This design comes from an exercise in tuning for small area, a short achievable clock period and few clock cycles on the open sky130 flow, not from production work.
At most, simulation tests tie the RTL to the original design; equivalence was not proved.
Not every run is shown, and edits may drop behaviour that the tests do not exercise.
Only the layout flow was run in runs 2 to 4, 6 and 7; the RTL was not checked for function there.

`run.sh`:
```
#!/bin/bash
# synth_recipe.tcl (not shown) runs the flow's synth.tcl, then flattens the netlist and writes it again
# the make line also repeats each setting of config.mk as NAME=value (left out here)
make -C /OpenROAD-flow-scripts/flow DESIGN_CONFIG=/design/flow/config.mk WORK_HOME=/design/flow/orfs CLKGATE_MAP_FILE= SYNTH_SCRIPT=/design/flow/synth_recipe.tcl finish
```
`config.mk`:
```
export PLATFORM = sky130hd
export DESIGN_NAME = SP
export DESIGN_NICKNAME = SP
export VERILOG_FILES = /design/flow/design.v
export SDC_FILE = /design/flow/constraint.sdc
export NUM_CORES = 4
export LEC_CHECK = 0
export CAP_MARGIN = 20
export CORE_MARGIN = 2
export CORE_UTILIZATION = 40
export SLEW_MARGIN = 20
```
`constraint.sdc`:
```
create_clock -name core_clock -period 22.0 [get_ports {clk}]
set_input_delay 4.4000 -clock core_clock [delete_from_list [all_inputs] [get_ports {clk}]]
set_output_delay 4.4000 -clock core_clock [all_outputs]
set_load 0.01 [all_outputs]
```
`design.v`:
```
module SP(
	clk,
	rst_n,
	cg_en,
	in_valid,
	in_data,
	in_mode,
	out_valid,
	out_data
);
input		clk;
input		rst_n;
input		in_valid;
input		cg_en;
input [8:0] in_data;
input [2:0] in_mode;
output reg 		  out_valid;
output reg signed[9:0] out_data;
reg [3:0] c_state, n_state;
parameter ST_IDLE = 'd0,
		  ST_IN_MODE = 'd1,
		  ST_IN = 'd2,
		  ST_ADDSUB = 'd3,
		  ST_SMA = 'd4,
		  ST_MMM = 'd5,
		  ST_OUT = 'd6;
reg [2:0] mode;
reg signed [9:0] data [8:0];
reg [1:0] out_cnt;
wire signed [8:0] bin_code;
reg signed [9:0] final_in_data;
wire signed [8:0] bin_code_two_comp;
wire signed [9:0] max_wire, med_wire, min_wire;
wire signed [9:0] max_min_sub,
			  	  max_min_add,
				  half_diff_temp,
				  midpoint_temp,
				  half_diff,
				  midpoint;
reg signed [9:0] addsub_max, addsub_min;
reg signed [9:0] add_sub [8:0];
wire signed [9:0] sma [8:0];
reg signed [9:0] out_max, out_med, out_min;
reg [3:0] in_cnt;
genvar i;
wire signed [9:0] hor_0 [2:0];  
wire signed [9:0] hor_1 [2:0];  
wire signed [9:0] hor_2 [2:0];  
wire signed [9:0] ver_0 [2:0];  
wire signed [9:0] ver_1 [2:0];  
wire signed [9:0] ver_2 [2:0];  
wire signed [9:0] iter1_winner [6:0];
wire signed [9:0] iter1_loser [6:0];
wire signed [9:0] iter2_winner [6:0];
wire signed [9:0] iter2_loser [6:0];
always @(posedge clk or negedge rst_n) begin
	if(!rst_n) c_state <= ST_IDLE;
	else c_state <= n_state;
end
always @(*) begin
	case (c_state)
	ST_IDLE: begin
		if(in_valid) n_state = ST_IN_MODE;
		else n_state = ST_IDLE;
	end
	ST_IN_MODE: n_state = ST_IN;
	ST_IN: begin
		if(in_cnt <= 4'd8) n_state = ST_IN;
		else begin
			if(mode[1]) n_state = ST_ADDSUB;
			else if(mode[2]) n_state = ST_SMA;
			else n_state = ST_OUT;
		end
	end
	ST_ADDSUB: begin
		if(mode[2]) n_state = ST_SMA;
		else n_state = ST_OUT;
	end
	ST_SMA: n_state = ST_OUT;
	ST_OUT: begin
		if(out_cnt == 2'b11) n_state = ST_IDLE;
		else n_state = ST_OUT;
	end
	default: n_state = ST_IDLE;
	endcase
end
always @(posedge clk or negedge rst_n) begin
	if(!rst_n) in_cnt <= 4'b0;
	else begin
		case (n_state)
			ST_IN_MODE: in_cnt <= in_cnt + 1'b1;
			ST_IN: in_cnt <= in_cnt + 1'b1;
			default: in_cnt <= 1'b0;
		endcase
	end
end
always @(posedge clk or negedge rst_n) begin
	if(!rst_n) mode <= 3'b0;
	else begin
		case (n_state)
		ST_IN_MODE: mode <= in_mode;
		default: mode <= mode;
		endcase
	end
end
always @(*) begin
	case (c_state)
	ST_IDLE: begin
		if(in_valid) begin
			if(in_mode[0]) final_in_data = {bin_code[8], bin_code};
			else final_in_data = {in_data[8], in_data};
		end
		else final_in_data = 10'd0;
	end
	ST_IN_MODE: begin
		if(mode[0]) final_in_data = {bin_code[8], bin_code};
		else final_in_data = {in_data[8], in_data};
	end
	ST_IN: begin
		if(in_valid) begin
			if(mode[0]) final_in_data = {bin_code[8], bin_code};
			else final_in_data = {in_data[8], in_data};
		end
		else final_in_data = 10'd0;
	end
	default: final_in_data = 10'd0;
	endcase
end
always @(posedge clk or negedge rst_n) begin
	if(!rst_n) data[0] <= 10'b0;
	else begin
		case (n_state)
		ST_IN_MODE: data[0] <= final_in_data;
		ST_IN: data[0] <= data[0];
		ST_ADDSUB: begin
			if(data[0] > midpoint) data[0] <= data[0] - half_diff;
			else if(data[0] < midpoint) data[0] <= data[0] + half_diff;
			else data[0] <= data[0];
		end
		ST_SMA: data[0] <= sma[0];
		default: data[0] <= data[0];
		endcase
	end
end
generate
for(i = 1; i < 9; i = i + 1) begin
	always @(posedge clk or negedge rst_n) begin
		if(!rst_n) data[i] <= 10'b0;
		else begin
			case (n_state)
			ST_IN: begin
				if(in_cnt == i)	data[i] <= final_in_data;
				else data[i] <= data[i];
			end
			ST_ADDSUB: begin
				if(data[i] > midpoint) data[i] <= data[i] - half_diff;
				else if(data[i] < midpoint) data[i] <= data[i] + half_diff;
				else data[i] <= data[i];
			end
			ST_SMA: data[i] <= sma[i];
			default: data[i] <= ~data[i];
			endcase
		end
	end
end
endgenerate
always @(posedge clk or negedge rst_n) begin
	if(!rst_n) addsub_max <= 10'b0;
	else begin
		case (n_state)
		ST_IN_MODE: addsub_max <= final_in_data;
		ST_IN: begin
			if(final_in_data > addsub_max) addsub_max <= final_in_data;
			else addsub_max <= addsub_max;
		end
		ST_ADDSUB: addsub_max <= addsub_max;
		default: addsub_max <= ~addsub_max;
		endcase
	end
end
always @(posedge clk or negedge rst_n) begin
	if(!rst_n) addsub_min <= 10'b0;
	else begin
		case (n_state)
		ST_IN_MODE: addsub_min <= final_in_data;
		ST_IN: begin
			if(final_in_data < addsub_min) addsub_min <= final_in_data;
			else addsub_min <= addsub_min;
		end
		ST_ADDSUB: addsub_min <= addsub_min;
		default: addsub_min <= ~addsub_min;
		endcase
	end
end
always @(posedge clk or negedge rst_n) begin
	if(!rst_n) out_max <= 10'b0;
	else begin
		case (n_state)
		ST_OUT: begin
			if(c_state == ST_IN || c_state == ST_ADDSUB || c_state == ST_SMA) out_max <= max_wire;
			else out_max <= out_max;
		end
		default: out_max <= ~out_max;
		endcase
	end
end
always @(posedge clk or negedge rst_n) begin
	if(!rst_n) out_med <= 10'b0;
	else begin
		case (n_state)
		ST_OUT: begin
			if(c_state == ST_IN || c_state == ST_ADDSUB || c_state == ST_SMA) out_med <= med_wire;
			else out_med <= out_med;
		end
		default: out_med <= ~out_med;
		endcase
	end
end
always @(posedge clk or negedge rst_n) begin
	if(!rst_n) out_min <= 10'b0;
	else begin
		case (n_state)
		ST_OUT: begin
			if(c_state == ST_IN || c_state == ST_ADDSUB || c_state == ST_SMA) out_min <= min_wire;
			else out_min <= out_min;
		end
		default: out_min <= ~out_min;
		endcase
	end
end
GRAYCODE2BINARY U_g2b(.gray(in_data), .bin(bin_code));
assign bin_code_two_comp = (in_data[8])? {1'b1, (~bin_code[7:0]) + 1'b1} : bin_code;
assign max_min_sub = addsub_max - addsub_min;
assign max_min_add = addsub_max + addsub_min;
assign half_diff = max_min_sub / 2;
assign midpoint = max_min_add / 2;
assign sma[0] = (data[0] + data[1] + data[8]) / 3;
assign sma[8] = (data[7] + data[8] + data[0]) / 3;
generate
for(i = 1; i < 8; i = i + 1) begin
	assign sma[i] = (data[i-1] + data[i] + data[i+1]) / 3;
end	
endgenerate
always @(posedge clk or negedge rst_n) begin
	if(!rst_n) out_cnt <= 2'b0;
	else begin
		case (n_state)
			ST_OUT: out_cnt <= out_cnt + 1'b1;
			default: out_cnt <= 2'b0;
		endcase
	end
end
always @(posedge clk or negedge rst_n) begin
	if(!rst_n) out_valid <= 1'b0;
	else begin
		case (n_state)
		ST_OUT : out_valid <= 1'b1;		
		default: out_valid <= 1'b0;
		endcase
	end
end
always @(*) begin
	case (c_state)
	ST_OUT: begin
		case (out_cnt)
		2'b01: out_data = out_max;
		2'b10: out_data = out_med;
		2'b11: out_data = out_min;
		default: out_data = 10'b0;
		endcase
		end
	default: out_data = 10'b0;
	endcase
end
assign iter1_winner[0] = (data[0] >= data[1])? data[0] : data[1];
assign iter1_loser[0] = (data[0] >= data[1])? data[1] : data[0];
assign iter2_winner[0] = (iter1_loser[0] >= data[2])? iter1_loser[0] : data[2];
assign iter2_loser[0] = (iter1_loser[0] >= data[2])? data[2] : iter1_loser[0];
assign iter1_winner[1] = (data[3] >= data[4])? data[3] : data[4];
assign iter1_loser[1] = (data[3] >= data[4])? data[4] : data[3];
assign iter2_winner[1] = (iter1_loser[1] >= data[5])? iter1_loser[1] : data[5];
assign iter2_loser[1] = (iter1_loser[1] >= data[5])? data[5] : iter1_loser[1];
assign iter1_winner[2] = (data[6] >= data[7])? data[6] : data[7];
assign iter1_loser[2] = (data[6] >= data[7])? data[7] : data[6];
assign iter2_winner[2] = (iter1_loser[2] >= data[8])? iter1_loser[2] : data[8];
assign iter2_loser[2] = (iter1_loser[2] >= data[8])? data[8] : iter1_loser[2];
assign hor_0[0] = (iter1_winner[0] >= iter2_winner[0])? iter1_winner[0] : iter2_winner[0];
assign hor_0[1] = (iter1_winner[0] >= iter2_winner[0])? iter2_winner[0] : iter1_winner[0];
assign hor_0[2] = iter2_loser[0];
assign hor_1[0] = (iter1_winner[1] >= iter2_winner[1])? iter1_winner[1] : iter2_winner[1];
assign hor_1[1] = (iter1_winner[1] >= iter2_winner[1])? iter2_winner[1] : iter1_winner[1];
assign hor_1[2] = iter2_loser[1];
assign hor_2[0] = (iter1_winner[2] >= iter2_winner[2])? iter1_winner[2] : iter2_winner[2];
assign hor_2[1] = (iter1_winner[2] >= iter2_winner[2])? iter2_winner[2] : iter1_winner[2];
assign hor_2[2] = iter2_loser[2];
assign iter1_winner[3] = (hor_0[0] >= hor_1[0])? hor_0[0] : hor_1[0];
assign iter1_loser[3] = (hor_0[0] >= hor_1[0])? hor_1[0] : hor_0[0];
assign iter2_winner[3] = (iter1_loser[3] >= hor_2[0])? iter1_loser[3] : hor_2[0];
assign iter2_loser[3] = (iter1_loser[3] >= hor_2[0])? hor_2[0] : iter1_loser[3];
assign iter1_winner[4] = (hor_0[1] >= hor_1[1])? hor_0[1] : hor_1[1];
assign iter1_loser[4] = (hor_0[1] >= hor_1[1])? hor_1[1] : hor_0[1];
assign iter2_winner[4] = (iter1_loser[4] >= hor_2[1])? iter1_loser[4] : hor_2[1];
assign iter2_loser[4] = (iter1_loser[4] >= hor_2[1])? hor_2[1] : iter1_loser[4];
assign iter1_winner[5] = (hor_0[2] >= hor_1[2])? hor_0[2] : hor_1[2];
assign iter1_loser[5] = (hor_0[2] >= hor_1[2])? hor_1[2] : hor_0[2];
assign iter2_winner[5] = (iter1_loser[5] >= hor_2[2])? iter1_loser[5] : hor_2[2];
assign iter2_loser[5] = (iter1_loser[5] >= hor_2[2])? hor_2[2] : iter1_loser[5];
assign ver_0[0] = (iter1_winner[3] >= iter2_winner[3])? iter1_winner[3] : iter2_winner[3];
assign ver_0[1] = (iter1_winner[3] >= iter2_winner[3])? iter2_winner[3] : iter1_winner[3];
assign ver_0[2] = iter2_loser[3];
assign ver_1[0] = (iter1_winner[4] >= iter2_winner[4])? iter1_winner[4] : iter2_winner[4];
assign ver_1[1] = (iter1_winner[4] >= iter2_winner[4])? iter2_winner[4] : iter1_winner[4];
assign ver_1[2] = iter2_loser[4];
assign ver_2[0] = (iter1_winner[5] >= iter2_winner[5])? iter1_winner[5] : iter2_winner[5];
assign ver_2[1] = (iter1_winner[5] >= iter2_winner[5])? iter2_winner[5] : iter1_winner[5];
assign ver_2[2] = iter2_loser[5];
assign iter1_winner[6] = (ver_0[2] >= ver_1[1])? ver_0[2] : ver_1[1];
assign iter1_loser[6] = (ver_0[2] >= ver_1[1])? ver_1[1] : ver_0[2];
assign iter2_winner[6] = (iter1_loser[6] >= ver_2[0])? iter1_loser[6] : ver_2[0];
assign iter2_loser[6] = (iter1_loser[6] >= ver_2[0])? ver_2[0] : iter1_loser[6];
assign max_wire = ver_0[0];
assign med_wire = (iter1_winner[6] >= iter2_winner[6])? iter2_winner[6] : iter1_winner[6];
assign min_wire = ver_2[2];
endmodule
module GRAYCODE2BINARY(
	gray, bin
);
input signed [8:0] gray;
output signed [8:0] bin;
wire [7:0] w;
wire [7:0] w_neg;
wire zeroFlag;
assign w[7] = gray[7];
assign w[6] = gray[6] ^ w[7];
assign w[5] = gray[5] ^ w[6];
assign w[4] = gray[4] ^ w[5];
assign w[3] = gray[3] ^ w[4];
assign w[2] = gray[2] ^ w[3];
assign w[1] = gray[1] ^ w[2];
assign w[0] = gray[0] ^ w[1];
assign zeroFlag = |w;
assign bin = (zeroFlag)? ((gray[8])? {1'b1, (~w[7:0]) + 1'b1} : w) : 9'b0;
endmodule
```
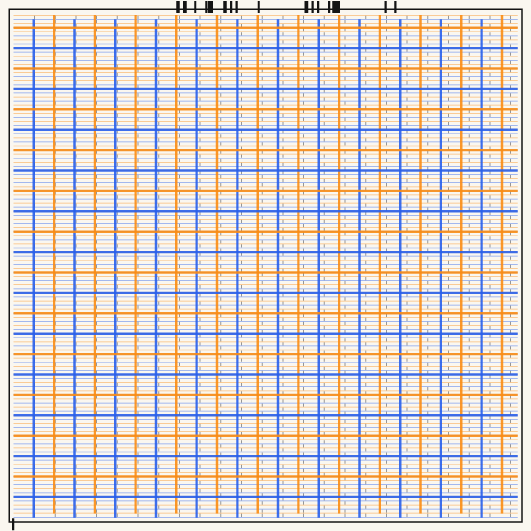
*Power grid, run 1*
(1.5 px per µm) Pins as bars on the die edge. Tap cells in grey.
Key: VSS = blue; VDD = orange
1500 tap cells. 24 straps on met5. 24 straps on met4. 27 signal pins sit on the boundary. 124 met1 rails follow the rows.

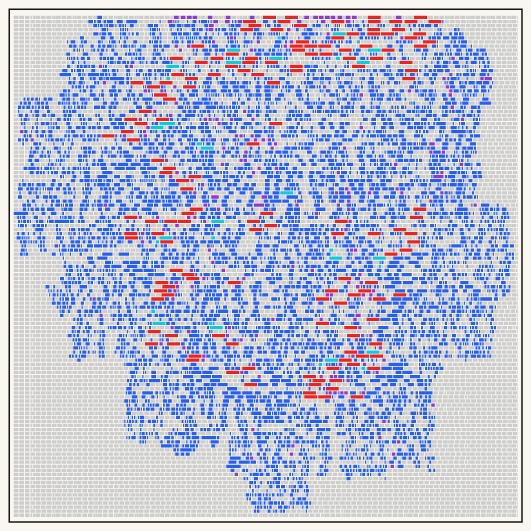
*Cell classes on the final placement, run 1*
(1.5 px per µm) Fill, decap, tap and diode cells in grey.
Key: flops = red [cells 153]; other buffers and delay cells = purple [cells 213]; clock drivers and dummy loads = cyan [cells 32]; all other logic = blue [cells 5718]

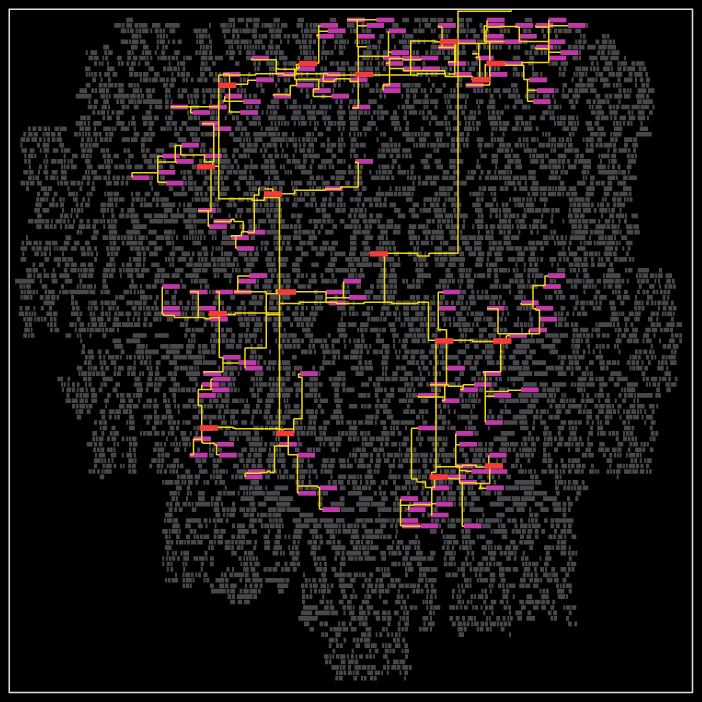
*Clock wires, drivers and flops, run 1*
(2 px per µm)
Key: clock wires = yellow [length 2920 µm]; flip-flops = magenta [count 153]; cells driving clock nets = red [count 17]
There are 18 routed clock nets.

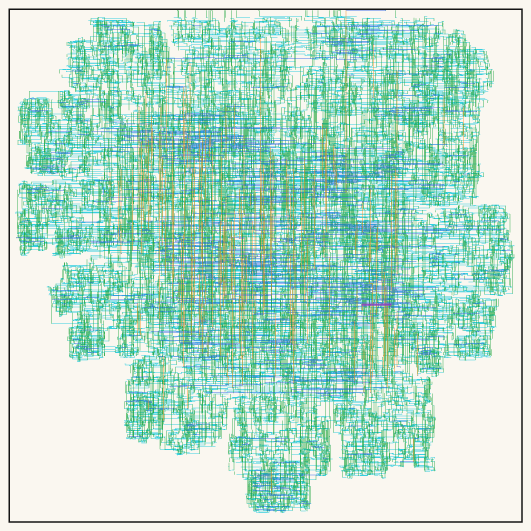
*Wiring by layer, run 1*
(1.5 px per µm)
Key: met5 = purple [wire length 18.4 µm]; met2 = green [wire length 72.8 mm]; met4 = orange [wire length 6390 µm]; met1 = cyan [wire length 74.6 mm]; met3 = blue [wire length 12800 µm]

run 1: worst max-delay path, delay by kind of cell (launching register included):
| kind | cells | cell delay (ns) |
|---|---|---|
| mux | 7 | 2.23 |
| compound gates | 70 | 11.38 |
| simple gates | 28 | 2.49 |
| fa+ha+maj | 9 | 2.54 |
| buf+inv | 9 | 1.35 |
| flops | 1 | 0.38 |
run 1: final cells by class:
class                           instances  share of cell area (%)
Clock buffer                           17                   0.871
Sequential cell                       153                    7.84
Multi-Input combinational cell       5362                    80.8
Clock inverter                         15                   0.341
Antenna cell                            1                 0.00513
Timing Repair Buffer                  213                    3.51
Inverter                              356                    2.74
Tap cell                             1500                    3.84
run 1: per-stage QoR:
stage / util [%] / setup WS [ns] / hold WS [ns] / instance area [µm²]
finish: 43.4 / 1.49 / 0.486 / 48800
detailed placement: 42.5 / -0.212 / 0.474 / 47800
global route: 43.4 / -0.0413 / 0.518 / 48800
floorplan: - / 0.00541 / 0.443 / 45400
global placement: 42.5 / -0.218 / 0.462 / 47800
CTS: 43.0 / 0.0484 / 0.482 / 48400
run 1: routing by layer:
metal | wire length, µm | GRT usage (%) | up-vias
met5 | 18 | 0 | -
li1 | - | - | 22600
met3 | 12800 | 3.86 | 311
met4 | 6390 | 9.62 | 2
met1 | 74600 | 38.6 | 22400
met2 | 72800 | 42.9 | 1745
run 1: kinds of logic (layout without fill, tap and decap cells):
logic type,Yosys count,after routing
muxes,316,316
adders and majority gates,666,666
other,0,1
and+or+nand+nor,1985,1985
xor gates and xnor gates,423,423
buffers and inverters,626,601
AOI/OAI and AO/OA,1971,1972
DFF,153,153
run 1: registers in the layout (all words and copies together) (netlist names):
signal	flops
out_min	10
out_max	10
out_med	10
out_cnt	2
mode	3
c_state	3
in_cnt	4
addsub_max	10
data	90
out_valid	1
addsub_min	10
run 1: repair_timing:
item / CTS / global route
gates resized for setup: 1 / 59
cloned: 0 / 1
endpoints found under the setup margin: 6 / 10
pin swaps: 0 / 11
setup buffers: 4 / 18
==> results.txt, run 1 <==
The worst register-to-register path has a setup slack of 1.49 ns. After synthesis, the cell types taking the most area are sky130_fd_sc_hd__ha_1 (16%), sky130_fd_sc_hd__dfrtp_1 (8.4%), sky130_fd_sc_hd__a21oi_1 (5.2%). In the layout the commonest cells are sky130_fd_sc_hd__ha_1 (568), sky130_fd_sc_hd__nor2_1 (547), sky130_fd_sc_hd__nand2_1 (493).

Dividing the detail-routed via count by the number of cells gives 6.18. The slowest stage cell on the critical path is sky130_fd_sc_hd__mux2_2. The clock passes through at most 2 buffers.

The flow ran to the end and the layout has no timing, DRC or antenna violations. Net count of the mapped netlist: 6815. The number of nets in the layout was 6778; the share of cell area taken by muxes after synthesis was 7.23%. In this run the count of I/O pins placed on the die edge is 27. The dominant cell by count in the synthesized netlist is sky130_fd_sc_hd__ha_1. The run gives 0 as the total overflow reported by the global router.

For the final routed database, the setup TNS stands at 0 ns. The number of failing hold endpoints at the final stage is 0. For the post-synthesis cell area, the log shows 45400 µm². Worst hold path cell count: 1. Leading register cell type out of synthesis: sky130_fd_sc_hd__dfrtp_1. The kind of capture point of the worst setup path was a register.

After clock tree synthesis, the clock-pin slew on the worst setup and hold paths is 0.07 ns. Global routing consumed, over all layers together, 27.5% of the routing resources. The transition time at the pin with the least slew margin is 1.20 ns.

The critical path ends at out_med[3]. The run gives 1 as the number of antenna violations at the first check in global routing. The H-tree was split into 4 levels. The region available for standard cell placement spans 112000 µm². Number of cells on the worst reg-to-reg path: 123. The signed area change from the synthesized netlist to the final layout is 7.53%, and the arithmetic-cell share of the synthesized area counting full adders, half adders and majority gates is 19.8%. The maximum fanout along the worst path was 18; the share of layout cells above drive strength 1 was 8.67%. XOR/XNOR share of the synthesized area: 8.39%. In this run the tightest slew margin relative to its limit is 20.1%. The fraction of the yosys area taken by sequential cells came out at 8.43%. The logs give 127 mm for the sum of net half-perimeters after detailed placement and 39500 µm² for the area of the multi-input gates.

The initial core utilization came out at 40.4%. Buffer type at the clock tree root: sky130_fd_sc_hd__clkbuf_16. The cell count after synthesis came out at 6140. In this run the horizontal extent of the chip is 341 µm. The endpoint identified for the worst register-to-register timing path is out_med[3].
Testbench counts for the RTL of run 1, summed over its fixed seeds: cycles 7,173.
==> run 2: changes to the inputs <==
==> design.v (replaced) <==
module SP(
	clk,
	rst_n,
	cg_en,
	in_valid,
	in_data,
	in_mode,
	out_valid,
	out_data
);
input		clk;
input		rst_n;
input		in_valid;
input		cg_en;
input [8:0] in_data;
input [2:0] in_mode;
output reg 		  out_valid;
output reg [9:0]  out_data;
integer i;
reg       busy;
reg [4:0] c;
reg [2:0] mode;
reg       o1, o2;
wire start = in_valid && !busy;
always @(posedge clk or negedge rst_n) begin
	if (!rst_n) busy <= 1'b0;
	else if (start) busy <= 1'b1;
	else if (o2) busy <= 1'b0;
end
always @(posedge clk) begin
	c <= busy ? c + 5'd1 : 5'd0;
	if (start) mode <= in_mode;
end
wire m1 = mode[1];
wire m2 = mode[2];
wire inph = (c <= 5'd8);           
wire rep  = (c >= 5'd9);           
wire ins_raw = busy && inph && !m2 && !(m1 && c == 5'd8) ||
               busy && m1 && c <= 5'd7;
wire ins_f   = busy && m1 && !m2 && c >= 5'd10 && c <= 5'd18;
wire ins_q   = busy && m2 && (m1 ? (c >= 5'd13 && c <= 5'd21) : (c >= 5'd4 && c <= 5'd12));
wire ins     = ins_raw || ins_f || ins_q;
wire lastins = busy && (m2 ? (m1 ? c == 5'd21 : c == 5'd12) : (m1 ? c == 5'd18 : c == 5'd8));
wire clr     = busy && m1 && c == 5'd8;    
reg [8:0] raw;
always @(posedge clk) raw <= in_data;
wire [7:0] gb;
wire [7:0] nb;
genvar k;
generate for (k = 0; k < 8; k = k + 1) begin : g_gray
	assign gb[k] = ^raw[7:k];
	if (k == 0) assign nb[k] = gb[0];
	else assign nb[k] = gb[k] ^ (raw[8] & (|gb[k-1:0]));
end endgenerate
wire signed [8:0] vdec = mode[0] ? {raw[8] & (|gb), nb} : $signed(raw);
reg signed [8:0] S [0:8];
wire signed [8:0] e = inph ? vdec : S[0];
always @(posedge clk) begin
	for (i = 0; i < 8; i = i + 1) S[i] <= S[i+1];
	S[8] <= e;
end
reg signed [8:0] mid;
reg [7:0] half;
wire fen = m1 && rep;
wire signed [8:0] hs = {1'b0, half};
wire signed [8:0] fe = !fen ? e : (e > mid) ? e - hs : (e < mid) ? e + hs : e;
reg signed [8:0] f, f1, f2;
always @(posedge clk) begin
	f <= fe; f1 <= f; f2 <= f1;
end
wire signed [10:0] s3 = f + f1 + f2;
wire signed [10:0] q3 = s3 / 3;
reg signed [8:0] q;
always @(posedge clk) q <= q3[8:0];
wire signed [8:0] x = (m2 && !(m1 && inph)) ? q : (rep ? f : vdec);
reg signed [8:0] L [1:5];
reg signed [8:0] mn;
reg [3:0] n;                   
reg [5:0] gt;                  
always @(*) begin
	gt[0] = 1'b1;
	for (i = 1; i <= 5; i = i + 1) gt[i] = (n < i) || (x > L[i]);
end
wire signed [8:0] nmax = gt[1] ? x : L[1];
always @(posedge clk) begin
	if (!busy || clr) n <= 4'd0;
	else if (ins) n <= n + 4'd1;
	if (ins) begin
		L[1] <= nmax;
		for (i = 2; i <= 5; i = i + 1)
			L[i] <= gt[i-1] ? L[i-1] : (gt[i] ? x : L[i]);
		if (n == 4'd0 || x < mn) mn <= x;
	end
end
wire signed [8:0] MX = (vdec > L[1]) ? vdec : L[1];
wire signed [8:0] MN = (vdec < mn) ? vdec : mn;
wire signed [9:0] msum = MX + MN;
wire [9:0] mdiff = MX - MN;
always @(posedge clk) begin
	if (clr) begin
		mid <= (msum + {9'd0, msum[9]}) >>> 1;
		half <= mdiff[8:1];
	end
end
always @(posedge clk or negedge rst_n) begin
	if (!rst_n) begin
		o1 <= 1'b0; o2 <= 1'b0;
		out_valid <= 1'b0;
		out_data <= 10'd0;
	end else begin
		o1 <= lastins;
		o2 <= o1;
		out_valid <= lastins | o1 | o2;
		out_data <= lastins ? {nmax[8], nmax} : o1 ? {L[5][8], L[5]} : o2 ? {mn[8], mn} : 10'd0;
	end
end
endmodule
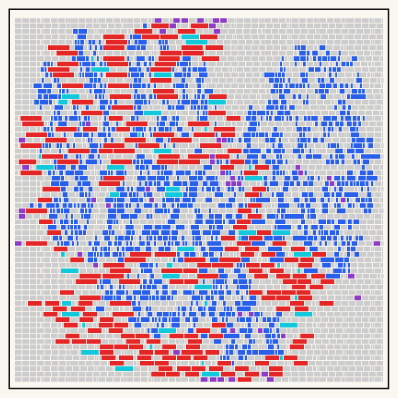
*Cell classes on the final placement, run 2*
(2 px per µm) Fill, decap, tap and diode cells in grey.
Key: flops = red [cells 222]; other buffers and delay cells = purple [cells 51]; clock drivers and dummy loads = cyan [cells 46]; all other logic = blue [cells 1182]

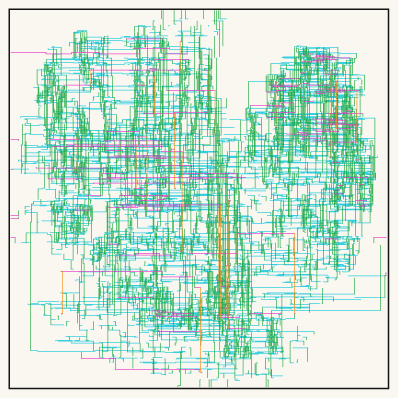
*Wiring by layer, run 2*
(2 px per µm)
Key: met4 = orange [wire length 804 µm]; met1 = cyan [wire length 15800 µm]; met2 = green [wire length 15400 µm]; met3 = magenta [wire length 1790 µm]

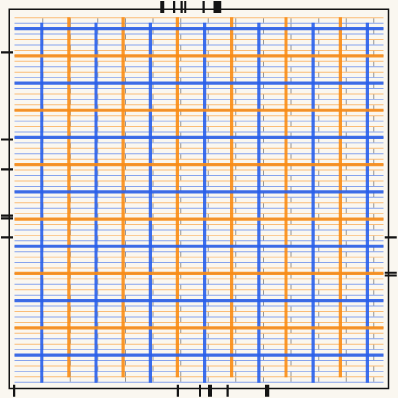
*Power grid, run 2*
(2 px per µm) Pins as bars on the die edge. Tap cells in grey.
Key: VDD = orange; VSS = blue
68 met1 rails follow the rows. 13 straps on met5. The core has 67 rows. 27 signal pins sit on the boundary.

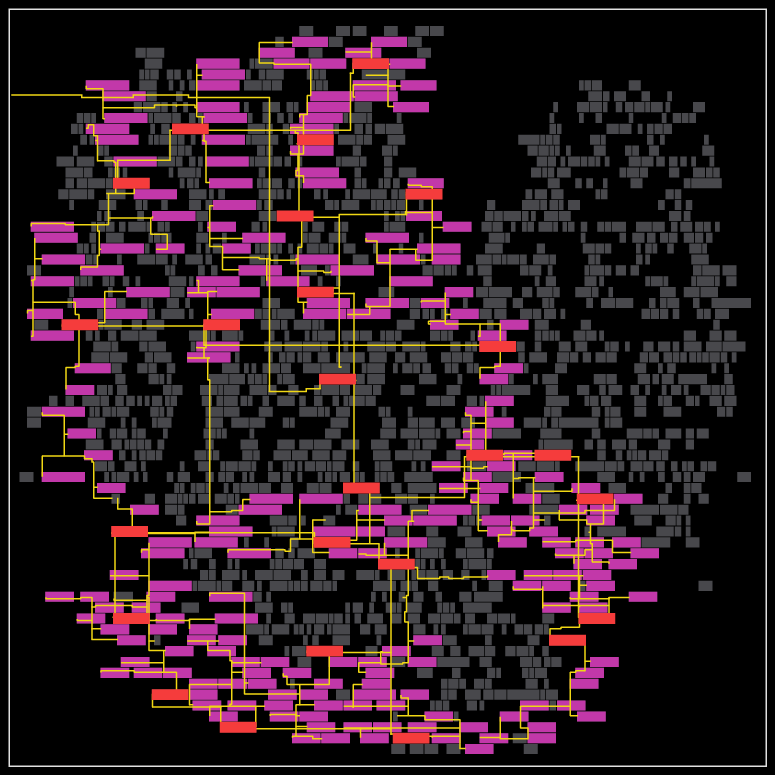
*Clock wires, drivers and flops, run 2*
(4 px per µm)
Key: flip-flops = magenta [count 222]; cells driving clock nets = red [count 25]; clock wires = yellow [length 2740 µm]
There are 26 routed clock nets.

==> run 2 against run 1 <==
Hold slack worse by 0.17 ns. Critical path depth is 96 lower. Register-to-register slack better by 13 ns. First-iteration DRC count is 80% lower. Fmax grew to 2.7 times the previous value. Non-clock buffer count is 162 lower. Core utilization is 1.9 points higher. Final cell count is 74% lower. Critical endpoint is now q[6].
==> results.txt, run 2 <==
Number of failing hold endpoints at the final stage: 0 (unchanged). Buffer type at the clock tree root: sky130_fd_sc_hd__clkbuf_16 (unchanged). The dominant cell by count in the synthesized netlist was sky130_fd_sc_hd__dfxtp_1 (was sky130_fd_sc_hd__ha_1). The arithmetic-cell share of the synthesized area counting full adders, half adders and majority gates works out to 14.0% (was 19.8%).

Share of layout cells above drive strength 1: 8.66% (was 8.67%). The run finished with no timing, DRC or antenna violations. The number of flip-flops under the largest register name was 81 (was 90); the signed area change from the synthesized netlist to the final layout was 11.4% (was 7.53%). The most used routing layer in global routing is met2 (unchanged).

The die outline width is 189 µm (was 341 µm), and the maximum fanout along the worst path is 17 (was 18). XOR/XNOR share of the synthesized area: 4.04% (was 8.39%). The cell class contributing the biggest share of worst-path delay is compound AO/OA/AOI/OAI gates (unchanged). The worst reg2reg path endpoint was q[6] (was out_med[3]).

The transition time at the pin with the least slew margin was 1.01 ns (was 1.20 ns); the met1 usage in global routing was 26.2% (was 38.6%). The run gives 38.4% (was 8.43%) as the fraction of the yosys area taken by sequential cells. The tools report the post-cts repair resize count as 0 (was 1).

The depth of the CTS H-tree was 1 (was 4); the count of cell instances traversed by the critical path was 27 (was 123). The tools report the number of top-level pins as 27 (unchanged).

The slowest stage cell on the critical path is sky130_fd_sc_hd__nor2_1 (was sky130_fd_sc_hd__mux2_2). The clock edge transition at the registers on the reported setup and hold paths works out to 0.06 ns (was 0.07 ns). The setup slack after layout was 14.30 ns (was 1.49 ns). Leading register cell type out of synthesis: sky130_fd_sc_hd__dfxtp_1 (was sky130_fd_sc_hd__dfrtp_1). For the post-synthesis cell area, the log shows 13700 µm² (was 45400 µm²). The tools report the setup TNS as 0 ns (unchanged). Share of cell area taken by muxes after synthesis: 4.04% (was 7.23%). The placeable core region was 33600 µm² (was 112000 µm²). The run gives 1642 (was 6778) as the number of nets in the layout.

The tools report the kind of capture point of the worst setup path as a register (unchanged). The met3 global-route usage was 2.40% (was 3.86%); the tightest slew margin relative to the limit was 32.4% (was 20.1%).
-- run 2: worst min-delay path by stage --
stage | to | slack, ns | cells past startpoint
finish | S[5][4] | 0.32 | 0
global route | S[0][7] | 0.32 | 0
CTS | S[5][0] | 0.32 | 0
detailed placement | S[5][1] | 0.31 | 0
global placement | S[2][4] | 0.31 | 0
floorplan | S[0][0] | 0.31 | 0
-- run 2: metrics by stage --
step / util, % / hold WS, ns / cells / cell area [µm²]
final: 45.3 / 0.321 / 1949 / 15200
after global routing: 45.3 / 0.325 / 1949 / 15200
after CTS: 45.3 / 0.324 / 1949 / 15200
after detailed placement: 42.9 / 0.312 / 1903 / 14400
after global placement: 42.9 / 0.310 / 1903 / 14400
after floorplan: - / 0.310 / 1460 / 13700
-- run 2: kinds of logic (layout without fill, tap and decap cells) --
kind of cell    count (synthesis)  in the layout
flops                         222            222
compound gates                393            393
mux                            52             52
xor+xnor                       59             59
buf+inv                       168            209
simple gates                  422            422
fa+ha+maj                     144            144
-- run 2: area by class of cell --
type	instances	area, µm²
fillers	3207	18400
multi-input cells	1070	7760
flip-flops and latches	222	5250
clock buffers	35	693
well taps	448	561
repair buffers	51	445
inverters	112	420
clock inverters	11	100
-- run 2: per-layer routing --
metal	part of all wire, %	up-vias
met1	47	5076
met3	5.3	61
met5	0	-
met2	45	291
met4	2.4	0
li1	-	5340
## Run 3: files that changed since run 2, shown whole
removed: run.sh
==> design.v <==
module SP(
	clk,
	rst_n,
	cg_en,
	in_valid,
	in_data,
	in_mode,
	out_valid,
	out_data
);
input		clk;
input		rst_n;
input		in_valid;
input		cg_en;
input [8:0] in_data;
input [2:0] in_mode;
output reg 		  out_valid;
output reg [9:0]  out_data;
integer i;
reg       busy;
reg [4:0] c;
reg [2:0] mode;
reg       o1, o2;
wire start = in_valid && !busy;
always @(posedge clk or negedge rst_n) begin
	if (!rst_n) busy <= 1'b0;
	else if (start) busy <= 1'b1;
	else if (o2) busy <= 1'b0;
end
always @(posedge clk) begin
	c <= busy ? c + 5'd1 : 5'd0;
	if (start) mode <= in_mode;
end
wire m1 = mode[1];
wire m2 = mode[2];
wire [4:0] nc = c + 5'd1;
reg inph, fen, ins_raw, ins_f, ins_q, clr, lastins;
wire nraw0 = !(in_mode[2] && !in_mode[1]);
always @(posedge clk or negedge rst_n) begin
	if (!rst_n) begin
		inph <= 1'b0; fen <= 1'b0; ins_raw <= 1'b0; ins_f <= 1'b0; ins_q <= 1'b0;
		clr <= 1'b0; lastins <= 1'b0;
	end else begin
		inph    <= start || busy && nc <= 5'd8;
		fen     <= busy && m1 && nc >= 5'd9 && nc <= 5'd17;
		ins_raw <= start && nraw0 ||
		           busy && (m1 ? nc <= 5'd7 : !m2 && nc <= 5'd8);
		ins_f   <= busy && m1 && !m2 && nc >= 5'd10 && nc <= 5'd18;
		ins_q   <= busy && m2 && (m1 ? (nc >= 5'd13 && nc <= 5'd21) : (nc >= 5'd4 && nc <= 5'd12));
		clr     <= busy && m1 && nc == 5'd8;
		lastins <= busy && (m2 ? (m1 ? nc == 5'd21 : nc == 5'd12) : (m1 ? nc == 5'd18 : nc == 5'd8));
	end
end
wire ins = ins_raw || ins_f || ins_q;
reg [7:0] gi;                 
reg       sg;
wire [7:0] gin;
genvar k;
generate for (k = 0; k < 8; k = k + 1) begin : g_gray
	if (k >= 4) assign gin[k] = ^in_data[7:k];
	else assign gin[k] = ^in_data[3:k];
end endgenerate
always @(posedge clk) begin
	gi <= gin;
	sg <= in_data[8];
end
wire [7:0] gb = {gi[7:4], gi[3:0] ^ {4{gi[4]}}};
wire [7:0] gr = {gi[7:4] ^ {1'b0, gi[7:5]}, gi[3:0] ^ {1'b0, gi[3:1]}};    
wire [7:0] nb;
generate for (k = 0; k < 8; k = k + 1) begin : g_neg
	if (k == 0) assign nb[k] = gb[0];
	else assign nb[k] = gb[k] ^ (sg & (|gb[k-1:0]));
end endgenerate
wire signed [8:0] vdec = mode[0] ? {sg & (|gb), nb} : {sg, gr};
reg signed [8:0] S [0:8];
reg signed [9:0] msum;         
reg [7:0] half;                
wire signed [8:0] hs = {1'b0, half};
wire signed [8:0] e = inph ? vdec : S[0];
wire signed [10:0] D = $signed({e, 1'b0}) - msum;
wire signed [10:0] t = msum[0] ? (msum[9] ? 11'sd1 : -11'sd1) : 11'sd0;
wire signed [8:0] fe = !fen ? e : (D > t) ? e - hs : (D < t) ? e + hs : e;
always @(posedge clk) begin
	for (i = 0; i < 8; i = i + 1) S[i] <= S[i+1];
	S[8] <= fe;
end
wire signed [10:0] s3 = S[6] + S[7] + S[8];
wire signed [8:0] q3;
SP_div3 u_div3(.t(s3), .q(q3));
reg signed [8:0] q;
always @(posedge clk) q <= q3;
wire signed [8:0] x = ins_q ? q : ins_f ? S[8] : vdec;
reg signed [8:0] L [1:5];
reg signed [8:0] mn;
reg [5:1] full;                
reg [5:0] gt;                  
always @(*) begin
	gt[0] = 1'b1;
	for (i = 1; i <= 5; i = i + 1) gt[i] = !full[i] || (x > L[i]);
end
wire signed [8:0] nmax = gt[1] ? x : L[1];
always @(posedge clk) begin
	if (!busy || clr) full <= 5'd0;
	else if (ins) full <= {full[4:1], 1'b1};
	if (ins) begin
		L[1] <= nmax;
		for (i = 2; i <= 5; i = i + 1)
			L[i] <= gt[i-1] ? L[i-1] : (gt[i] ? x : L[i]);
		mn <= nmin;
	end
end
wire signed [8:0] nmin = (!full[1] || x < mn) ? x : mn;
wire [9:0] mdiff = nmax - nmin;
always @(posedge clk) begin
	if (clr) begin
		msum <= nmax + nmin;
		half <= mdiff[8:1];
	end
end
always @(posedge clk or negedge rst_n) begin
	if (!rst_n) begin
		o1 <= 1'b0; o2 <= 1'b0;
		out_valid <= 1'b0;
		out_data <= 10'd0;
	end else begin
		o1 <= lastins;
		o2 <= o1;
		out_valid <= lastins | o1 | o2;
		out_data <= lastins ? {nmax[8], nmax} : o1 ? {L[5][8], L[5]} : o2 ? {mn[8], mn} : 10'd0;
	end
end
endmodule
module SP_div3(input [10:0] t, output [8:0] q);
wire [11:0] u;
assign u[8:0] = t[8:0];
assign u[9] = ~t[9];
assign u[10] = ~t[10] ^ t[9];
assign u[11] = ~t[10] & t[9];
wire [1:0] r_0_0 = {1'b0, u[0]};
wire [1:0] r_1_1 = {1'b0, u[1]};
wire [1:0] r_2_2 = {1'b0, u[2]};
wire [1:0] r_3_3 = {1'b0, u[3]};
wire [1:0] r_4_4 = {1'b0, u[4]};
wire [1:0] r_5_5 = {1'b0, u[5]};
wire [1:0] r_6_6 = {1'b0, u[6]};
wire [1:0] r_7_7 = {1'b0, u[7]};
wire [1:0] r_8_8 = {1'b0, u[8]};
wire [1:0] r_9_9 = {1'b0, u[9]};
wire [1:0] r_10_10 = {1'b0, u[10]};
wire [1:0] r_11_11 = {1'b0, u[11]};
wire [1:0] r_11_10 = m3sub(r_10_10, r_11_11);
wire [1:0] r_11_9 = m3sub(r_9_9, r_11_10);
wire [1:0] r_8_7 = m3sub(r_7_7, r_8_8);
wire [1:0] r_8_6 = m3sub(r_6_6, r_8_7);
wire [1:0] r_11_8 = m3sub(r_8_8, r_11_9);
wire [1:0] r_11_7 = m3add(r_11_9, r_8_7);
wire [1:0] r_11_6 = m3sub(r_8_6, r_11_9);
wire [1:0] r_5_4 = m3sub(r_4_4, r_5_5);
wire [1:0] r_5_3 = m3sub(r_3_3, r_5_4);
wire [1:0] r_2_1 = m3sub(r_1_1, r_2_2);
wire [1:0] r_2_0 = m3sub(r_0_0, r_2_1);
wire [1:0] r_5_2 = m3sub(r_2_2, r_5_3);
wire [1:0] r_5_1 = m3add(r_5_3, r_2_1);
wire [1:0] r_5_0 = m3sub(r_2_0, r_5_3);
wire [1:0] r_11_5 = m3sub(r_5_5, r_11_6);
wire [1:0] r_11_4 = m3add(r_11_6, r_5_4);
wire [1:0] r_11_3 = m3sub(r_5_3, r_11_6);
wire [1:0] r_11_2 = m3add(r_11_6, r_5_2);
wire [1:0] r_11_1 = m3sub(r_5_1, r_11_6);
wire [1:0] r_11_0 = m3add(r_11_6, r_5_0);
wire [11:0] qb;
assign qb[11] = 1'b0;
assign qb[0] = r_11_1[1] | (r_11_1[0] & u[0]);
assign qb[1] = r_11_2[1] | (r_11_2[0] & u[1]);
assign qb[2] = r_11_3[1] | (r_11_3[0] & u[2]);
assign qb[3] = r_11_4[1] | (r_11_4[0] & u[3]);
assign qb[4] = r_11_5[1] | (r_11_5[0] & u[4]);
assign qb[5] = r_11_6[1] | (r_11_6[0] & u[5]);
assign qb[6] = r_11_7[1] | (r_11_7[0] & u[6]);
assign qb[7] = r_11_8[1] | (r_11_8[0] & u[7]);
assign qb[8] = r_11_9[1] | (r_11_9[0] & u[8]);
assign qb[9] = r_11_10[1] | (r_11_10[0] & u[9]);
assign qb[10] = r_11_11[1] | (r_11_11[0] & u[10]);
wire neg_rem = t[10] & (r_11_0 != 2'd0);
assign q = qb[8:0] + {8'd0, neg_rem};
function [1:0] m3add(input [1:0] a, input [1:0] b);
  case ({a,b}) 4'b0000: m3add=0; 4'b0001: m3add=1; 4'b0010: m3add=2;
    4'b0100: m3add=1; 4'b0101: m3add=2; 4'b0110: m3add=0;
    4'b1000: m3add=2; 4'b1001: m3add=0; 4'b1010: m3add=1; default: m3add=2'b00; endcase
endfunction
function [1:0] m3sub(input [1:0] b, input [1:0] a);  
  case ({b,a}) 4'b0000: m3sub=0; 4'b0001: m3sub=2; 4'b0010: m3sub=1;
    4'b0100: m3sub=1; 4'b0101: m3sub=0; 4'b0110: m3sub=2;
    4'b1000: m3sub=2; 4'b1001: m3sub=1; 4'b1010: m3sub=0; default: m3sub=2'b00; endcase
endfunction
endmodule
==> flow/run.sh <==
#!/bin/bash
# Standard layout with stronger port buffers.
set -e
bash standard.sh BUFFER_PORTS_ARGS="-buffer_cell sky130_fd_sc_hd__buf_4" finish > standard.log 2>&1
==> standard.sh <==
#!/bin/bash
# synth_recipe.tcl (not shown) runs the flow's synth.tcl, then flattens the netlist and writes it again
# the make line also repeats each setting of config.mk as NAME=value (left out here)
make -C /OpenROAD-flow-scripts/flow DESIGN_CONFIG=/design/flow/config.mk WORK_HOME=/design/flow/orfs CLKGATE_MAP_FILE= SYNTH_SCRIPT=/design/flow/synth_recipe.tcl "${@:-finish}"
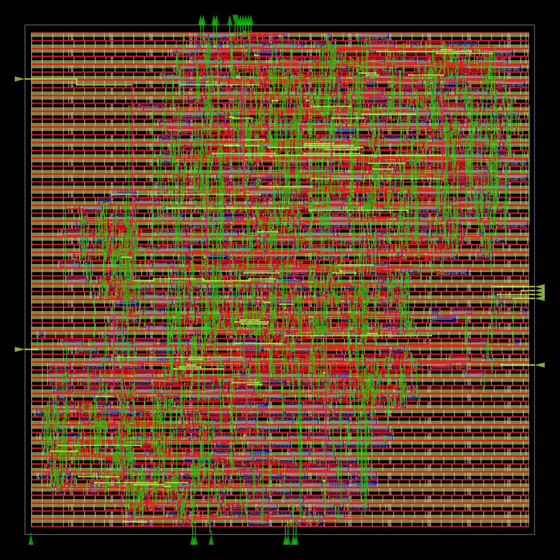
*Wires after detailed routing, run 3*
count of vias placed by the detailed router: 8595
post-detailed-routing wire length: 27.1 mm

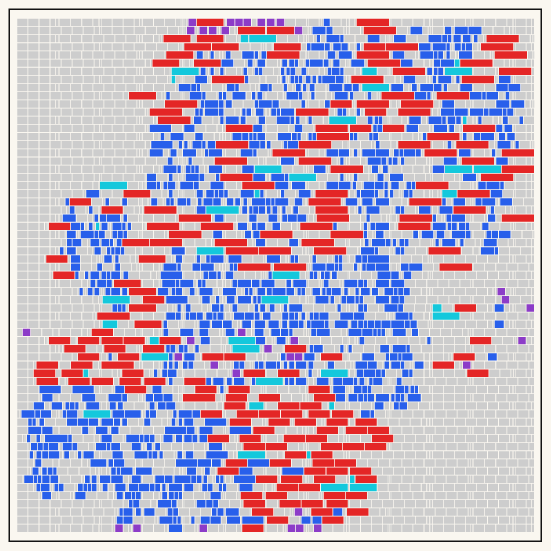
*Cell classes on the final placement, run 3*
(3 px per µm) Fill, decap, tap and diode cells in grey.
Key: all other logic = blue [cells 970]; clock drivers and dummy loads = cyan [cells 41]; other buffers and delay cells = purple [cells 34]; flops = red [cells 204]

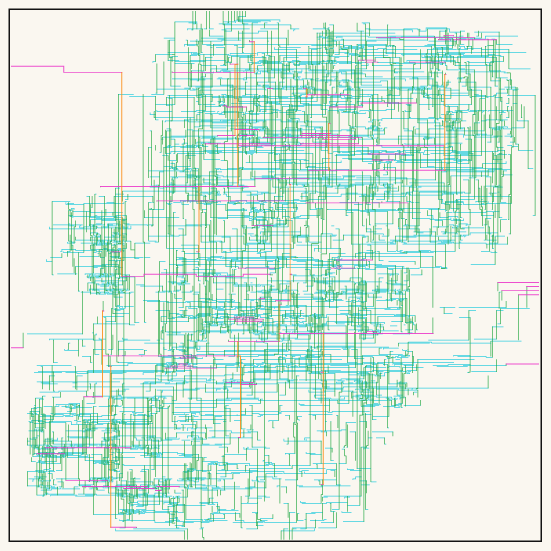
*Wiring by layer, run 3*
(3 px per µm)
Key: met4 = orange [wire length 430 µm]; met2 = green [wire length 12400 µm]; met1 = cyan [wire length 13200 µm]; met3 = magenta [wire length 1060 µm]

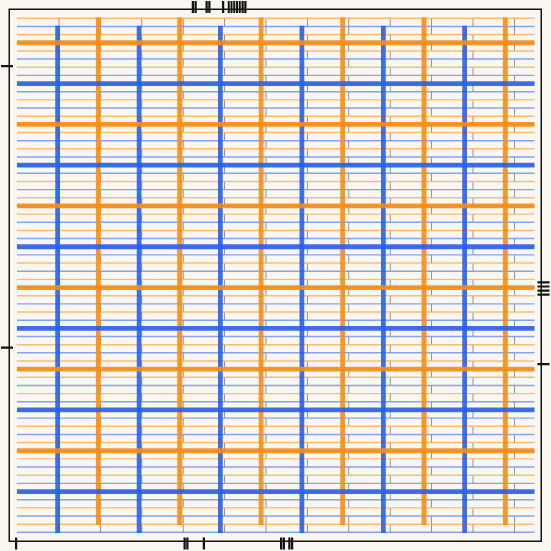
*Power grid, run 3*
(3 px per µm) Pins as bars on the die edge. Tap cells in grey.
Key: VSS = blue; VDD = orange
The core has 63 rows. 27 signal pins sit on the boundary. 12 straps on met5. 12 straps on met4. 64 met1 rails follow the rows.

==> run 3 against run 2 <==
Global-route usage is 1.2 points lower. Fmax increased by 16%. Clock-buffer cell count decreased by 5. Largest cell class unchanged.
==> results.txt, run 3 <==
For the placeable core region, the log shows 29600 µm² (was 33600 µm²). The die outline width is 177 µm (was 189 µm). XOR/XNOR share of the synthesized area: 3.59% (was 4.04%). The post-synthesis cell area is 11900 µm² (was 13700 µm²). The largest register by flop count was S (unchanged).

The tools report the setup slack after layout as 15.38 ns (was 14.30 ns). The setup slack of the most critical reg-to-reg path is 15.38 ns (was 14.30 ns). The logs give 1 (unchanged) for the depth of the CTS H-tree and 12600 µm² (was 14400 µm²) for the placement-stage cell area. The tools report the post-synthesis cell count as 1204 (was 1460). The buffer type at the clock tree root was sky130_fd_sc_hd__clkbuf_16 (unchanged).

The via density per instance was 5.24 (was 5.52). The total non-filler cell area in the finished layout was 13300 µm² (was 15200 µm²); the number of cells on the worst reg-to-reg path was 27 (unchanged). The total overflow reported by the global router was 0 (unchanged); the number of flip-flops under the largest register name was 81 (unchanged). The logs give 0 (unchanged) for the number of failing hold endpoints at the final stage and 0 (unchanged) for the post-cts repair resize count.

The number of antenna repair diodes was 0 (unchanged). The run gives 1639 (was 1949) as the non-filler instance count after layout. Share of layout cells above drive strength 1: 11.0% (was 8.66%). The flow ran to the end and the layout has no timing, DRC or antenna violations.

The clock edge transition at the registers on the reported setup and hold paths came out at 0.06 ns (about the same). For the number of nets in the layout, the log shows 1394 (was 1642). The arithmetic-cell share of the synthesized area counting full adders, half adders and majority gates is 16.3% (was 14.0%). The share of cell area taken by muxes after synthesis was 7.41% (was 4.04%). The post-place setup slack is 15.48 ns (was 14.38 ns). Kind of capture point of the worst setup path: a register (unchanged).

The tools report the worst hold slack across all endpoints as 0.324 ns (was 0.321 ns). Number of top-level pins: 27 (unchanged). Leading registers by flop count: S: 81 flops, L: 45 flops, msum: 10 flops (was S: 81 flops, L: 45 flops).

The run gives 20.4 mm (was 25.1 mm) as the sum of net half-perimeters after detailed placement. The tightest slew margin relative to the limit is 36.2% (was 32.4%).

Ranking of synthesized cells by area: sky130_fd_sc_hd__edfxtp_1 (19%), sky130_fd_sc_hd__dfxtp_1 (18%), sky130_fd_sc_hd__ha_1 (14%) (was sky130_fd_sc_hd__dfxtp_1 (20%), sky130_fd_sc_hd__edfxtp_1 (16%), sky130_fd_sc_hd__ha_1 (12%)). The number of filler instances in the final layout was 2799 (was 3207). The tools report the worst reg2reg path endpoint as msum[8] (was q[6]).

The dominant cell by count in the synthesized netlist was sky130_fd_sc_hd__inv_1 (was sky130_fd_sc_hd__dfxtp_1). The transition time at the pin with the least slew margin was 0.952 ns (was 1.01 ns). The number of antenna violations at the first check in global routing is 0 (unchanged). For the initial core utilization, the log shows 40.4% (was 40.7%).
-- run 3: layer usage --
metal  up-vias  GRT usage, %  share of wire, %
li1       4329             -                 -
met1      4088          25.6                49
met2       143          28.5                46
met3        35          2.10               3.9
met4         0          3.44               1.6
met5         -             0                 0
-- run 3: worst max-delay path, stage by stage (launching register included) --
cell	delay, ns
sky130_fd_sc_hd__dfxtp_1	0.47
sky130_fd_sc_hd__inv_1	0.16
sky130_fd_sc_hd__ha_1	0.38
sky130_fd_sc_hd__nand2_1	0.09
sky130_fd_sc_hd__o21ai_0	0.07
sky130_fd_sc_hd__a21oi_1	0.16
sky130_fd_sc_hd__mux2i_1	0.10
sky130_fd_sc_hd__xnor2_1	0.29
sky130_fd_sc_hd__mux2i_1	0.12
sky130_fd_sc_hd__o21ai_1	0.13
sky130_fd_sc_hd__buf_4	0.27
sky130_fd_sc_hd__ha_1	0.29
sky130_fd_sc_hd__o21ai_0	0.16
sky130_fd_sc_hd__a21oi_1	0.06
sky130_fd_sc_hd__o31ai_1	0.22
sky130_fd_sc_hd__a32o_1	0.84
sky130_fd_sc_hd__mux2i_1	0.62
sky130_fd_sc_hd__inv_1	0.10
sky130_fd_sc_hd__ha_1	0.24
sky130_fd_sc_hd__fa_1	0.41
sky130_fd_sc_hd__nand2_1	0.09
sky130_fd_sc_hd__nand2_1	0.06
sky130_fd_sc_hd__a21oi_1	0.25
sky130_fd_sc_hd__o21ai_0	0.14
sky130_fd_sc_hd__a21oi_1	0.23
sky130_fd_sc_hd__o21ai_0	0.11
sky130_fd_sc_hd__a21oi_1	0.18
sky130_fd_sc_hd__xnor2_1	0.07
-- run 3: worst min path at each step --
stage	startpoint	to	slack [ns]	depth (start not counted)
2_1_floorplan	S[1][0]	S[0][0]	0.31	0
3_3_place_gp	S[1][1]	S[0][1]	0.31	0
3_5_place_dp	S[1][0]	S[0][0]	0.31	0
4_1_cts	S[2][8]	S[1][8]	0.33	0
5_1_grt	S[5][4]	S[4][4]	0.33	0
6_report	S[1][0]	S[0][0]	0.32	0
-- run 3: area by class of cell --
class	count	area (µm²)	share of cell area [%]
sequential	204	4930	37.0
multi-input combinational	835	6410	48.0
clock buffer	30	663	4.97
timing repair buffer	34	255	1.91
tap	390	488	3.66
inverter	135	507	3.80
clock inverter	11	87.6	0.656
==> run 4: changes to the inputs <==
==> flow/run.sh (replaced) <==
#!/bin/bash
# Standard layout with stronger port buffers; timing repair aims for slack well
# beyond the clock's (the clock and constraints are unchanged).
set -e
bash standard.sh BUFFER_PORTS_ARGS="-buffer_cell sky130_fd_sc_hd__buf_4" SETUP_SLACK_MARGIN=16.5 finish > standard.log 2>&1
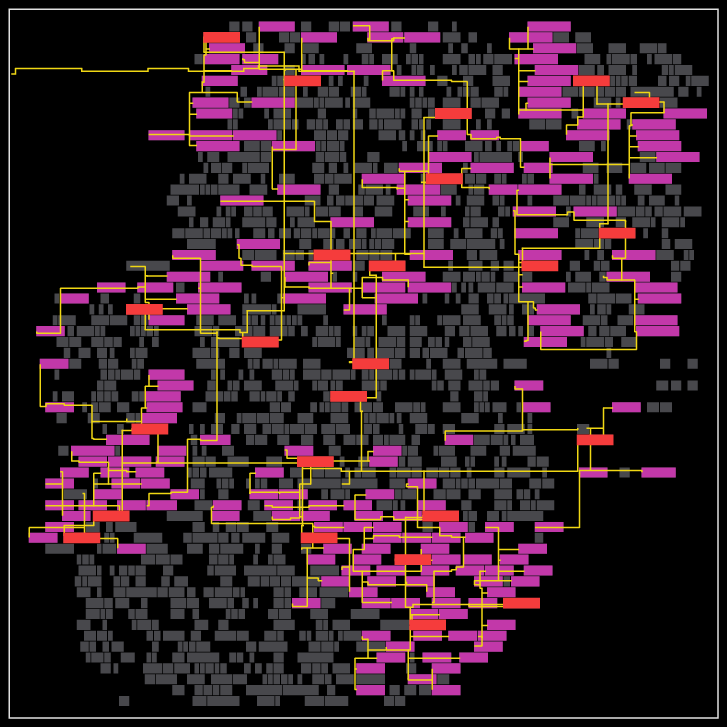
*Clock wires, drivers and flops, run 4*
(4 px per µm)
Key: flip-flops = magenta [count 204]; cells driving clock nets = red [count 24]; clock wires = yellow [length 2660 µm]
Position of the flops: all over the die. There are 25 routed clock nets.

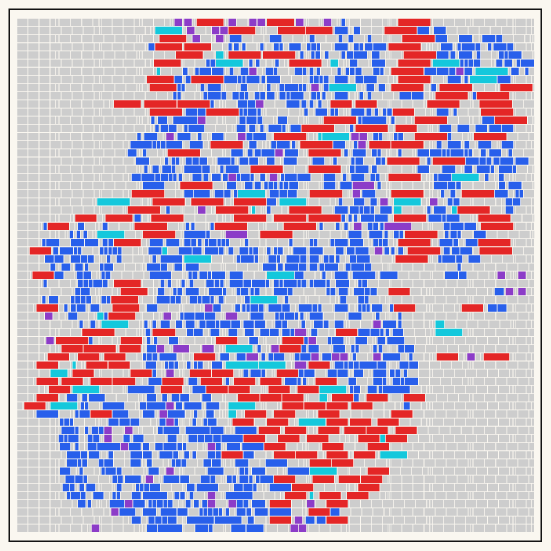
*Cell classes on the final placement, run 4*
(3 px per µm) Fill, decap, tap and diode cells in grey.
Key: flops = red [cells 204]; all other logic = blue [cells 970]; clock drivers and dummy loads = cyan [cells 44]; other buffers and delay cells = purple [cells 78]

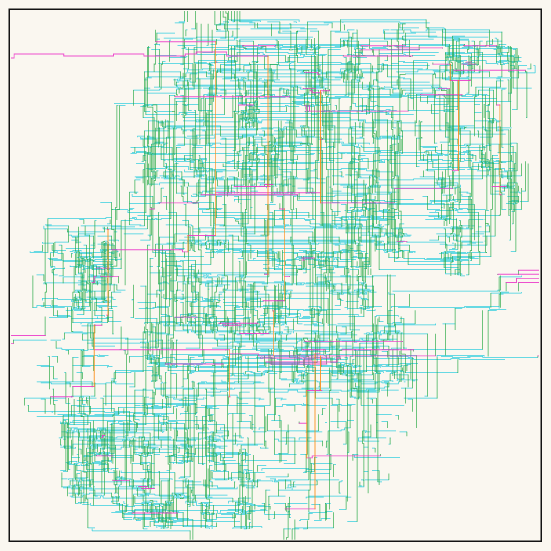
*Wiring by layer, run 4*
(3 px per µm)
Key: met3 = magenta [wire length 1040 µm]; met2 = green [wire length 12800 µm]; met4 = orange [wire length 441 µm]; met1 = cyan [wire length 13900 µm]

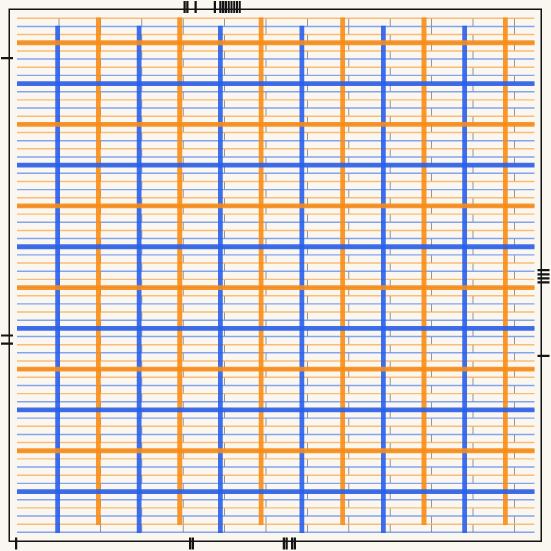
*Power grid, run 4*
(3 px per µm) Pins as bars on the die edge. Tap cells in grey.
Key: VSS = blue; VDD = orange
12 straps on met5. 12 straps on met4. 27 signal pins sit on the boundary. 64 met1 rails follow the rows. 390 tap cells.

==> run 4 against run 3 <==
Flip-flop and latch count unchanged. Cell area up 6.0%. Non-clock buffer count up 44. Via count up 2.9%. Core utilization up 2.7 points. Clock-buffer cell count down 2. Sequential share of layout area down 2.1 points. Largest cell class unchanged.
==> results.txt, run 4 <==
The worst hold slack across all endpoints is 0.324 ns (about the same). The arithmetic-cell share of the synthesized area counting full adders, half adders and majority gates was 16.3% (unchanged). For the initial core utilization, the log shows 40.4% (unchanged). The signed area change from the synthesized netlist to the final layout is 18.4% (was 11.7%). The kind of capture point of the worst setup path was an output port (was a register). The overall fraction of global-route tracks in use came out at 17.7% (about the same).

The via density per instance came out at 5.25 (was 5.24). Walking the worst path, the cells encountered are buf_4. Sum of net half-perimeters after detailed placement: 20.2 mm (was 20.4 mm). For the number of failing hold endpoints at the final stage, the log shows 0 (unchanged).

The largest register by flop count is S (unchanged). The logs give 16.60 ns (was 15.38 ns) for the setup slack of the most critical reg-to-reg path and 0 (unchanged) for the number of antenna violations at the first check in global routing. The count of cell instances traversed by the critical path was 1 (was 27). The flow ran to the end and the layout has no timing, DRC or antenna violations. The share of layout cells above drive strength 1 works out to 18.4% (was 11.0%). The share of cell area taken by muxes after synthesis is 7.41% (unchanged), and the maximum buffer depth of the clock tree is 3 (unchanged).

Leading cell types in the layout, fill and taps excluded: sky130_fd_sc_hd__inv_1 (134), sky130_fd_sc_hd__ha_1 (121), sky130_fd_sc_hd__dfxtp_1 (106) (was sky130_fd_sc_hd__inv_1 (135), sky130_fd_sc_hd__ha_1 (130), sky130_fd_sc_hd__dfxtp_1 (109)). The buffer type at the clock tree root was sky130_fd_sc_hd__clkbuf_16 (unchanged). For the total overflow reported by the global router, the log shows 0 (unchanged). Ranking of synthesized cells by area: sky130_fd_sc_hd__edfxtp_1 (19%), sky130_fd_sc_hd__dfxtp_1 (18%), sky130_fd_sc_hd__ha_1 (14%) (unchanged). The slowest stage cell on the critical path is sky130_fd_sc_hd__dfrtp_1 (was sky130_fd_sc_hd__a32o_1). The die outline width works out to 177 µm (unchanged). The post-synthesis cell area was 11900 µm² (unchanged); the post-place setup slack was 15.77 ns (was 15.48 ns).

Cell class contributing the biggest share of worst-path delay: flip-flops (was compound AO/OA/AOI/OAI gates). Leading registers by flop count: S: 81 flops, L: 45 flops, msum: 10 flops (unchanged). The number of flip-flops under the largest register name was 81 (unchanged); the worst hold path cell count was 0 (unchanged).

Leading register cell type out of synthesis: sky130_fd_sc_hd__dfxtp_1 (unchanged). Setup slack after layout: 16.57 ns (was 15.38 ns).
[run 4: repair_timing]
item,CTS,global route
pin swaps,7,22
gates resized for setup,42,52
cloned,0,1
setup endpoints to repair,28,20
buffers inserted,16,24
[run 4: layout make-up]
type                            instances  area [µm²]
Clock buffer                           28         637
Tap cell                              390         488
Multi-Input combinational cell        835        6740
Timing Repair Buffer                   78         654
Sequential cell                       204        4940
Inverter                              135         509
Clock inverter                         16         181
Fill cell                            2739       15400
[run 4: cells by family after synthesis]
group	Yosys count
AO/OA/AOI/OAI	280
flip-flops	204
adder cells (fa/ha/maj)	147
AND/OR/NAND/NOR	278
buffers and inverters	165
multiplexers	81
XOR/XNOR	49
[run 4: path summary, 6_finish.rpt]
check | from | to
max in group asynchronous | rst_n | inph
max reg2reg | gi[4] | msum[8]
max | out_data[8] | out_data[8]
min in group asynchronous | rst_n | out_data[4]
min | S[2][5] | S[1][5]
min reg2reg | S[2][5] | S[1][5]
[run 4: layer usage]
metal	vias to the layer above	share of wire (%)	track usage, %
met4	0	1.6	3.93
met1	4242	49	25.7
li1	4421	-	-
met2	144	45	28.2
met5	-	0	0
met3	38	3.7	1.98
[run 4: through the flow]
| stage | utilization (%) | instance area [µm²] | cells |
|---|---|---|---|
| 2_1_floorplan | - | 12000 | 1204 |
| 4_1_cts | 46.4 | 13700 | 1661 |
| 5_1_grt | 47.9 | 14100 | 1686 |
| 6_report | 47.9 | 14100 | 1686 |
| 3_5_place_dp | 42.6 | 12600 | 1601 |
| 3_3_place_gp | 42.6 | 12600 | 1601 |
==> run 5: changes to the inputs <==
--- a/design.v
+++ b/design.v
@@ -79,3 +79,4 @@
 wire signed [8:0] e = inph ? vdec : S[0];
-wire signed [10:0] D = $signed({e, 1'b0}) - msum;
+wire signed [10:0] e2 = {e[8], e, 1'b0};
+wire signed [10:0] D = e2 - msum;
 wire signed [10:0] t = msum[0] ? (msum[9] ? 11'sd1 : -11'sd1) : 11'sd0;
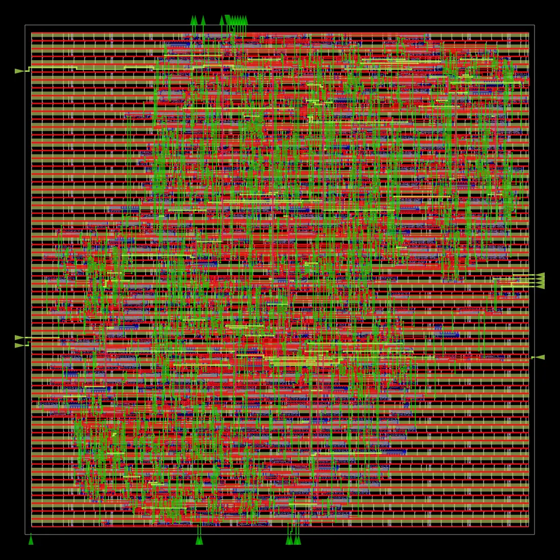
*Wires after detailed routing, run 5*
met3 wire len: 1.04 mm
Routed wire per std cell: 16.7 µm
Global Route Usage Sum: 17.7%
M1 wire length: 13.9 mm
highest metal layer with signal wires: met4

==> run 5 against run 4 <==
Register-to-register slack about the same. Critical path type unchanged. Non-clock buffer count did not move. Core utilization stayed put. Flip-flop and latch count stayed put.
==> results.txt, run 5 <==
The number of antenna repair diodes is 0 (unchanged). The post-synthesis cell area was 11900 µm² (unchanged).

Leading registers by flop count: S: 81 flops, L: 45 flops, msum: 10 flops (unchanged). Clock edge transition at the registers on the reported setup and hold paths: 0.06 ns (about the same). The worst hold slack across all endpoints is 0.324 ns (unchanged).

Ordered cell list for the critical path: buf_4 (unchanged). Kind of capture point of the worst setup path: an output port (unchanged). For the non-filler instance count after layout, the log shows 1686 (unchanged).

Source of the critical timing path: out_data[8] (unchanged). Leading cell types in the layout, fill and taps excluded: sky130_fd_sc_hd__inv_1 (134), sky130_fd_sc_hd__ha_1 (121), sky130_fd_sc_hd__dfxtp_1 (106) (unchanged). The share of layout cells above drive strength 1 came out at 18.4% (unchanged). The run gives 16.60 ns (about the same) as the setup slack of the most critical reg-to-reg path. The flow ran to the end and the layout has no timing, DRC or antenna violations.

The transition time at the pin with the least slew margin works out to 0.979 ns (unchanged). Initial core utilization: 40.4% (unchanged). The via density per instance is 5.25 (unchanged). The depth of the CTS H-tree is 1 (unchanged).

The run gives 1204 (unchanged) as the post-synthesis cell count. The number of antenna violations at the first check in global routing was 0 (unchanged). The tools report the number of nets in the layout as 1439 (unchanged).
Testbench counts for the RTL of run 5, summed over its fixed seeds: cycles 10,357.
-- run 5: cell counts in the layout (fill, tap and decap cells not counted) --
Identical to the previous run, type by type.
-- run 5: layout make-up --
cell class / count / area [µm²]
clock buffer: 28 / 637
fill: 2739 / 15400
inverter: 135 / 509
timing repair buffer: 78 / 654
sequential: 204 / 4940
multi-input combinational: 835 / 6740
clock inverter: 16 / 181
tap: 390 / 488
-- run 5: per-layer routing --
layer  vias to the layer above  wire [µm]  GRT usage [%]
met3                        38       1040           1.98
met5                         -          0              0
met2                       144      12800           28.2
met1                      4242      13900           25.7
met4                         0        441           3.93
li1                       4421          -              -
-- run 5: worst min path at each step --
stage / from / cells after the start / slack [ns] / endpoint
4_1_cts: S[1][1] / 0 / 0.33 / S[0][1]
5_1_grt: S[1][4] / 0 / 0.33 / S[0][4]
3_3_place_gp: S[5][3] / 0 / 0.31 / S[4][3]
2_1_floorplan: S[1][0] / 0 / 0.31 / S[0][0]
3_5_place_dp: S[1][1] / 0 / 0.31 / S[0][1]
6_report: S[2][5] / 0 / 0.32 / S[1][5]
-- run 5: logic make-up (layout without fill, tap and decap cells) --
family                     count (synthesis)  count (layout)
AOI/OAI and AO/OA                        280             280
and+or+nand+nor                          278             278
DFF                                      204             204
buffers and inverters                    165             257
adders and majority gates                147             147
muxes                                     81              81
xor gates and xnor gates                  49              49
-- run 5: stage by stage --
stage               util, %  instance area (µm²)  setup WS, ns
finish                 47.9                14100         16.57
floorplan                 -                12000         16.56
global route           47.9                14100         16.32
CTS                    46.4                13700         16.50
global placement       42.6                12600         15.81
detailed placement     42.6                12600         15.77
-- run 5: what timing repair did --
item,CTS,global route
hold endpoints to repair,0,0
endpoints found under the setup margin,28,20
gates cloned,0,1
pin swaps,7,22
resized for setup,42,52
buffers inserted,16,24
==> run 6: changes to the inputs <==
--- a/design.v
+++ b/design.v
@@ -79,4 +79,3 @@
 wire signed [8:0] e = inph ? vdec : S[0];
-wire signed [10:0] e2 = {e[8], e, 1'b0};
-wire signed [10:0] D = e2 - msum;
+wire signed [10:0] D = $signed({e, 1'b0}) - msum;
 wire signed [10:0] t = msum[0] ? (msum[9] ? 11'sd1 : -11'sd1) : 11'sd0;
==> flow/run.sh (replaced) <==
#!/bin/bash
# Standard layout with stronger port buffers; timing repair aims for slack well
# beyond the clock's (the clock and constraints are unchanged).
set -e
bash standard.sh BUFFER_PORTS_ARGS="-buffer_cell sky130_fd_sc_hd__buf_4" SETUP_SLACK_MARGIN=17.0 finish > standard.log 2>&1
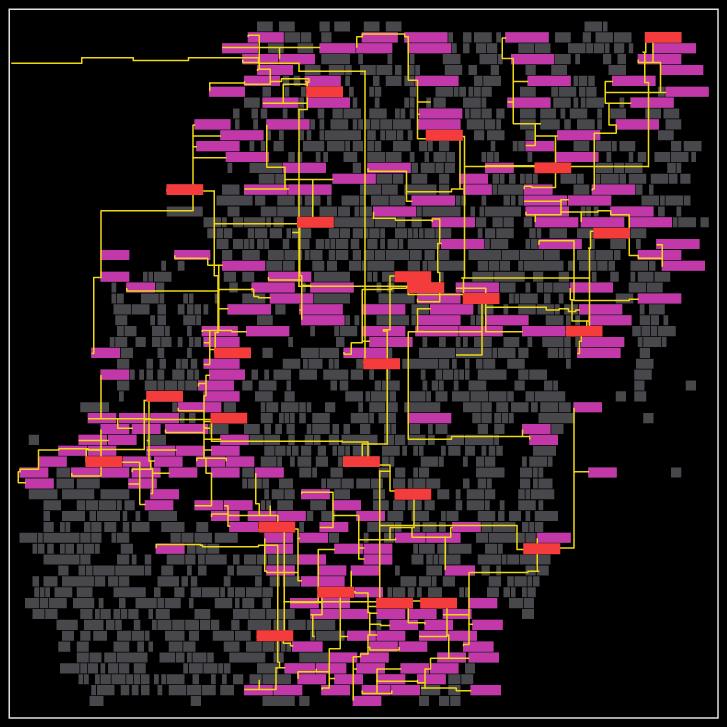
*Clock wires, drivers and flops, run 6*
(4 px per µm)
Key: clock wires = yellow [length 2800 µm]; flip-flops = magenta [count 204]; cells driving clock nets = red [count 24]
There are 25 routed clock nets.

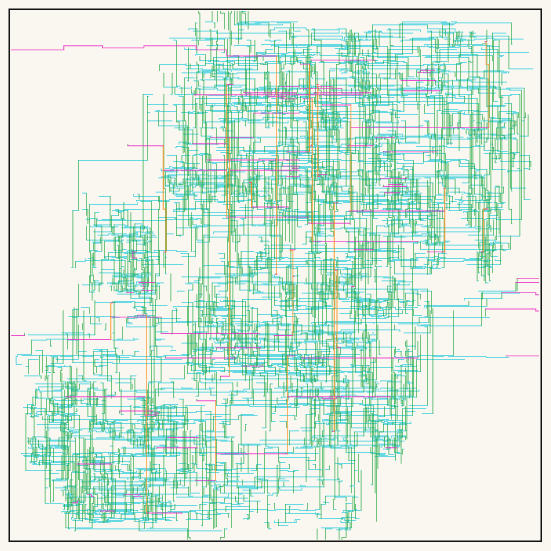
*Wiring by layer, run 6*
(3 px per µm)
Key: met4 = orange [wire length 718 µm]; met3 = magenta [wire length 1120 µm]; met2 = green [wire length 13800 µm]; met1 = cyan [wire length 13800 µm]

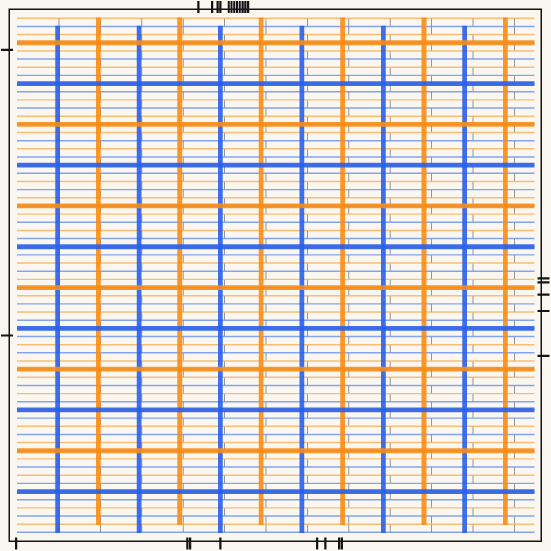
*Power grid, run 6*
(3 px per µm) Pins as bars on the die edge. Tap cells in grey.
Key: VDD = orange; VSS = blue
12 straps on met4. 390 tap cells. 64 met1 rails follow the rows.

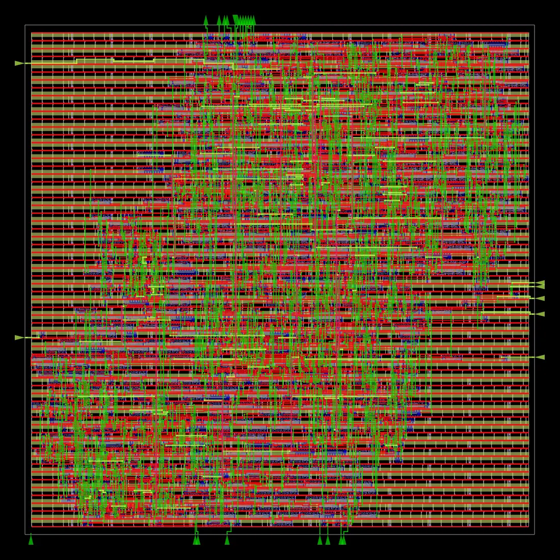
*Wires after detailed routing, run 6*
M1 wire length: 13.8 mm
post-detailed-routing wire length: 29.4 mm

==> run 6 against run 5 <==
Still clean on timing, DRC and antenna. Flip-flop and latch count is the same. Clock skew grew 0.0056 ns. Wire length grew 4.6%. Highest routed layer unchanged.
==> results.txt, run 6 <==
The cell class contributing the biggest share of worst-path delay is flip-flops (unchanged). The tools report the post-synthesis cell count as 1204 (unchanged). The clock edge transition at the registers on the reported setup and hold paths was 0.06 ns (about the same).

The largest register by flop count was S (unchanged). Non-filler instance count after layout: 1721 (was 1686). Dominant cell by count in the synthesized netlist: sky130_fd_sc_hd__inv_1 (unchanged). The count of cell instances traversed by the critical path was 1 (unchanged); the worst hold slack across all endpoints was 0.321 ns (was 0.324 ns).

The number of top-level pins was 27 (unchanged). Fraction of the yosys area taken by sequential cells: 41.3% (unchanged). For the total overflow reported by the global router, the log shows 0 (unchanged). The transition time at the pin with the least slew margin is 0.941 ns (was 0.979 ns), and the maximum buffer depth of the clock tree is 3 (unchanged).

Ranking of synthesized cells by area: sky130_fd_sc_hd__edfxtp_1 (19%), sky130_fd_sc_hd__dfxtp_1 (18%), sky130_fd_sc_hd__ha_1 (14%) (unchanged). The via density per instance is 5.32 (was 5.25), and the largest stage delay on the critical path is 0.38 ns (about the same). The slowest stage cell on the critical path is sky130_fd_sc_hd__dfrtp_1 (unchanged). The run gives 9151 (was 8845) as the via count. Leading cell types in the layout, fill and taps excluded: sky130_fd_sc_hd__inv_1 (126), sky130_fd_sc_hd__ha_1 (109), sky130_fd_sc_hd__nand2_1 (104) (was sky130_fd_sc_hd__inv_1 (134), sky130_fd_sc_hd__ha_1 (121), sky130_fd_sc_hd__dfxtp_1 (106)). Number of filler instances in the final layout: 2665 (was 2739). The flow ran to the end and the layout has no timing, DRC or antenna violations.

The number of failing hold endpoints at the final stage is 0 (unchanged). The tools report the total placed cells including tap cells as 1600 (was 1601). Leading registers by flop count: S: 81 flops, L: 45 flops, msum: 10 flops (unchanged).

The tools report the overall fraction of global-route tracks in use as 18.4% (was 17.7%). For the placeable core region, the log shows 29600 µm² (unchanged). The leading register cell type out of synthesis is sky130_fd_sc_hd__dfxtp_1 (unchanged). Sum of net half-perimeters after detailed placement: 20.5 mm (was 20.2 mm). The tools report the tightest slew margin relative to the limit as 37.0% (was 34.4%).

The tools report the kind of capture point of the worst setup path as an output port (unchanged). The post-synthesis cell area is 11900 µm² (unchanged).

Buffer type at the clock tree root: sky130_fd_sc_hd__clkbuf_16 (unchanged). The net count of the mapped netlist is 1365 (unchanged). The share of layout cells above drive strength 1 is 25.5% (was 18.4%). The wire length per cell was 17.1 µm (was 16.7 µm); the post-place setup slack was 15.74 ns (was 15.77 ns). The worst hold path cell count was 0 (unchanged).

The beginning of the worst hold path is S[1][5] (was S[2][5]). Ordered cell list for the critical path: buf_4 (unchanged). The source of the critical timing path was out_data[8] (unchanged). The buffers plus inverters on the worst setup path is 1 (unchanged). The number of cells on the worst reg-to-reg path is 22 (was 29).
[run 6: cell counts after synthesis]
No cell type changed its count.
[run 6: stage by stage]
stage	util, %	area (µm²)
after floorplan	-	12100
after detailed placement	42.9	12700
final	50.5	14900
after global routing	50.5	14900
after global placement	42.9	12700
after CTS	48.2	14300
[run 6: layer usage]
| metal | routed length [µm] | share of wire, % | up-vias | global-route usage [%] |
|---|---|---|---|---|
| met3 | 1120 | 3.8 | 47 | 2.10 |
| met1 | 13800 | 47 | 4457 | 25.7 |
| met2 | 13800 | 47 | 162 | 30.7 |
| li1 | - | - | 4485 | - |
| met5 | 0 | 0 | - | 0 |
| met4 | 718 | 2.4 | 0 | 4.37 |
[run 6: final cells by class]
| class | count | area, µm² | area share (%) |
|---|---|---|---|
| tap | 390 | 488 | 3.27 |
| inverter | 135 | 518 | 3.47 |
| clock buffer | 39 | 771 | 5.16 |
| clock inverter | 5 | 32.5 | 0.218 |
| sequential | 204 | 4950 | 33.2 |
| timing repair buffer | 112 | 958 | 6.42 |
| multi-input combinational | 836 | 7210 | 48.3 |
[run 6: logic make-up after synthesis]
logic type	count (synthesis)	synth area share (%)
compound gates	280	15.3
xor+xnor	49	3.59
fa+ha+maj	147	16.3
buf+inv	165	5.29
flops	204	41.3
mux	81	7.41
simple gates	278	10.8
[run 6: path summary, 6_finish.rpt]
path / to / slack, ns
setup reg to reg: q[5] / 16.78
min in group asynchronous: out_data[3] / 3.74
max in group asynchronous: inph / 18.03
hold / removal: S[0][5] / 0.32
setup / recovery: out_data[8] / 16.56
hold reg to reg: S[0][5] / 0.32
[run 6: timing repair]
item,4_1_cts,5_1_grt
endpoints found under the setup margin,64,93
setup buffers,48,28
pin swaps,54,50
gates resized for setup,99,95
cloned,1,0
==> run 7: changes to the inputs <==
==> flow/run.sh (replaced) <==
#!/bin/bash
# Standard layout with stronger port buffers; timing repair aims for slack well
# beyond the clock's (the clock and constraints are unchanged).
set -e
bash standard.sh BUFFER_PORTS_ARGS="-buffer_cell sky130_fd_sc_hd__buf_4" SETUP_SLACK_MARGIN=17.5 finish > standard.log 2>&1
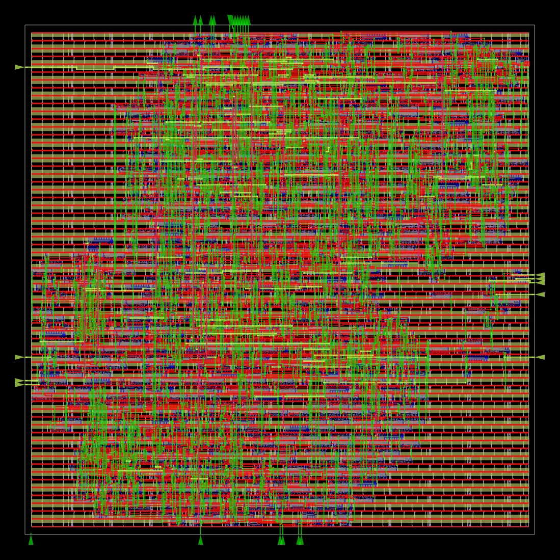
*Wires after detailed routing, run 7*
Global Route Usage Sum: 19.5%
wire length on met2: 14.8 mm
post-detailed-routing wire length: 31.3 mm
Routed wire per std cell: 17.6 µm

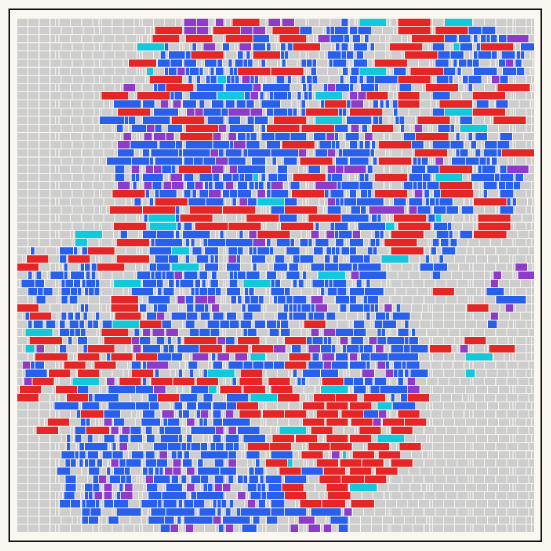
*Cell classes on the final placement, run 7*
(3 px per µm) Fill, decap, tap and diode cells in grey.
Key: clock drivers and dummy loads = cyan [cells 44]; flops = red [cells 204]; other buffers and delay cells = purple [cells 168]; all other logic = blue [cells 971]

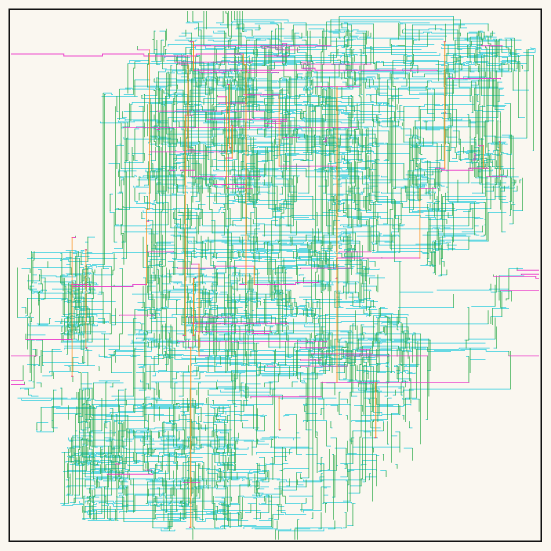
*Wiring by layer, run 7*
(3 px per µm)
Key: met2 = green [wire length 14800 µm]; met4 = orange [wire length 761 µm]; met1 = cyan [wire length 14500 µm]; met3 = magenta [wire length 1240 µm]

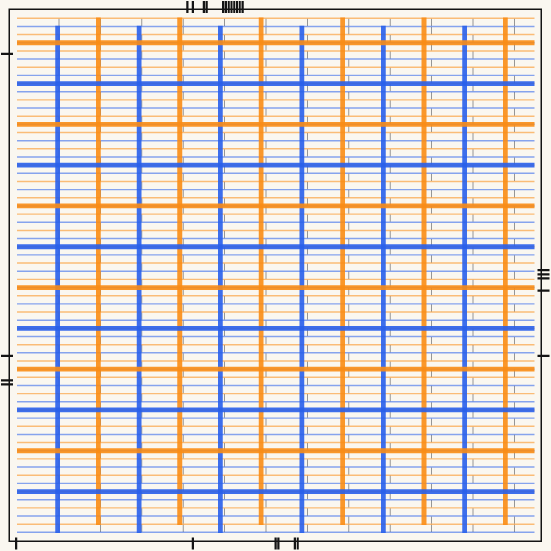
*Power grid, run 7*
(3 px per µm) Pins as bars on the die edge. Tap cells in grey.
Key: VSS = blue; VDD = orange
The core has 63 rows. 12 straps on met5.

==> run 7 against run 6 <==
Register-to-register slack better by 0.08 ns. Flip-flop and latch count stayed put. Final cell count up 3.3%. Die area unchanged. Hold slack worse by 0.0017 ns. Critical path depth unchanged. Cell area rose by 8.6%. Worst setup slack worse by 0.033 ns. Area after synthesis stayed put. Core utilization is 4.3 points higher. Largest cell class unchanged. Highest routed layer unchanged.
==> results.txt, run 7 <==
The run finished with no timing, DRC or antenna violations. The tools report the kind of capture point of the worst setup path as an output port (unchanged).

The tools report the fraction of the yosys area taken by sequential cells as 41.3% (unchanged). Number of top-level pins: 27 (unchanged). The number of nets in the layout was 1530 (was 1474); the number of distinct library cells after synthesis was 71 (unchanged). The number of placement rows came out at 63 (unchanged).

The leading register cell type out of synthesis was sky130_fd_sc_hd__dfxtp_1 (unchanged). The run gives 0 (unchanged) as the total overflow reported by the global router. The slowest stage cell on the critical path was sky130_fd_sc_hd__dfrtp_1 (unchanged). The signed area change from the synthesized netlist to the final layout works out to 35.7% (was 24.9%). Tightest slew margin relative to the limit: 11.4% (was 37.0%). TritonCTS built the clock tree. The DRC violations left was 0 (unchanged); the clock edge transition at the registers on the reported setup and hold paths was 0.06 ns (about the same). Critical path class: reg -> out (unchanged). The die outline width is 177 µm (unchanged).

The run gives 29600 µm² (unchanged) as the placeable core region. Leading cell types in the layout, fill and taps excluded: sky130_fd_sc_hd__inv_1 (120), sky130_fd_sc_hd__buf_4 (115), sky130_fd_sc_hd__dfxtp_1 (98), sky130_fd_sc_hd__nand2_1 (98), sky130_fd_sc_hd__ha_1 (98) (was sky130_fd_sc_hd__inv_1 (126), sky130_fd_sc_hd__ha_1 (109), sky130_fd_sc_hd__nand2_1 (104)). The buffer type at the clock tree root is sky130_fd_sc_hd__clkbuf_16 (unchanged). The largest register by flop count was S (unchanged). Maximum fanout along the worst path: 1 (was 2). The initial core utilization came out at 40.4% (unchanged). The largest stage delay on the critical path is 0.41 ns (was 0.38 ns).

The worst-skew pair later-pin latency was 0.53 ns (was 0.52 ns). Ordered cell list for the critical path: buf_6 (was buf_4). The run gives 9449 (was 9151) as the via count. The net count of the mapped netlist is 1365 (unchanged).

Setup TNS: 0 ns (unchanged). The via density per instance works out to 5.32 (about the same). The total of buffers placed on input and output ports came out at 25 (unchanged). Leading registers by flop count: S: 81 flops, L: 45 flops, msum: 10 flops (unchanged). The share of layout cells above drive strength 1 was 35.0% (was 25.5%); the setup slack after layout was 16.53 ns (was 16.56 ns).

Count of synthesis-stage warnings from yosys: 4 (unchanged). The number of failing hold endpoints at the final stage is 0 (unchanged), and the minimum clock period after layout is 5.47 ns (was 5.44 ns). The maximum buffer depth of the clock tree came out at 3 (unchanged). The cell class contributing the biggest share of worst-path delay was flip-flops (unchanged). The post-place setup slack is 16.17 ns (was 15.74 ns), and the buffers plus inverters on the worst setup path is 1 (unchanged).

The transition time at the pin with the least slew margin is 1.32 ns (was 0.941 ns), and the sum of net half-perimeters after detailed placement is 20.6 mm (was 20.5 mm). The path type of the worst min-delay path is reg -> reg (unchanged). The logs give 11900 µm² (unchanged) for the post-synthesis cell area and 0 (unchanged) for the number of antenna repair diodes. The tools report the number of filler instances in the final layout as 2479 (was 2665). The run gives 1204 (unchanged) as the post-synthesis cell count.

The dominant cell by count in the synthesized netlist is sky130_fd_sc_hd__inv_1 (unchanged). The number of antenna violations at the first check in global routing came out at 0 (unchanged). The run gives 0.319 ns (was 0.321 ns) as the worst hold slack across all endpoints. Ranking of synthesized cells by area: sky130_fd_sc_hd__edfxtp_1 (19%), sky130_fd_sc_hd__dfxtp_1 (18%), sky130_fd_sc_hd__ha_1 (14%) (unchanged).
## run 7: logic make-up (layout without fill, tap and decap cells)
logic type,count (synthesis),in the layout,share of synthesized area (%)
compound gates,280,280,15.3
simple gates,278,279,10.8
mux,81,81,7.41
fa+ha+maj,147,147,16.3
flops,204,204,41.3
buf+inv,165,347,5.29
xor+xnor,49,49,3.59
## run 7: timing repair
| item | 4_1_cts | 5_1_grt |
|---|---|---|
| gates cloned | 1 | 1 |
| pin swaps | 106 | 97 |
| resized for setup | 172 | 125 |
| setup buffers | 94 | 38 |
| setup endpoints to repair | 94 | 113 |
## run 7: path summary, 6_finish.rpt
| kind | startpoint | end | slack (ns) | depth (start not counted) |
|---|---|---|---|---|
| setup / recovery | out_data[5] | out_data[5] | 16.53 | 1 |
| hold / removal | S[3][1] | S[2][1] | 0.32 | 0 |
| setup reg to reg | S[6][2] | q[8] | 16.86 | 21 |
| hold reg to reg | S[3][1] | S[2][1] | 0.32 | 0 |
| max in group asynchronous | rst_n | busy | 18.01 | 1 |
| min in group asynchronous | rst_n | out_data[5] | 3.75 | 1 |
## run 7: per-layer routing
metal | global-route usage [%] | routed length, µm | vias up
met4 | 4.55 | 761 | 0
li1 | - | - | 4611
met5 | 0 | 0 | -
met2 | 32.2 | 14800 | 173
met3 | 2.51 | 1230 | 53
met1 | 27.2 | 14500 | 4612
## run 7: cell type report
type | instances | area, µm² | share of cell area, %
Multi-Input combinational cell | 836 | 7840 | 48.4
Sequential cell | 204 | 4950 | 30.6
Timing Repair Buffer | 168 | 1550 | 9.53
Clock buffer | 32 | 757 | 4.67
Inverter | 135 | 524 | 3.23
Tap cell | 390 | 488 | 3.01
Clock inverter | 12 | 98.8 | 0.610
## run 7: metrics by stage
| stage | instances | util (%) | cell area [µm²] |
|---|---|---|---|
| final | 1777 | 54.8 | 16200 |
| after global routing | 1777 | 54.8 | 16200 |
| after CTS | 1738 | 51.7 | 15300 |
| after detailed placement | 1599 | 43.4 | 12800 |
| after global placement | 1599 | 43.4 | 12800 |
| after floorplan | 1204 | - | 12200 |
==> run 8: changes to the inputs <==
--- a/design.v
+++ b/design.v
@@ -79,3 +79,4 @@
 wire signed [8:0] e = inph ? vdec : S[0];
-wire signed [10:0] D = $signed({e, 1'b0}) - msum;
+wire signed [10:0] e2 = {e[8], e, 1'b0};
+wire signed [10:0] D = e2 - msum;
 wire signed [10:0] t = msum[0] ? (msum[9] ? 11'sd1 : -11'sd1) : 11'sd0;
==> flow/run.sh (replaced) <==
#!/bin/bash
set -e
bash standard.sh BUFFER_PORTS_ARGS="-buffer_cell sky130_fd_sc_hd__buf_4" SETUP_SLACK_MARGIN=16.5 ABC_AREA=1 CTS_CLUSTER_SIZE=20 CTS_CLUSTER_DIAMETER=120 finish > standard.log 2>&1
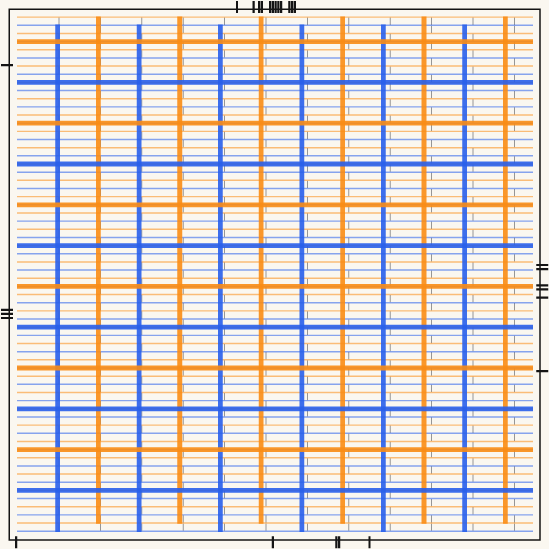
*Power grid, run 8*
(3 px per µm) Pins as bars on the die edge. Tap cells in grey.
Key: VSS = blue; VDD = orange
The core has 63 rows. 390 tap cells. 12 straps on met4. 12 straps on met5. 27 signal pins sit on the boundary.

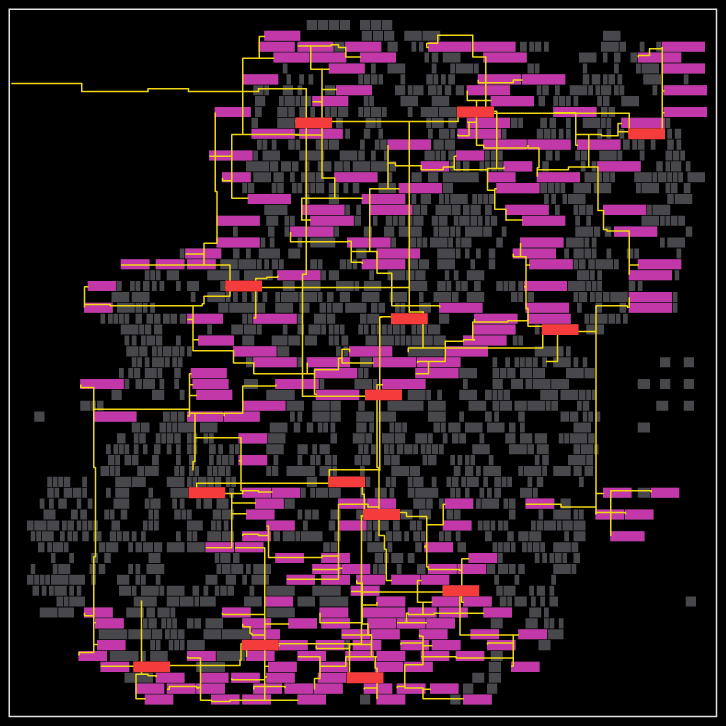
*Clock wires, drivers and flops, run 8*
(4 px per µm)
Key: flip-flops = magenta [count 204]; cells driving clock nets = red [count 14]; clock wires = yellow [length 2560 µm]
There are 15 routed clock nets.

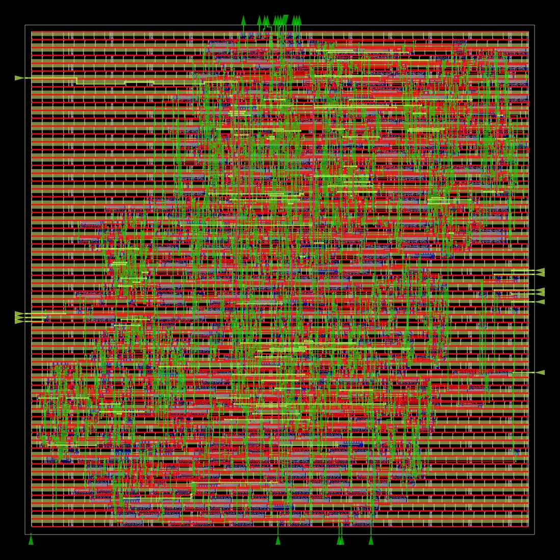
*Wires after detailed routing, run 8*
Routed wire per std cell: 15.1 µm
post-detailed-routing wire length: 27.7 mm
met3 wire len: 1.26 mm
count of vias placed by the detailed router: 9168
Global Route Usage Sum: 17.8%

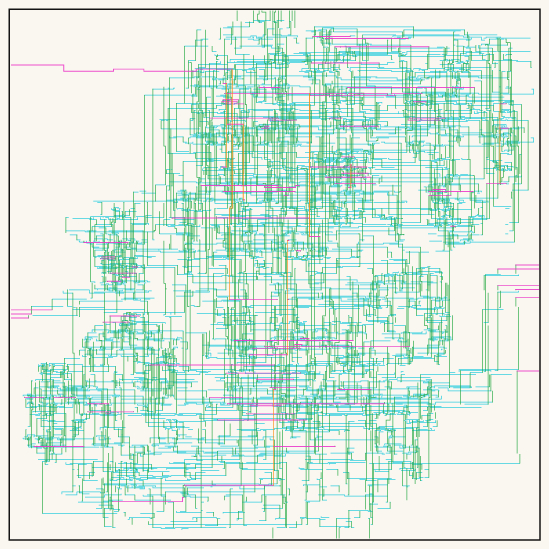
*Wiring by layer, run 8*
(3 px per µm)
Key: met4 = orange [wire length 282 µm]; met1 = cyan [wire length 13500 µm]; met3 = magenta [wire length 1260 µm]; met2 = green [wire length 12700 µm]

==> run 8 against run 7 <==
Still clean on timing, DRC and antenna. Clock-buffer cell count down 10. Flip-flop and latch count stayed put. Global-route usage down 1.7 points. Hold slack worse by 0.0065 ns. Core utilization decreased by 9.6 points. Wire length shrank 11%. Synthesized cell count increased by 16%.
==> results.txt, run 8 <==
The tools report the number of placement rows as 63 (unchanged). The number of cells on the worst reg-to-reg path was 31 (was 21). Post-route met1 wirelength: 13.5 mm (was 14.5 mm). Ordered cell list for the critical path: buf_4 (was buf_6). The count of cell instances traversed by the critical path works out to 1 (unchanged). The sum of net half-perimeters after detailed placement is 21.1 mm (was 20.6 mm), and the number of failing hold endpoints at the final stage is 0 (unchanged). The setup slack of the most critical reg-to-reg path was 16.76 ns (was 16.86 ns); the transition time at the pin with the least slew margin was 0.937 ns (was 1.32 ns). TritonCTS built the clock tree. The run gives 4940 µm² (was 4950 µm²) as the flip-flop and latch area. The number of distinct library cells after synthesis was 53 (was 71). The tools report the sequential cell count as 204 (unchanged). The minimum clock period after layout was 5.40 ns (was 5.47 ns). The tools report the worst reg2reg path endpoint as msum[9] (was q[8]). Leading cell types in the layout, fill and taps excluded: sky130_fd_sc_hd__nand2_1 (257), sky130_fd_sc_hd__inv_1 (194), sky130_fd_sc_hd__ha_1 (125) (was sky130_fd_sc_hd__inv_1 (120), sky130_fd_sc_hd__buf_4 (115), sky130_fd_sc_hd__dfxtp_1 (98), sky130_fd_sc_hd__nand2_1 (98), sky130_fd_sc_hd__ha_1 (98)). The buffers plus inverters on the worst setup path came out at 1 (unchanged). The DRC violations left is 0 (unchanged), and the via density per instance is 4.99 (was 5.32). The tightest slew margin relative to the limit was 37.3% (was 11.4%).

Leading register cell type out of synthesis: sky130_fd_sc_hd__dfxtp_1 (unchanged). The run gives 390 (unchanged) as the tap cell count. The startpoint of the most critical register-to-register path was gi[4] (was S[6][2]).

The largest stage delay on the critical path works out to 0.38 ns (was 0.41 ns). The clock buffer count in the final layout is 22 (was 32). The final design utilization came out at 45.3% (was 54.8%). The total of buffers placed on input and output ports is 25 (unchanged), and the number of flip-flops under the largest register name is 81 (unchanged).

The path type of the worst min-delay path was reg -> reg (unchanged). The multi-input logic cell count is 957 (was 836), and the fraction of the yosys area taken by sequential cells is 41.5% (was 41.3%). The tools report the post-synthesis cell count as 1392 (was 1204). The largest contributor to cell area by class was multi-input gates (unchanged). The setup TNS was 0 ns (unchanged). The post-synthesis cell area was 11900 µm² (about the same); the signed area change from the synthesized netlist to the final layout was 12.1% (was 35.7%). The fraction of standard cell area in multi-input logic works out to 47.1% (was 48.4%). The flow ran to the end and the layout has no timing, DRC or antenna violations.

The largest register by flop count was S (unchanged). Placeable core region: 29500 µm² (was 29600 µm²). The initial core utilization was 40.4% (about the same). The number of nets in the layout is 1602 (was 1530). Terminating pin of the worst hold path: S[3][0] (was S[2][1]).

The final-layout clock-cell area share was 3.13% (was 5.28%). The depth of the CTS H-tree came out at 1 (unchanged). Number of antenna repair diodes: 0 (unchanged). The share of layout cells above drive strength 1 is 11.0% (was 35.0%). The maximum buffer depth of the clock tree came out at 3 (unchanged). The non-clock inverter count in the final layout came out at 210 (was 135).

Leading registers by flop count: S: 81 flops, L: 45 flops, msum: 10 flops (unchanged). The clock edge transition at the registers on the reported setup and hold paths was 0.08 ns (was 0.06 ns). The number of ordinary and repair buffers in the finished layout is 54 (was 168).
Testbench counts for the RTL of run 8, summed over its fixed seeds: cycles 10,357.
run 8: changes by cell type after synthesis, sizes merged, moves of 18 or more:
cell / previous run / this run
nor2b: 18 / 0
mux2i: 27 / 0
inv: 135 / 204
nand2: 105 / 275
a21oi: 61 / 88
mux2: 54 / 0
o21ai: 86 / 136
nand3: 23 / 49
nor2: 69 / 106
xor2: 20 / 41
run 8: what timing repair did:
action	4_1_cts	5_1_grt
endpoints found under the hold margin	0	0
gates cloned	0	3
pin swaps	0	12
setup endpoints to repair	34	33
buffers inserted	5	18
resized for setup	25	42
run 8: through the flow:
| stage | std cells | area, µm² | hold slack, ns | worst slack (ns) |
|---|---|---|---|---|
| 2_1_floorplan | 1392 | 11900 | 0.310 | 16.95 |
| 3_3_place_gp | 1789 | 12500 | 0.310 | 15.19 |
| 3_5_place_dp | 1789 | 12500 | 0.312 | 15.17 |
| 4_1_cts | 1817 | 13000 | 0.312 | 16.49 |
| 5_1_grt | 1838 | 13300 | 0.315 | 16.44 |
| 6_report | 1838 | 13300 | 0.313 | 16.60 |
run 8: cells by family after synthesis:
logic type | Yosys count | synth area share [%]
compound gates | 289 | 13.8
xor+xnor | 54 | 4.04
fa+ha+maj | 145 | 16.2
buf+inv | 234 | 7.53
flops | 204 | 41.5
simple gates | 466 | 17.0
run 8: worst max path at each step:
| stage | startpoint | end | slack [ns] |
|---|---|---|---|
| final | out_data[8] | out_data[9] | 16.60 |
| after global routing | gi[4] | msum[8] | 16.44 |
| after CTS | gi[4] | msum[9] | 16.49 |
| after detailed placement | gi[4] | msum[9] | 15.17 |
| after global placement | gi[4] | msum[9] | 15.19 |
| after floorplan | gi[4] | msum[9] | 16.95 |
run 8: layer usage:
| layer | vias to the layer above | track usage (%) |
|---|---|---|
| met4 | 0 | 3.75 |
| met2 | 173 | 29.2 |
| met3 | 19 | 2.20 |
| li1 | 4712 | - |
| met5 | - | 0 |
| met1 | 4264 | 25.2 |
==> run 9: changes to the inputs <==
==> flow/run.sh (replaced) <==
#!/bin/bash
set -e
bash standard.sh BUFFER_PORTS_ARGS="-buffer_cell sky130_fd_sc_hd__buf_4" SETUP_SLACK_MARGIN=16.5 ABC_AREA=1 CTS_CLUSTER_SIZE=30 CTS_CLUSTER_DIAMETER=120 finish > standard.log 2>&1
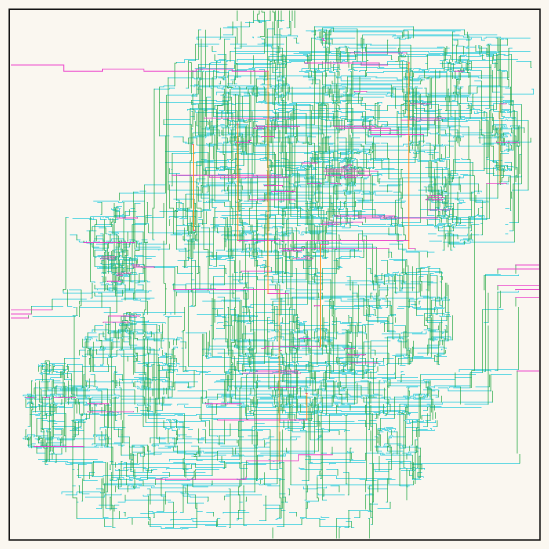
*Wiring by layer, run 9*
(3 px per µm)
Key: met1 = cyan [wire length 13600 µm]; met4 = orange [wire length 330 µm]; met3 = magenta [wire length 1120 µm]; met2 = green [wire length 12500 µm]

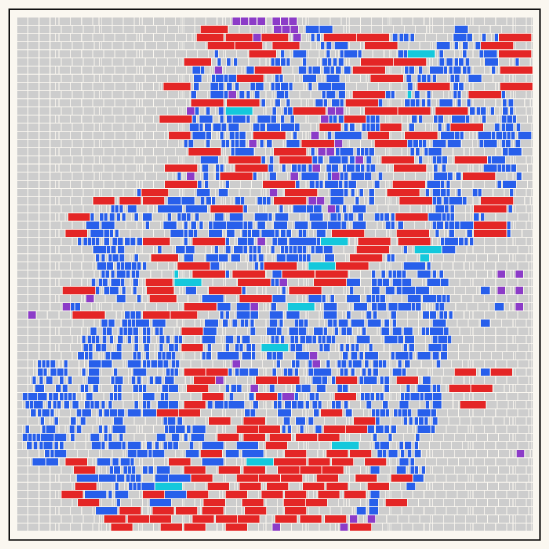
*Cell classes on the final placement, run 9*
(3 px per µm) Fill, decap, tap and diode cells in grey.
Key: all other logic = blue [cells 1167]; flops = red [cells 204]; other buffers and delay cells = purple [cells 54]; clock drivers and dummy loads = cyan [cells 14]

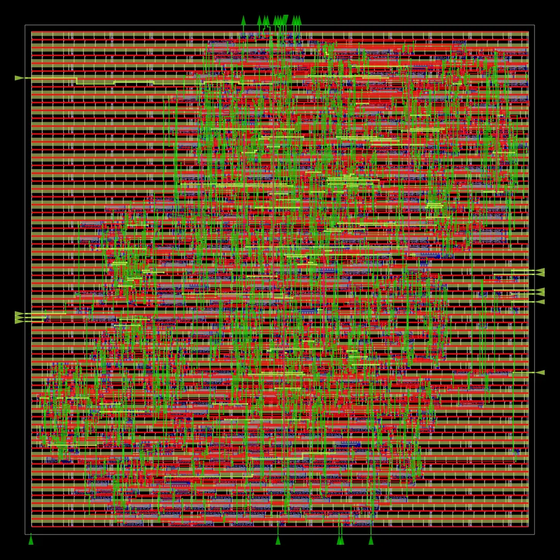
*Wires after detailed routing, run 9*
Routed wire per std cell: 15.1 µm
met3 wire len: 1.12 mm

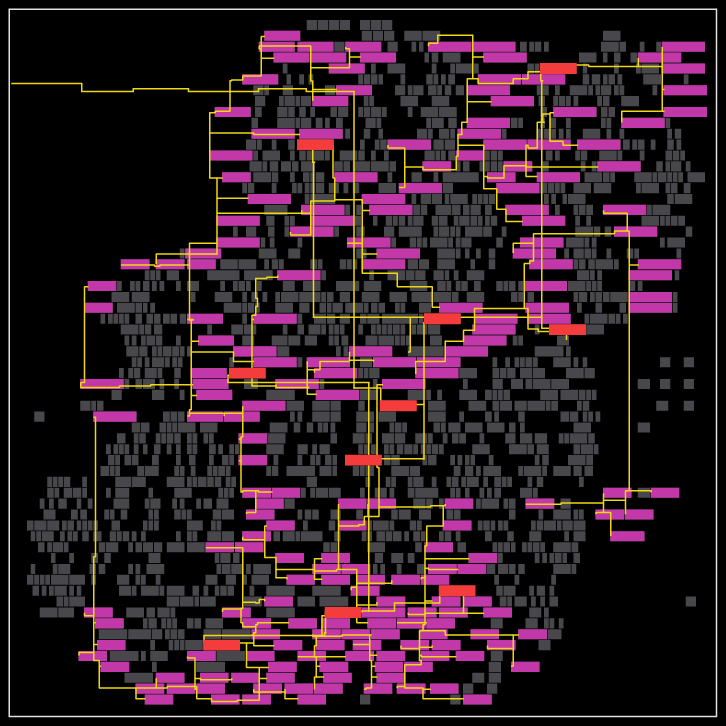
*Clock wires, drivers and flops, run 9*
(4 px per µm)
Key: flip-flops = magenta [count 204]; clock wires = yellow [length 2400 µm]; cells driving clock nets = red [count 10]
There are 11 routed clock nets.

==> run 9 against run 8 <==
Core utilization is 0.53 points lower. Non-clock buffer count stayed put. Largest cell class unchanged. Still clean. Hold slack better by 0.013 ns. Cell area is 1.2% lower. Critical endpoint unchanged. Highest routed layer unchanged. Clock skew is 0.0063 ns lower.
==> results.txt, run 9 <==
The tools report the placement-stage cell area as 12500 µm² (unchanged). The via density per instance is 5.02 (was 4.99). Maximum buffer depth of the clock tree: 3 (unchanged). The most used routing layer in global routing is met2 (unchanged). The kind of capture point of the worst setup path is an output port (unchanged). The count of cell instances traversed by the critical path is 1 (unchanged), and the number of top-level pins is 27 (unchanged).

The tools report the total met2 wirelength after detailed routing as 12.5 mm (was 12.7 mm). The placeable core region was 29500 µm² (unchanged); the worst hold path cell count was 0 (unchanged). The tools report the number of distinct library cells after synthesis as 53 (unchanged). Setup slack after layout: 16.58 ns (was 16.60 ns). The run finished with no timing, DRC or antenna violations. The count of synthesis-stage warnings from yosys is 4 (unchanged), and the total of buffers placed on input and output ports is 25 (unchanged). The run gives 13.6 mm (was 13.5 mm) as the post-route met1 wirelength. The critical path class was reg -> out (unchanged).

The run gives 0 (unchanged) as the DRC violations left. The cell class contributing the biggest share of worst-path delay is flip-flops (unchanged). The total wire length was 27.5 mm (was 27.7 mm). TritonCTS built the clock tree. The buffers plus inverters on the worst setup path is 1 (unchanged). The tools report the beginning of the worst hold path as S[5][6] (was S[4][0]). The clock edge transition at the registers on the reported setup and hold paths is 0.12 ns (was 0.08 ns). The tools report the number of filler instances in the final layout as 2894 (was 2879). The number of cells on the worst reg-to-reg path came out at 31 (unchanged).

For the number of antenna repair diodes, the log shows 0 (unchanged). The maximum fanout along the worst path was 2 (unchanged). The signed area change from the synthesized netlist to the final layout is 10.8% (was 12.1%). Ranking of synthesized cells by area: sky130_fd_sc_hd__edfxtp_1 (19%), sky130_fd_sc_hd__dfxtp_1 (18%), sky130_fd_sc_hd__ha_1 (14%) (unchanged). The run gives 44.7% (was 45.3%) as the final design utilization.

Terminating pin of the worst hold path: S[4][6] (was S[3][0]). The logs give 1598 (was 1602) for the number of nets in the layout and 1 (unchanged) for the depth of the CTS H-tree. The fraction of the yosys area taken by sequential cells was 41.5% (unchanged). The tools report the number of placement rows as 63 (unchanged). Worst-skew pair later-pin latency: 0.49 ns (about the same). The tools report the via count as 9179 (was 9168). The tools report the setup slack of the most critical reg-to-reg path as 16.80 ns (was 16.76 ns). The post-synthesis cell count came out at 1392 (unchanged).

The tools report the net count of the mapped netlist as 1553 (unchanged). For the total non-filler cell area in the finished layout, the log shows 13200 µm² (was 13300 µm²). The tools report the number of antenna violations at the first check in global routing as 0 (unchanged).
==> run 9: cell counts after synthesis <==
No cell type changed its count.
==> run 9: what timing repair did <==
item	in CTS	in global routing
cloned	0	3
resized for setup	24	37
setup buffers	7	16
setup endpoints to repair	34	34
pin swaps	1	6
==> run 9: per-stage QoR <==
| step | hold slack [ns] | cells |
|---|---|---|
| floorplan | 0.310 | 1392 |
| global placement | 0.310 | 1789 |
| detailed placement | 0.312 | 1789 |
| CTS | 0.326 | 1810 |
| global route | 0.337 | 1829 |
| finish | 0.326 | 1829 |
==> run 9: final cells by class <==
type / instances / area (µm²) / share of cell area, %
tap: 390 / 488 / 3.70
multi-input combinational: 957 / 6250 / 47.4
clock buffer: 13 / 283 / 2.15
clock inverter: 1 / 8.76 / 0.0664
timing repair buffer: 54 / 409 / 3.10
sequential: 204 / 4940 / 37.5
inverter: 210 / 802 / 6.08
==> run 9: kinds of logic (layout without fill, tap and decap cells) <==
family / count (synthesis) / in the layout / share of synthesized area, %
XOR/XNOR: 54 / 54 / 4.04
buffers and inverters: 234 / 278 / 7.53
AND/OR/NAND/NOR: 466 / 469 / 17.0
flip-flops: 204 / 204 / 41.5
AO/OA/AOI/OAI: 289 / 289 / 13.8
adder cells (fa/ha/maj): 145 / 145 / 16.2
==> run 9: worst reg2reg max path, delay by kind of cell, from the launching register on <==
| kind | cells | cell delay (ns) |
|---|---|---|
| buffers and inverters | 5 | 0.61 |
| adder cells (fa/ha/maj) | 3 | 0.92 |
| AND/OR/NAND/NOR | 12 | 1.43 |
| AO/OA/AOI/OAI | 11 | 1.68 |
| flip-flops | 1 | 0.41 |
==> run 9: worst max path at each step <==
stage                  endpoint        start
CTS                     msum[9]        gi[4]
finish              out_data[9]  out_data[8]
detailed placement      msum[9]        gi[4]
global route            msum[9]        gi[4]
global placement        msum[9]        gi[4]
floorplan               msum[9]        gi[4]
==> run 10: changes to the inputs <==
==> flow/run.sh (replaced) <==
#!/bin/bash
# Standard layout with stronger port buffers and area-oriented mapping; timing
# repair aims for slack well beyond the clock's (clock and constraints unchanged).
set -e
bash standard.sh BUFFER_PORTS_ARGS="-buffer_cell sky130_fd_sc_hd__buf_4" SETUP_SLACK_MARGIN=16.5 ABC_AREA=1 finish > standard.log 2>&1
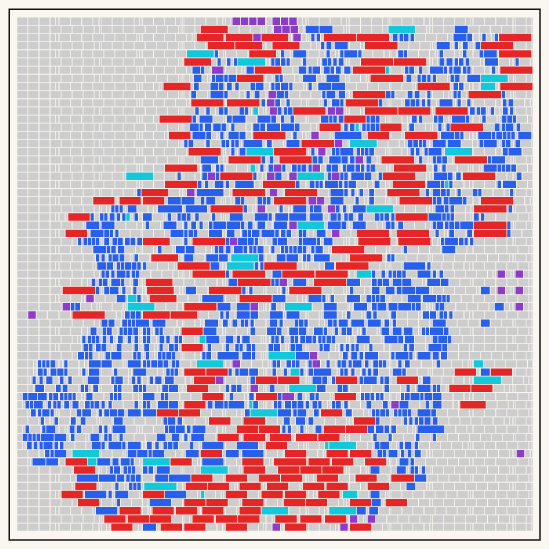
*Cell classes on the final placement, run 10*
(3 px per µm) Fill, decap, tap and diode cells in grey.
Key: clock drivers and dummy loads = cyan [cells 44]; all other logic = blue [cells 1167]; other buffers and delay cells = purple [cells 59]; flops = red [cells 204]

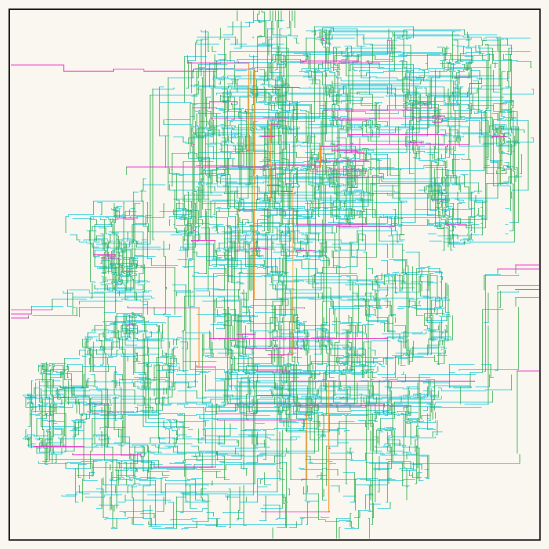
*Wiring by layer, run 10*
(3 px per µm)
Key: met1 = cyan [wire length 13600 µm]; met4 = orange [wire length 436 µm]; met3 = magenta [wire length 1370 µm]; met2 = green [wire length 12700 µm]

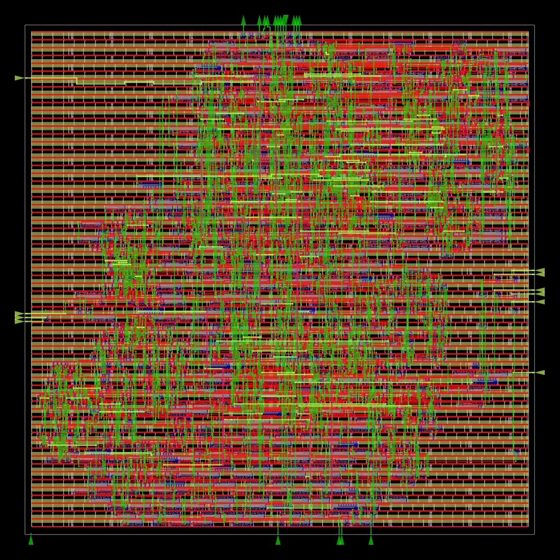
*Wires after detailed routing, run 10*
count of vias placed by the detailed router: 9311
post-detailed-routing wire length: 28.1 mm
wire length on met2: 12.7 mm
Global Route Usage Sum: 18.0%

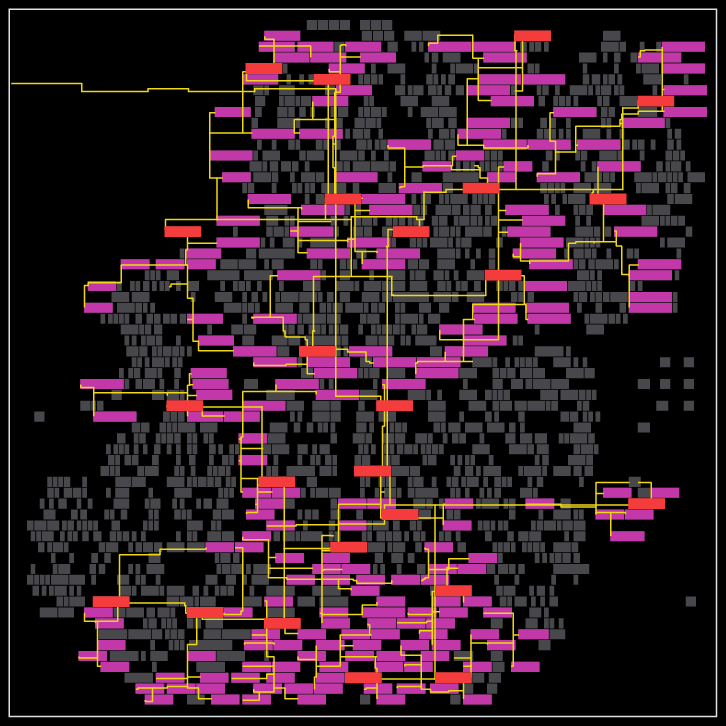
*Clock wires, drivers and flops, run 10*
(4 px per µm)
Key: cells driving clock nets = red [count 24]; flip-flops = magenta [count 204]; clock wires = yellow [length 2680 µm]
There are 25 routed clock nets.

==> run 10 against run 9 <==
First-iteration DRC count fell by 5.9%. Area after synthesis did not move. Wire length rose by 2.1%. Register-to-register slack barely moved. Global-route usage rose by 0.30 points. Via count rose by 1.4%. Hold slack got worse by 0.0030 ns. Critical endpoint is now out_data[3]. Non-clock buffer count rose by 5.
==> results.txt, run 10 <==
The run finished with no timing, DRC or antenna violations. The tools report the buffer type at the clock tree root as sky130_fd_sc_hd__clkbuf_16 (unchanged). The tightest slew margin relative to the limit is 38.3% (was 36.8%).

The net count of the mapped netlist is 1553 (unchanged). Critical path class: reg -> out (unchanged). Buffers plus inverters on the worst setup path: 1 (unchanged).

The transition time at the pin with the least slew margin is 0.926 ns (was 0.948 ns). The final design utilization came out at 46.7% (was 44.7%). The source of the critical timing path was out_data[3] (was out_data[8]). The setup slack after layout is 16.57 ns (was 16.58 ns). The run gives 0 (unchanged) as the number of failing hold endpoints at the final stage. The DRC violations left came out at 0 (unchanged). The post-place setup slack is 15.17 ns (unchanged).

The run gives 0 (unchanged) as the number of antenna violations at the first check in global routing. The depth of the CTS H-tree is 1 (unchanged). The count of synthesis-stage warnings from yosys was 4 (unchanged).

The slowest stage cell on the critical path was sky130_fd_sc_hd__dfrtp_1 (unchanged). The cell class contributing the biggest share of worst-path delay is flip-flops (unchanged). The tools report the kind of capture point of the worst setup path as an output port (unchanged). The clock edge transition at the registers on the reported setup and hold paths was 0.06 ns (was 0.12 ns); the post-synthesis cell area was 11900 µm² (unchanged).

The number of distinct library cells after synthesis was 53 (unchanged). The leading register cell type out of synthesis is sky130_fd_sc_hd__dfxtp_1 (unchanged). The worst reg2reg path endpoint was half[7] (was msum[9]). The worst-skew pair later-pin latency was 0.52 ns (was 0.49 ns). Startpoint of the most critical register-to-register path: gi[4] (unchanged).
==> run 10: per-stage QoR <==
| step | std cells | instance area [µm²] | hold WS (ns) |
|---|---|---|---|
| after floorplan | 1392 | 11900 | 0.310 |
| after global placement | 1789 | 12500 | 0.310 |
| after detailed placement | 1789 | 12500 | 0.312 |
| after CTS | 1840 | 13400 | 0.325 |
| after global routing | 1864 | 13800 | 0.329 |
| final | 1864 | 13800 | 0.323 |
==> run 10: worst min path at each step <==
| stage | endpoint | slack, ns | cells after the start |
|---|---|---|---|
| floorplan | S[0][0] | 0.31 | 0 |
| global placement | S[2][5] | 0.31 | 0 |
| detailed placement | S[2][2] | 0.31 | 0 |
| CTS | S[2][5] | 0.33 | 0 |
| global route | S[4][2] | 0.33 | 0 |
| finish | S[2][5] | 0.32 | 0 |
==> run 10: kinds of logic after synthesis <==
logic type | count (synthesis) | share of synthesized area, %
XOR/XNOR | 54 | 4.04
AND/OR/NAND/NOR | 466 | 17.0
AO/OA/AOI/OAI | 289 | 13.8
buffers and inverters | 234 | 7.53
flip-flops | 204 | 41.5
adder cells (fa/ha/maj) | 145 | 16.2
==> run 10: what timing repair did <==
action | 4_1_cts | 5_1_grt
gates cloned | 0 | 3
setup endpoints to repair | 34 | 34
resized for setup | 23 | 48
pin swaps | 1 | 24
setup buffers | 7 | 21
==> run 10: layout make-up <==
class / count / area share, %
clock buffer: 36 / 5.22
clock inverter: 8 / 0.591
inverter: 210 / 5.85
multi-input combinational: 957 / 45.6
sequential: 204 / 35.9
tap: 390 / 3.55
timing repair buffer: 59 / 3.27
==> run 10: layer usage <==
layer | global-route usage (%) | wire [µm]
met1 | 25.3 | 13600
met2 | 29.2 | 12700
met3 | 2.69 | 1370
met4 | 4.68 | 435
met5 | 0 | 0

afterwards: timing with drivers on the ports:
The results above use ideal ports. As a check the final layouts listed here were re-extracted and re-timed, cells and wires unchanged.
Step 1 (the two cells are an assumption about what drives the block):
set clk [get_ports {clk}]
set_driving_cell -lib_cell sky130_fd_sc_hd__clkbuf_16 $clk
set_driving_cell -lib_cell sky130_fd_sc_hd__buf_2 [delete_from_list [all_inputs] $clk]
Step 2 moves the port delays by t, midway between the first and last clock arrival at a register: inputs arrive t later, outputs are due t later. That takes back most of the time a late clock gives input paths.
a / b / c = no drivers / after step 1 / after step 2; a / b = the first two.
| run | t, ns | setup WS [ns] | worst slew at a driven data input, ns | cell pins on the clock port's net |
|---|---|---|---|---|
| run 1 | 0.560 | 1.490 / 1.490 / 1.490 | 0.04 | 1 |
| run 2 | 0.577 | 14.301 / 14.301 / 14.301 | 0.04 | 1 |
| run 3 | 0.545 | 15.381 / 15.381 / 15.381 | 0.05 | 1 |
| run 4 | 0.557 | 16.566 / 16.516 / 16.599 | 0.05 | 1 |
| run 5 | 0.557 | 16.566 / 16.516 / 16.599 | 0.05 | 1 |
| run 6 | 0.561 | 16.562 / 16.511 / 16.678 | 0.04 | 1 |
| run 7 | 0.571 | 16.529 / 16.480 / 16.851 | 0.05 | 1 |
| run 8 | 0.520 | 16.601 / 16.550 / 16.734 | 0.04 | 1 |
| run 9 | 0.525 | 16.581 / 16.529 / 16.753 | 0.04 | 1 |
| run 10 | 0.562 | 16.572 / 16.520 / 16.699 | 0.04 | 1 |
After both steps setup and hold are still met in every run listed.
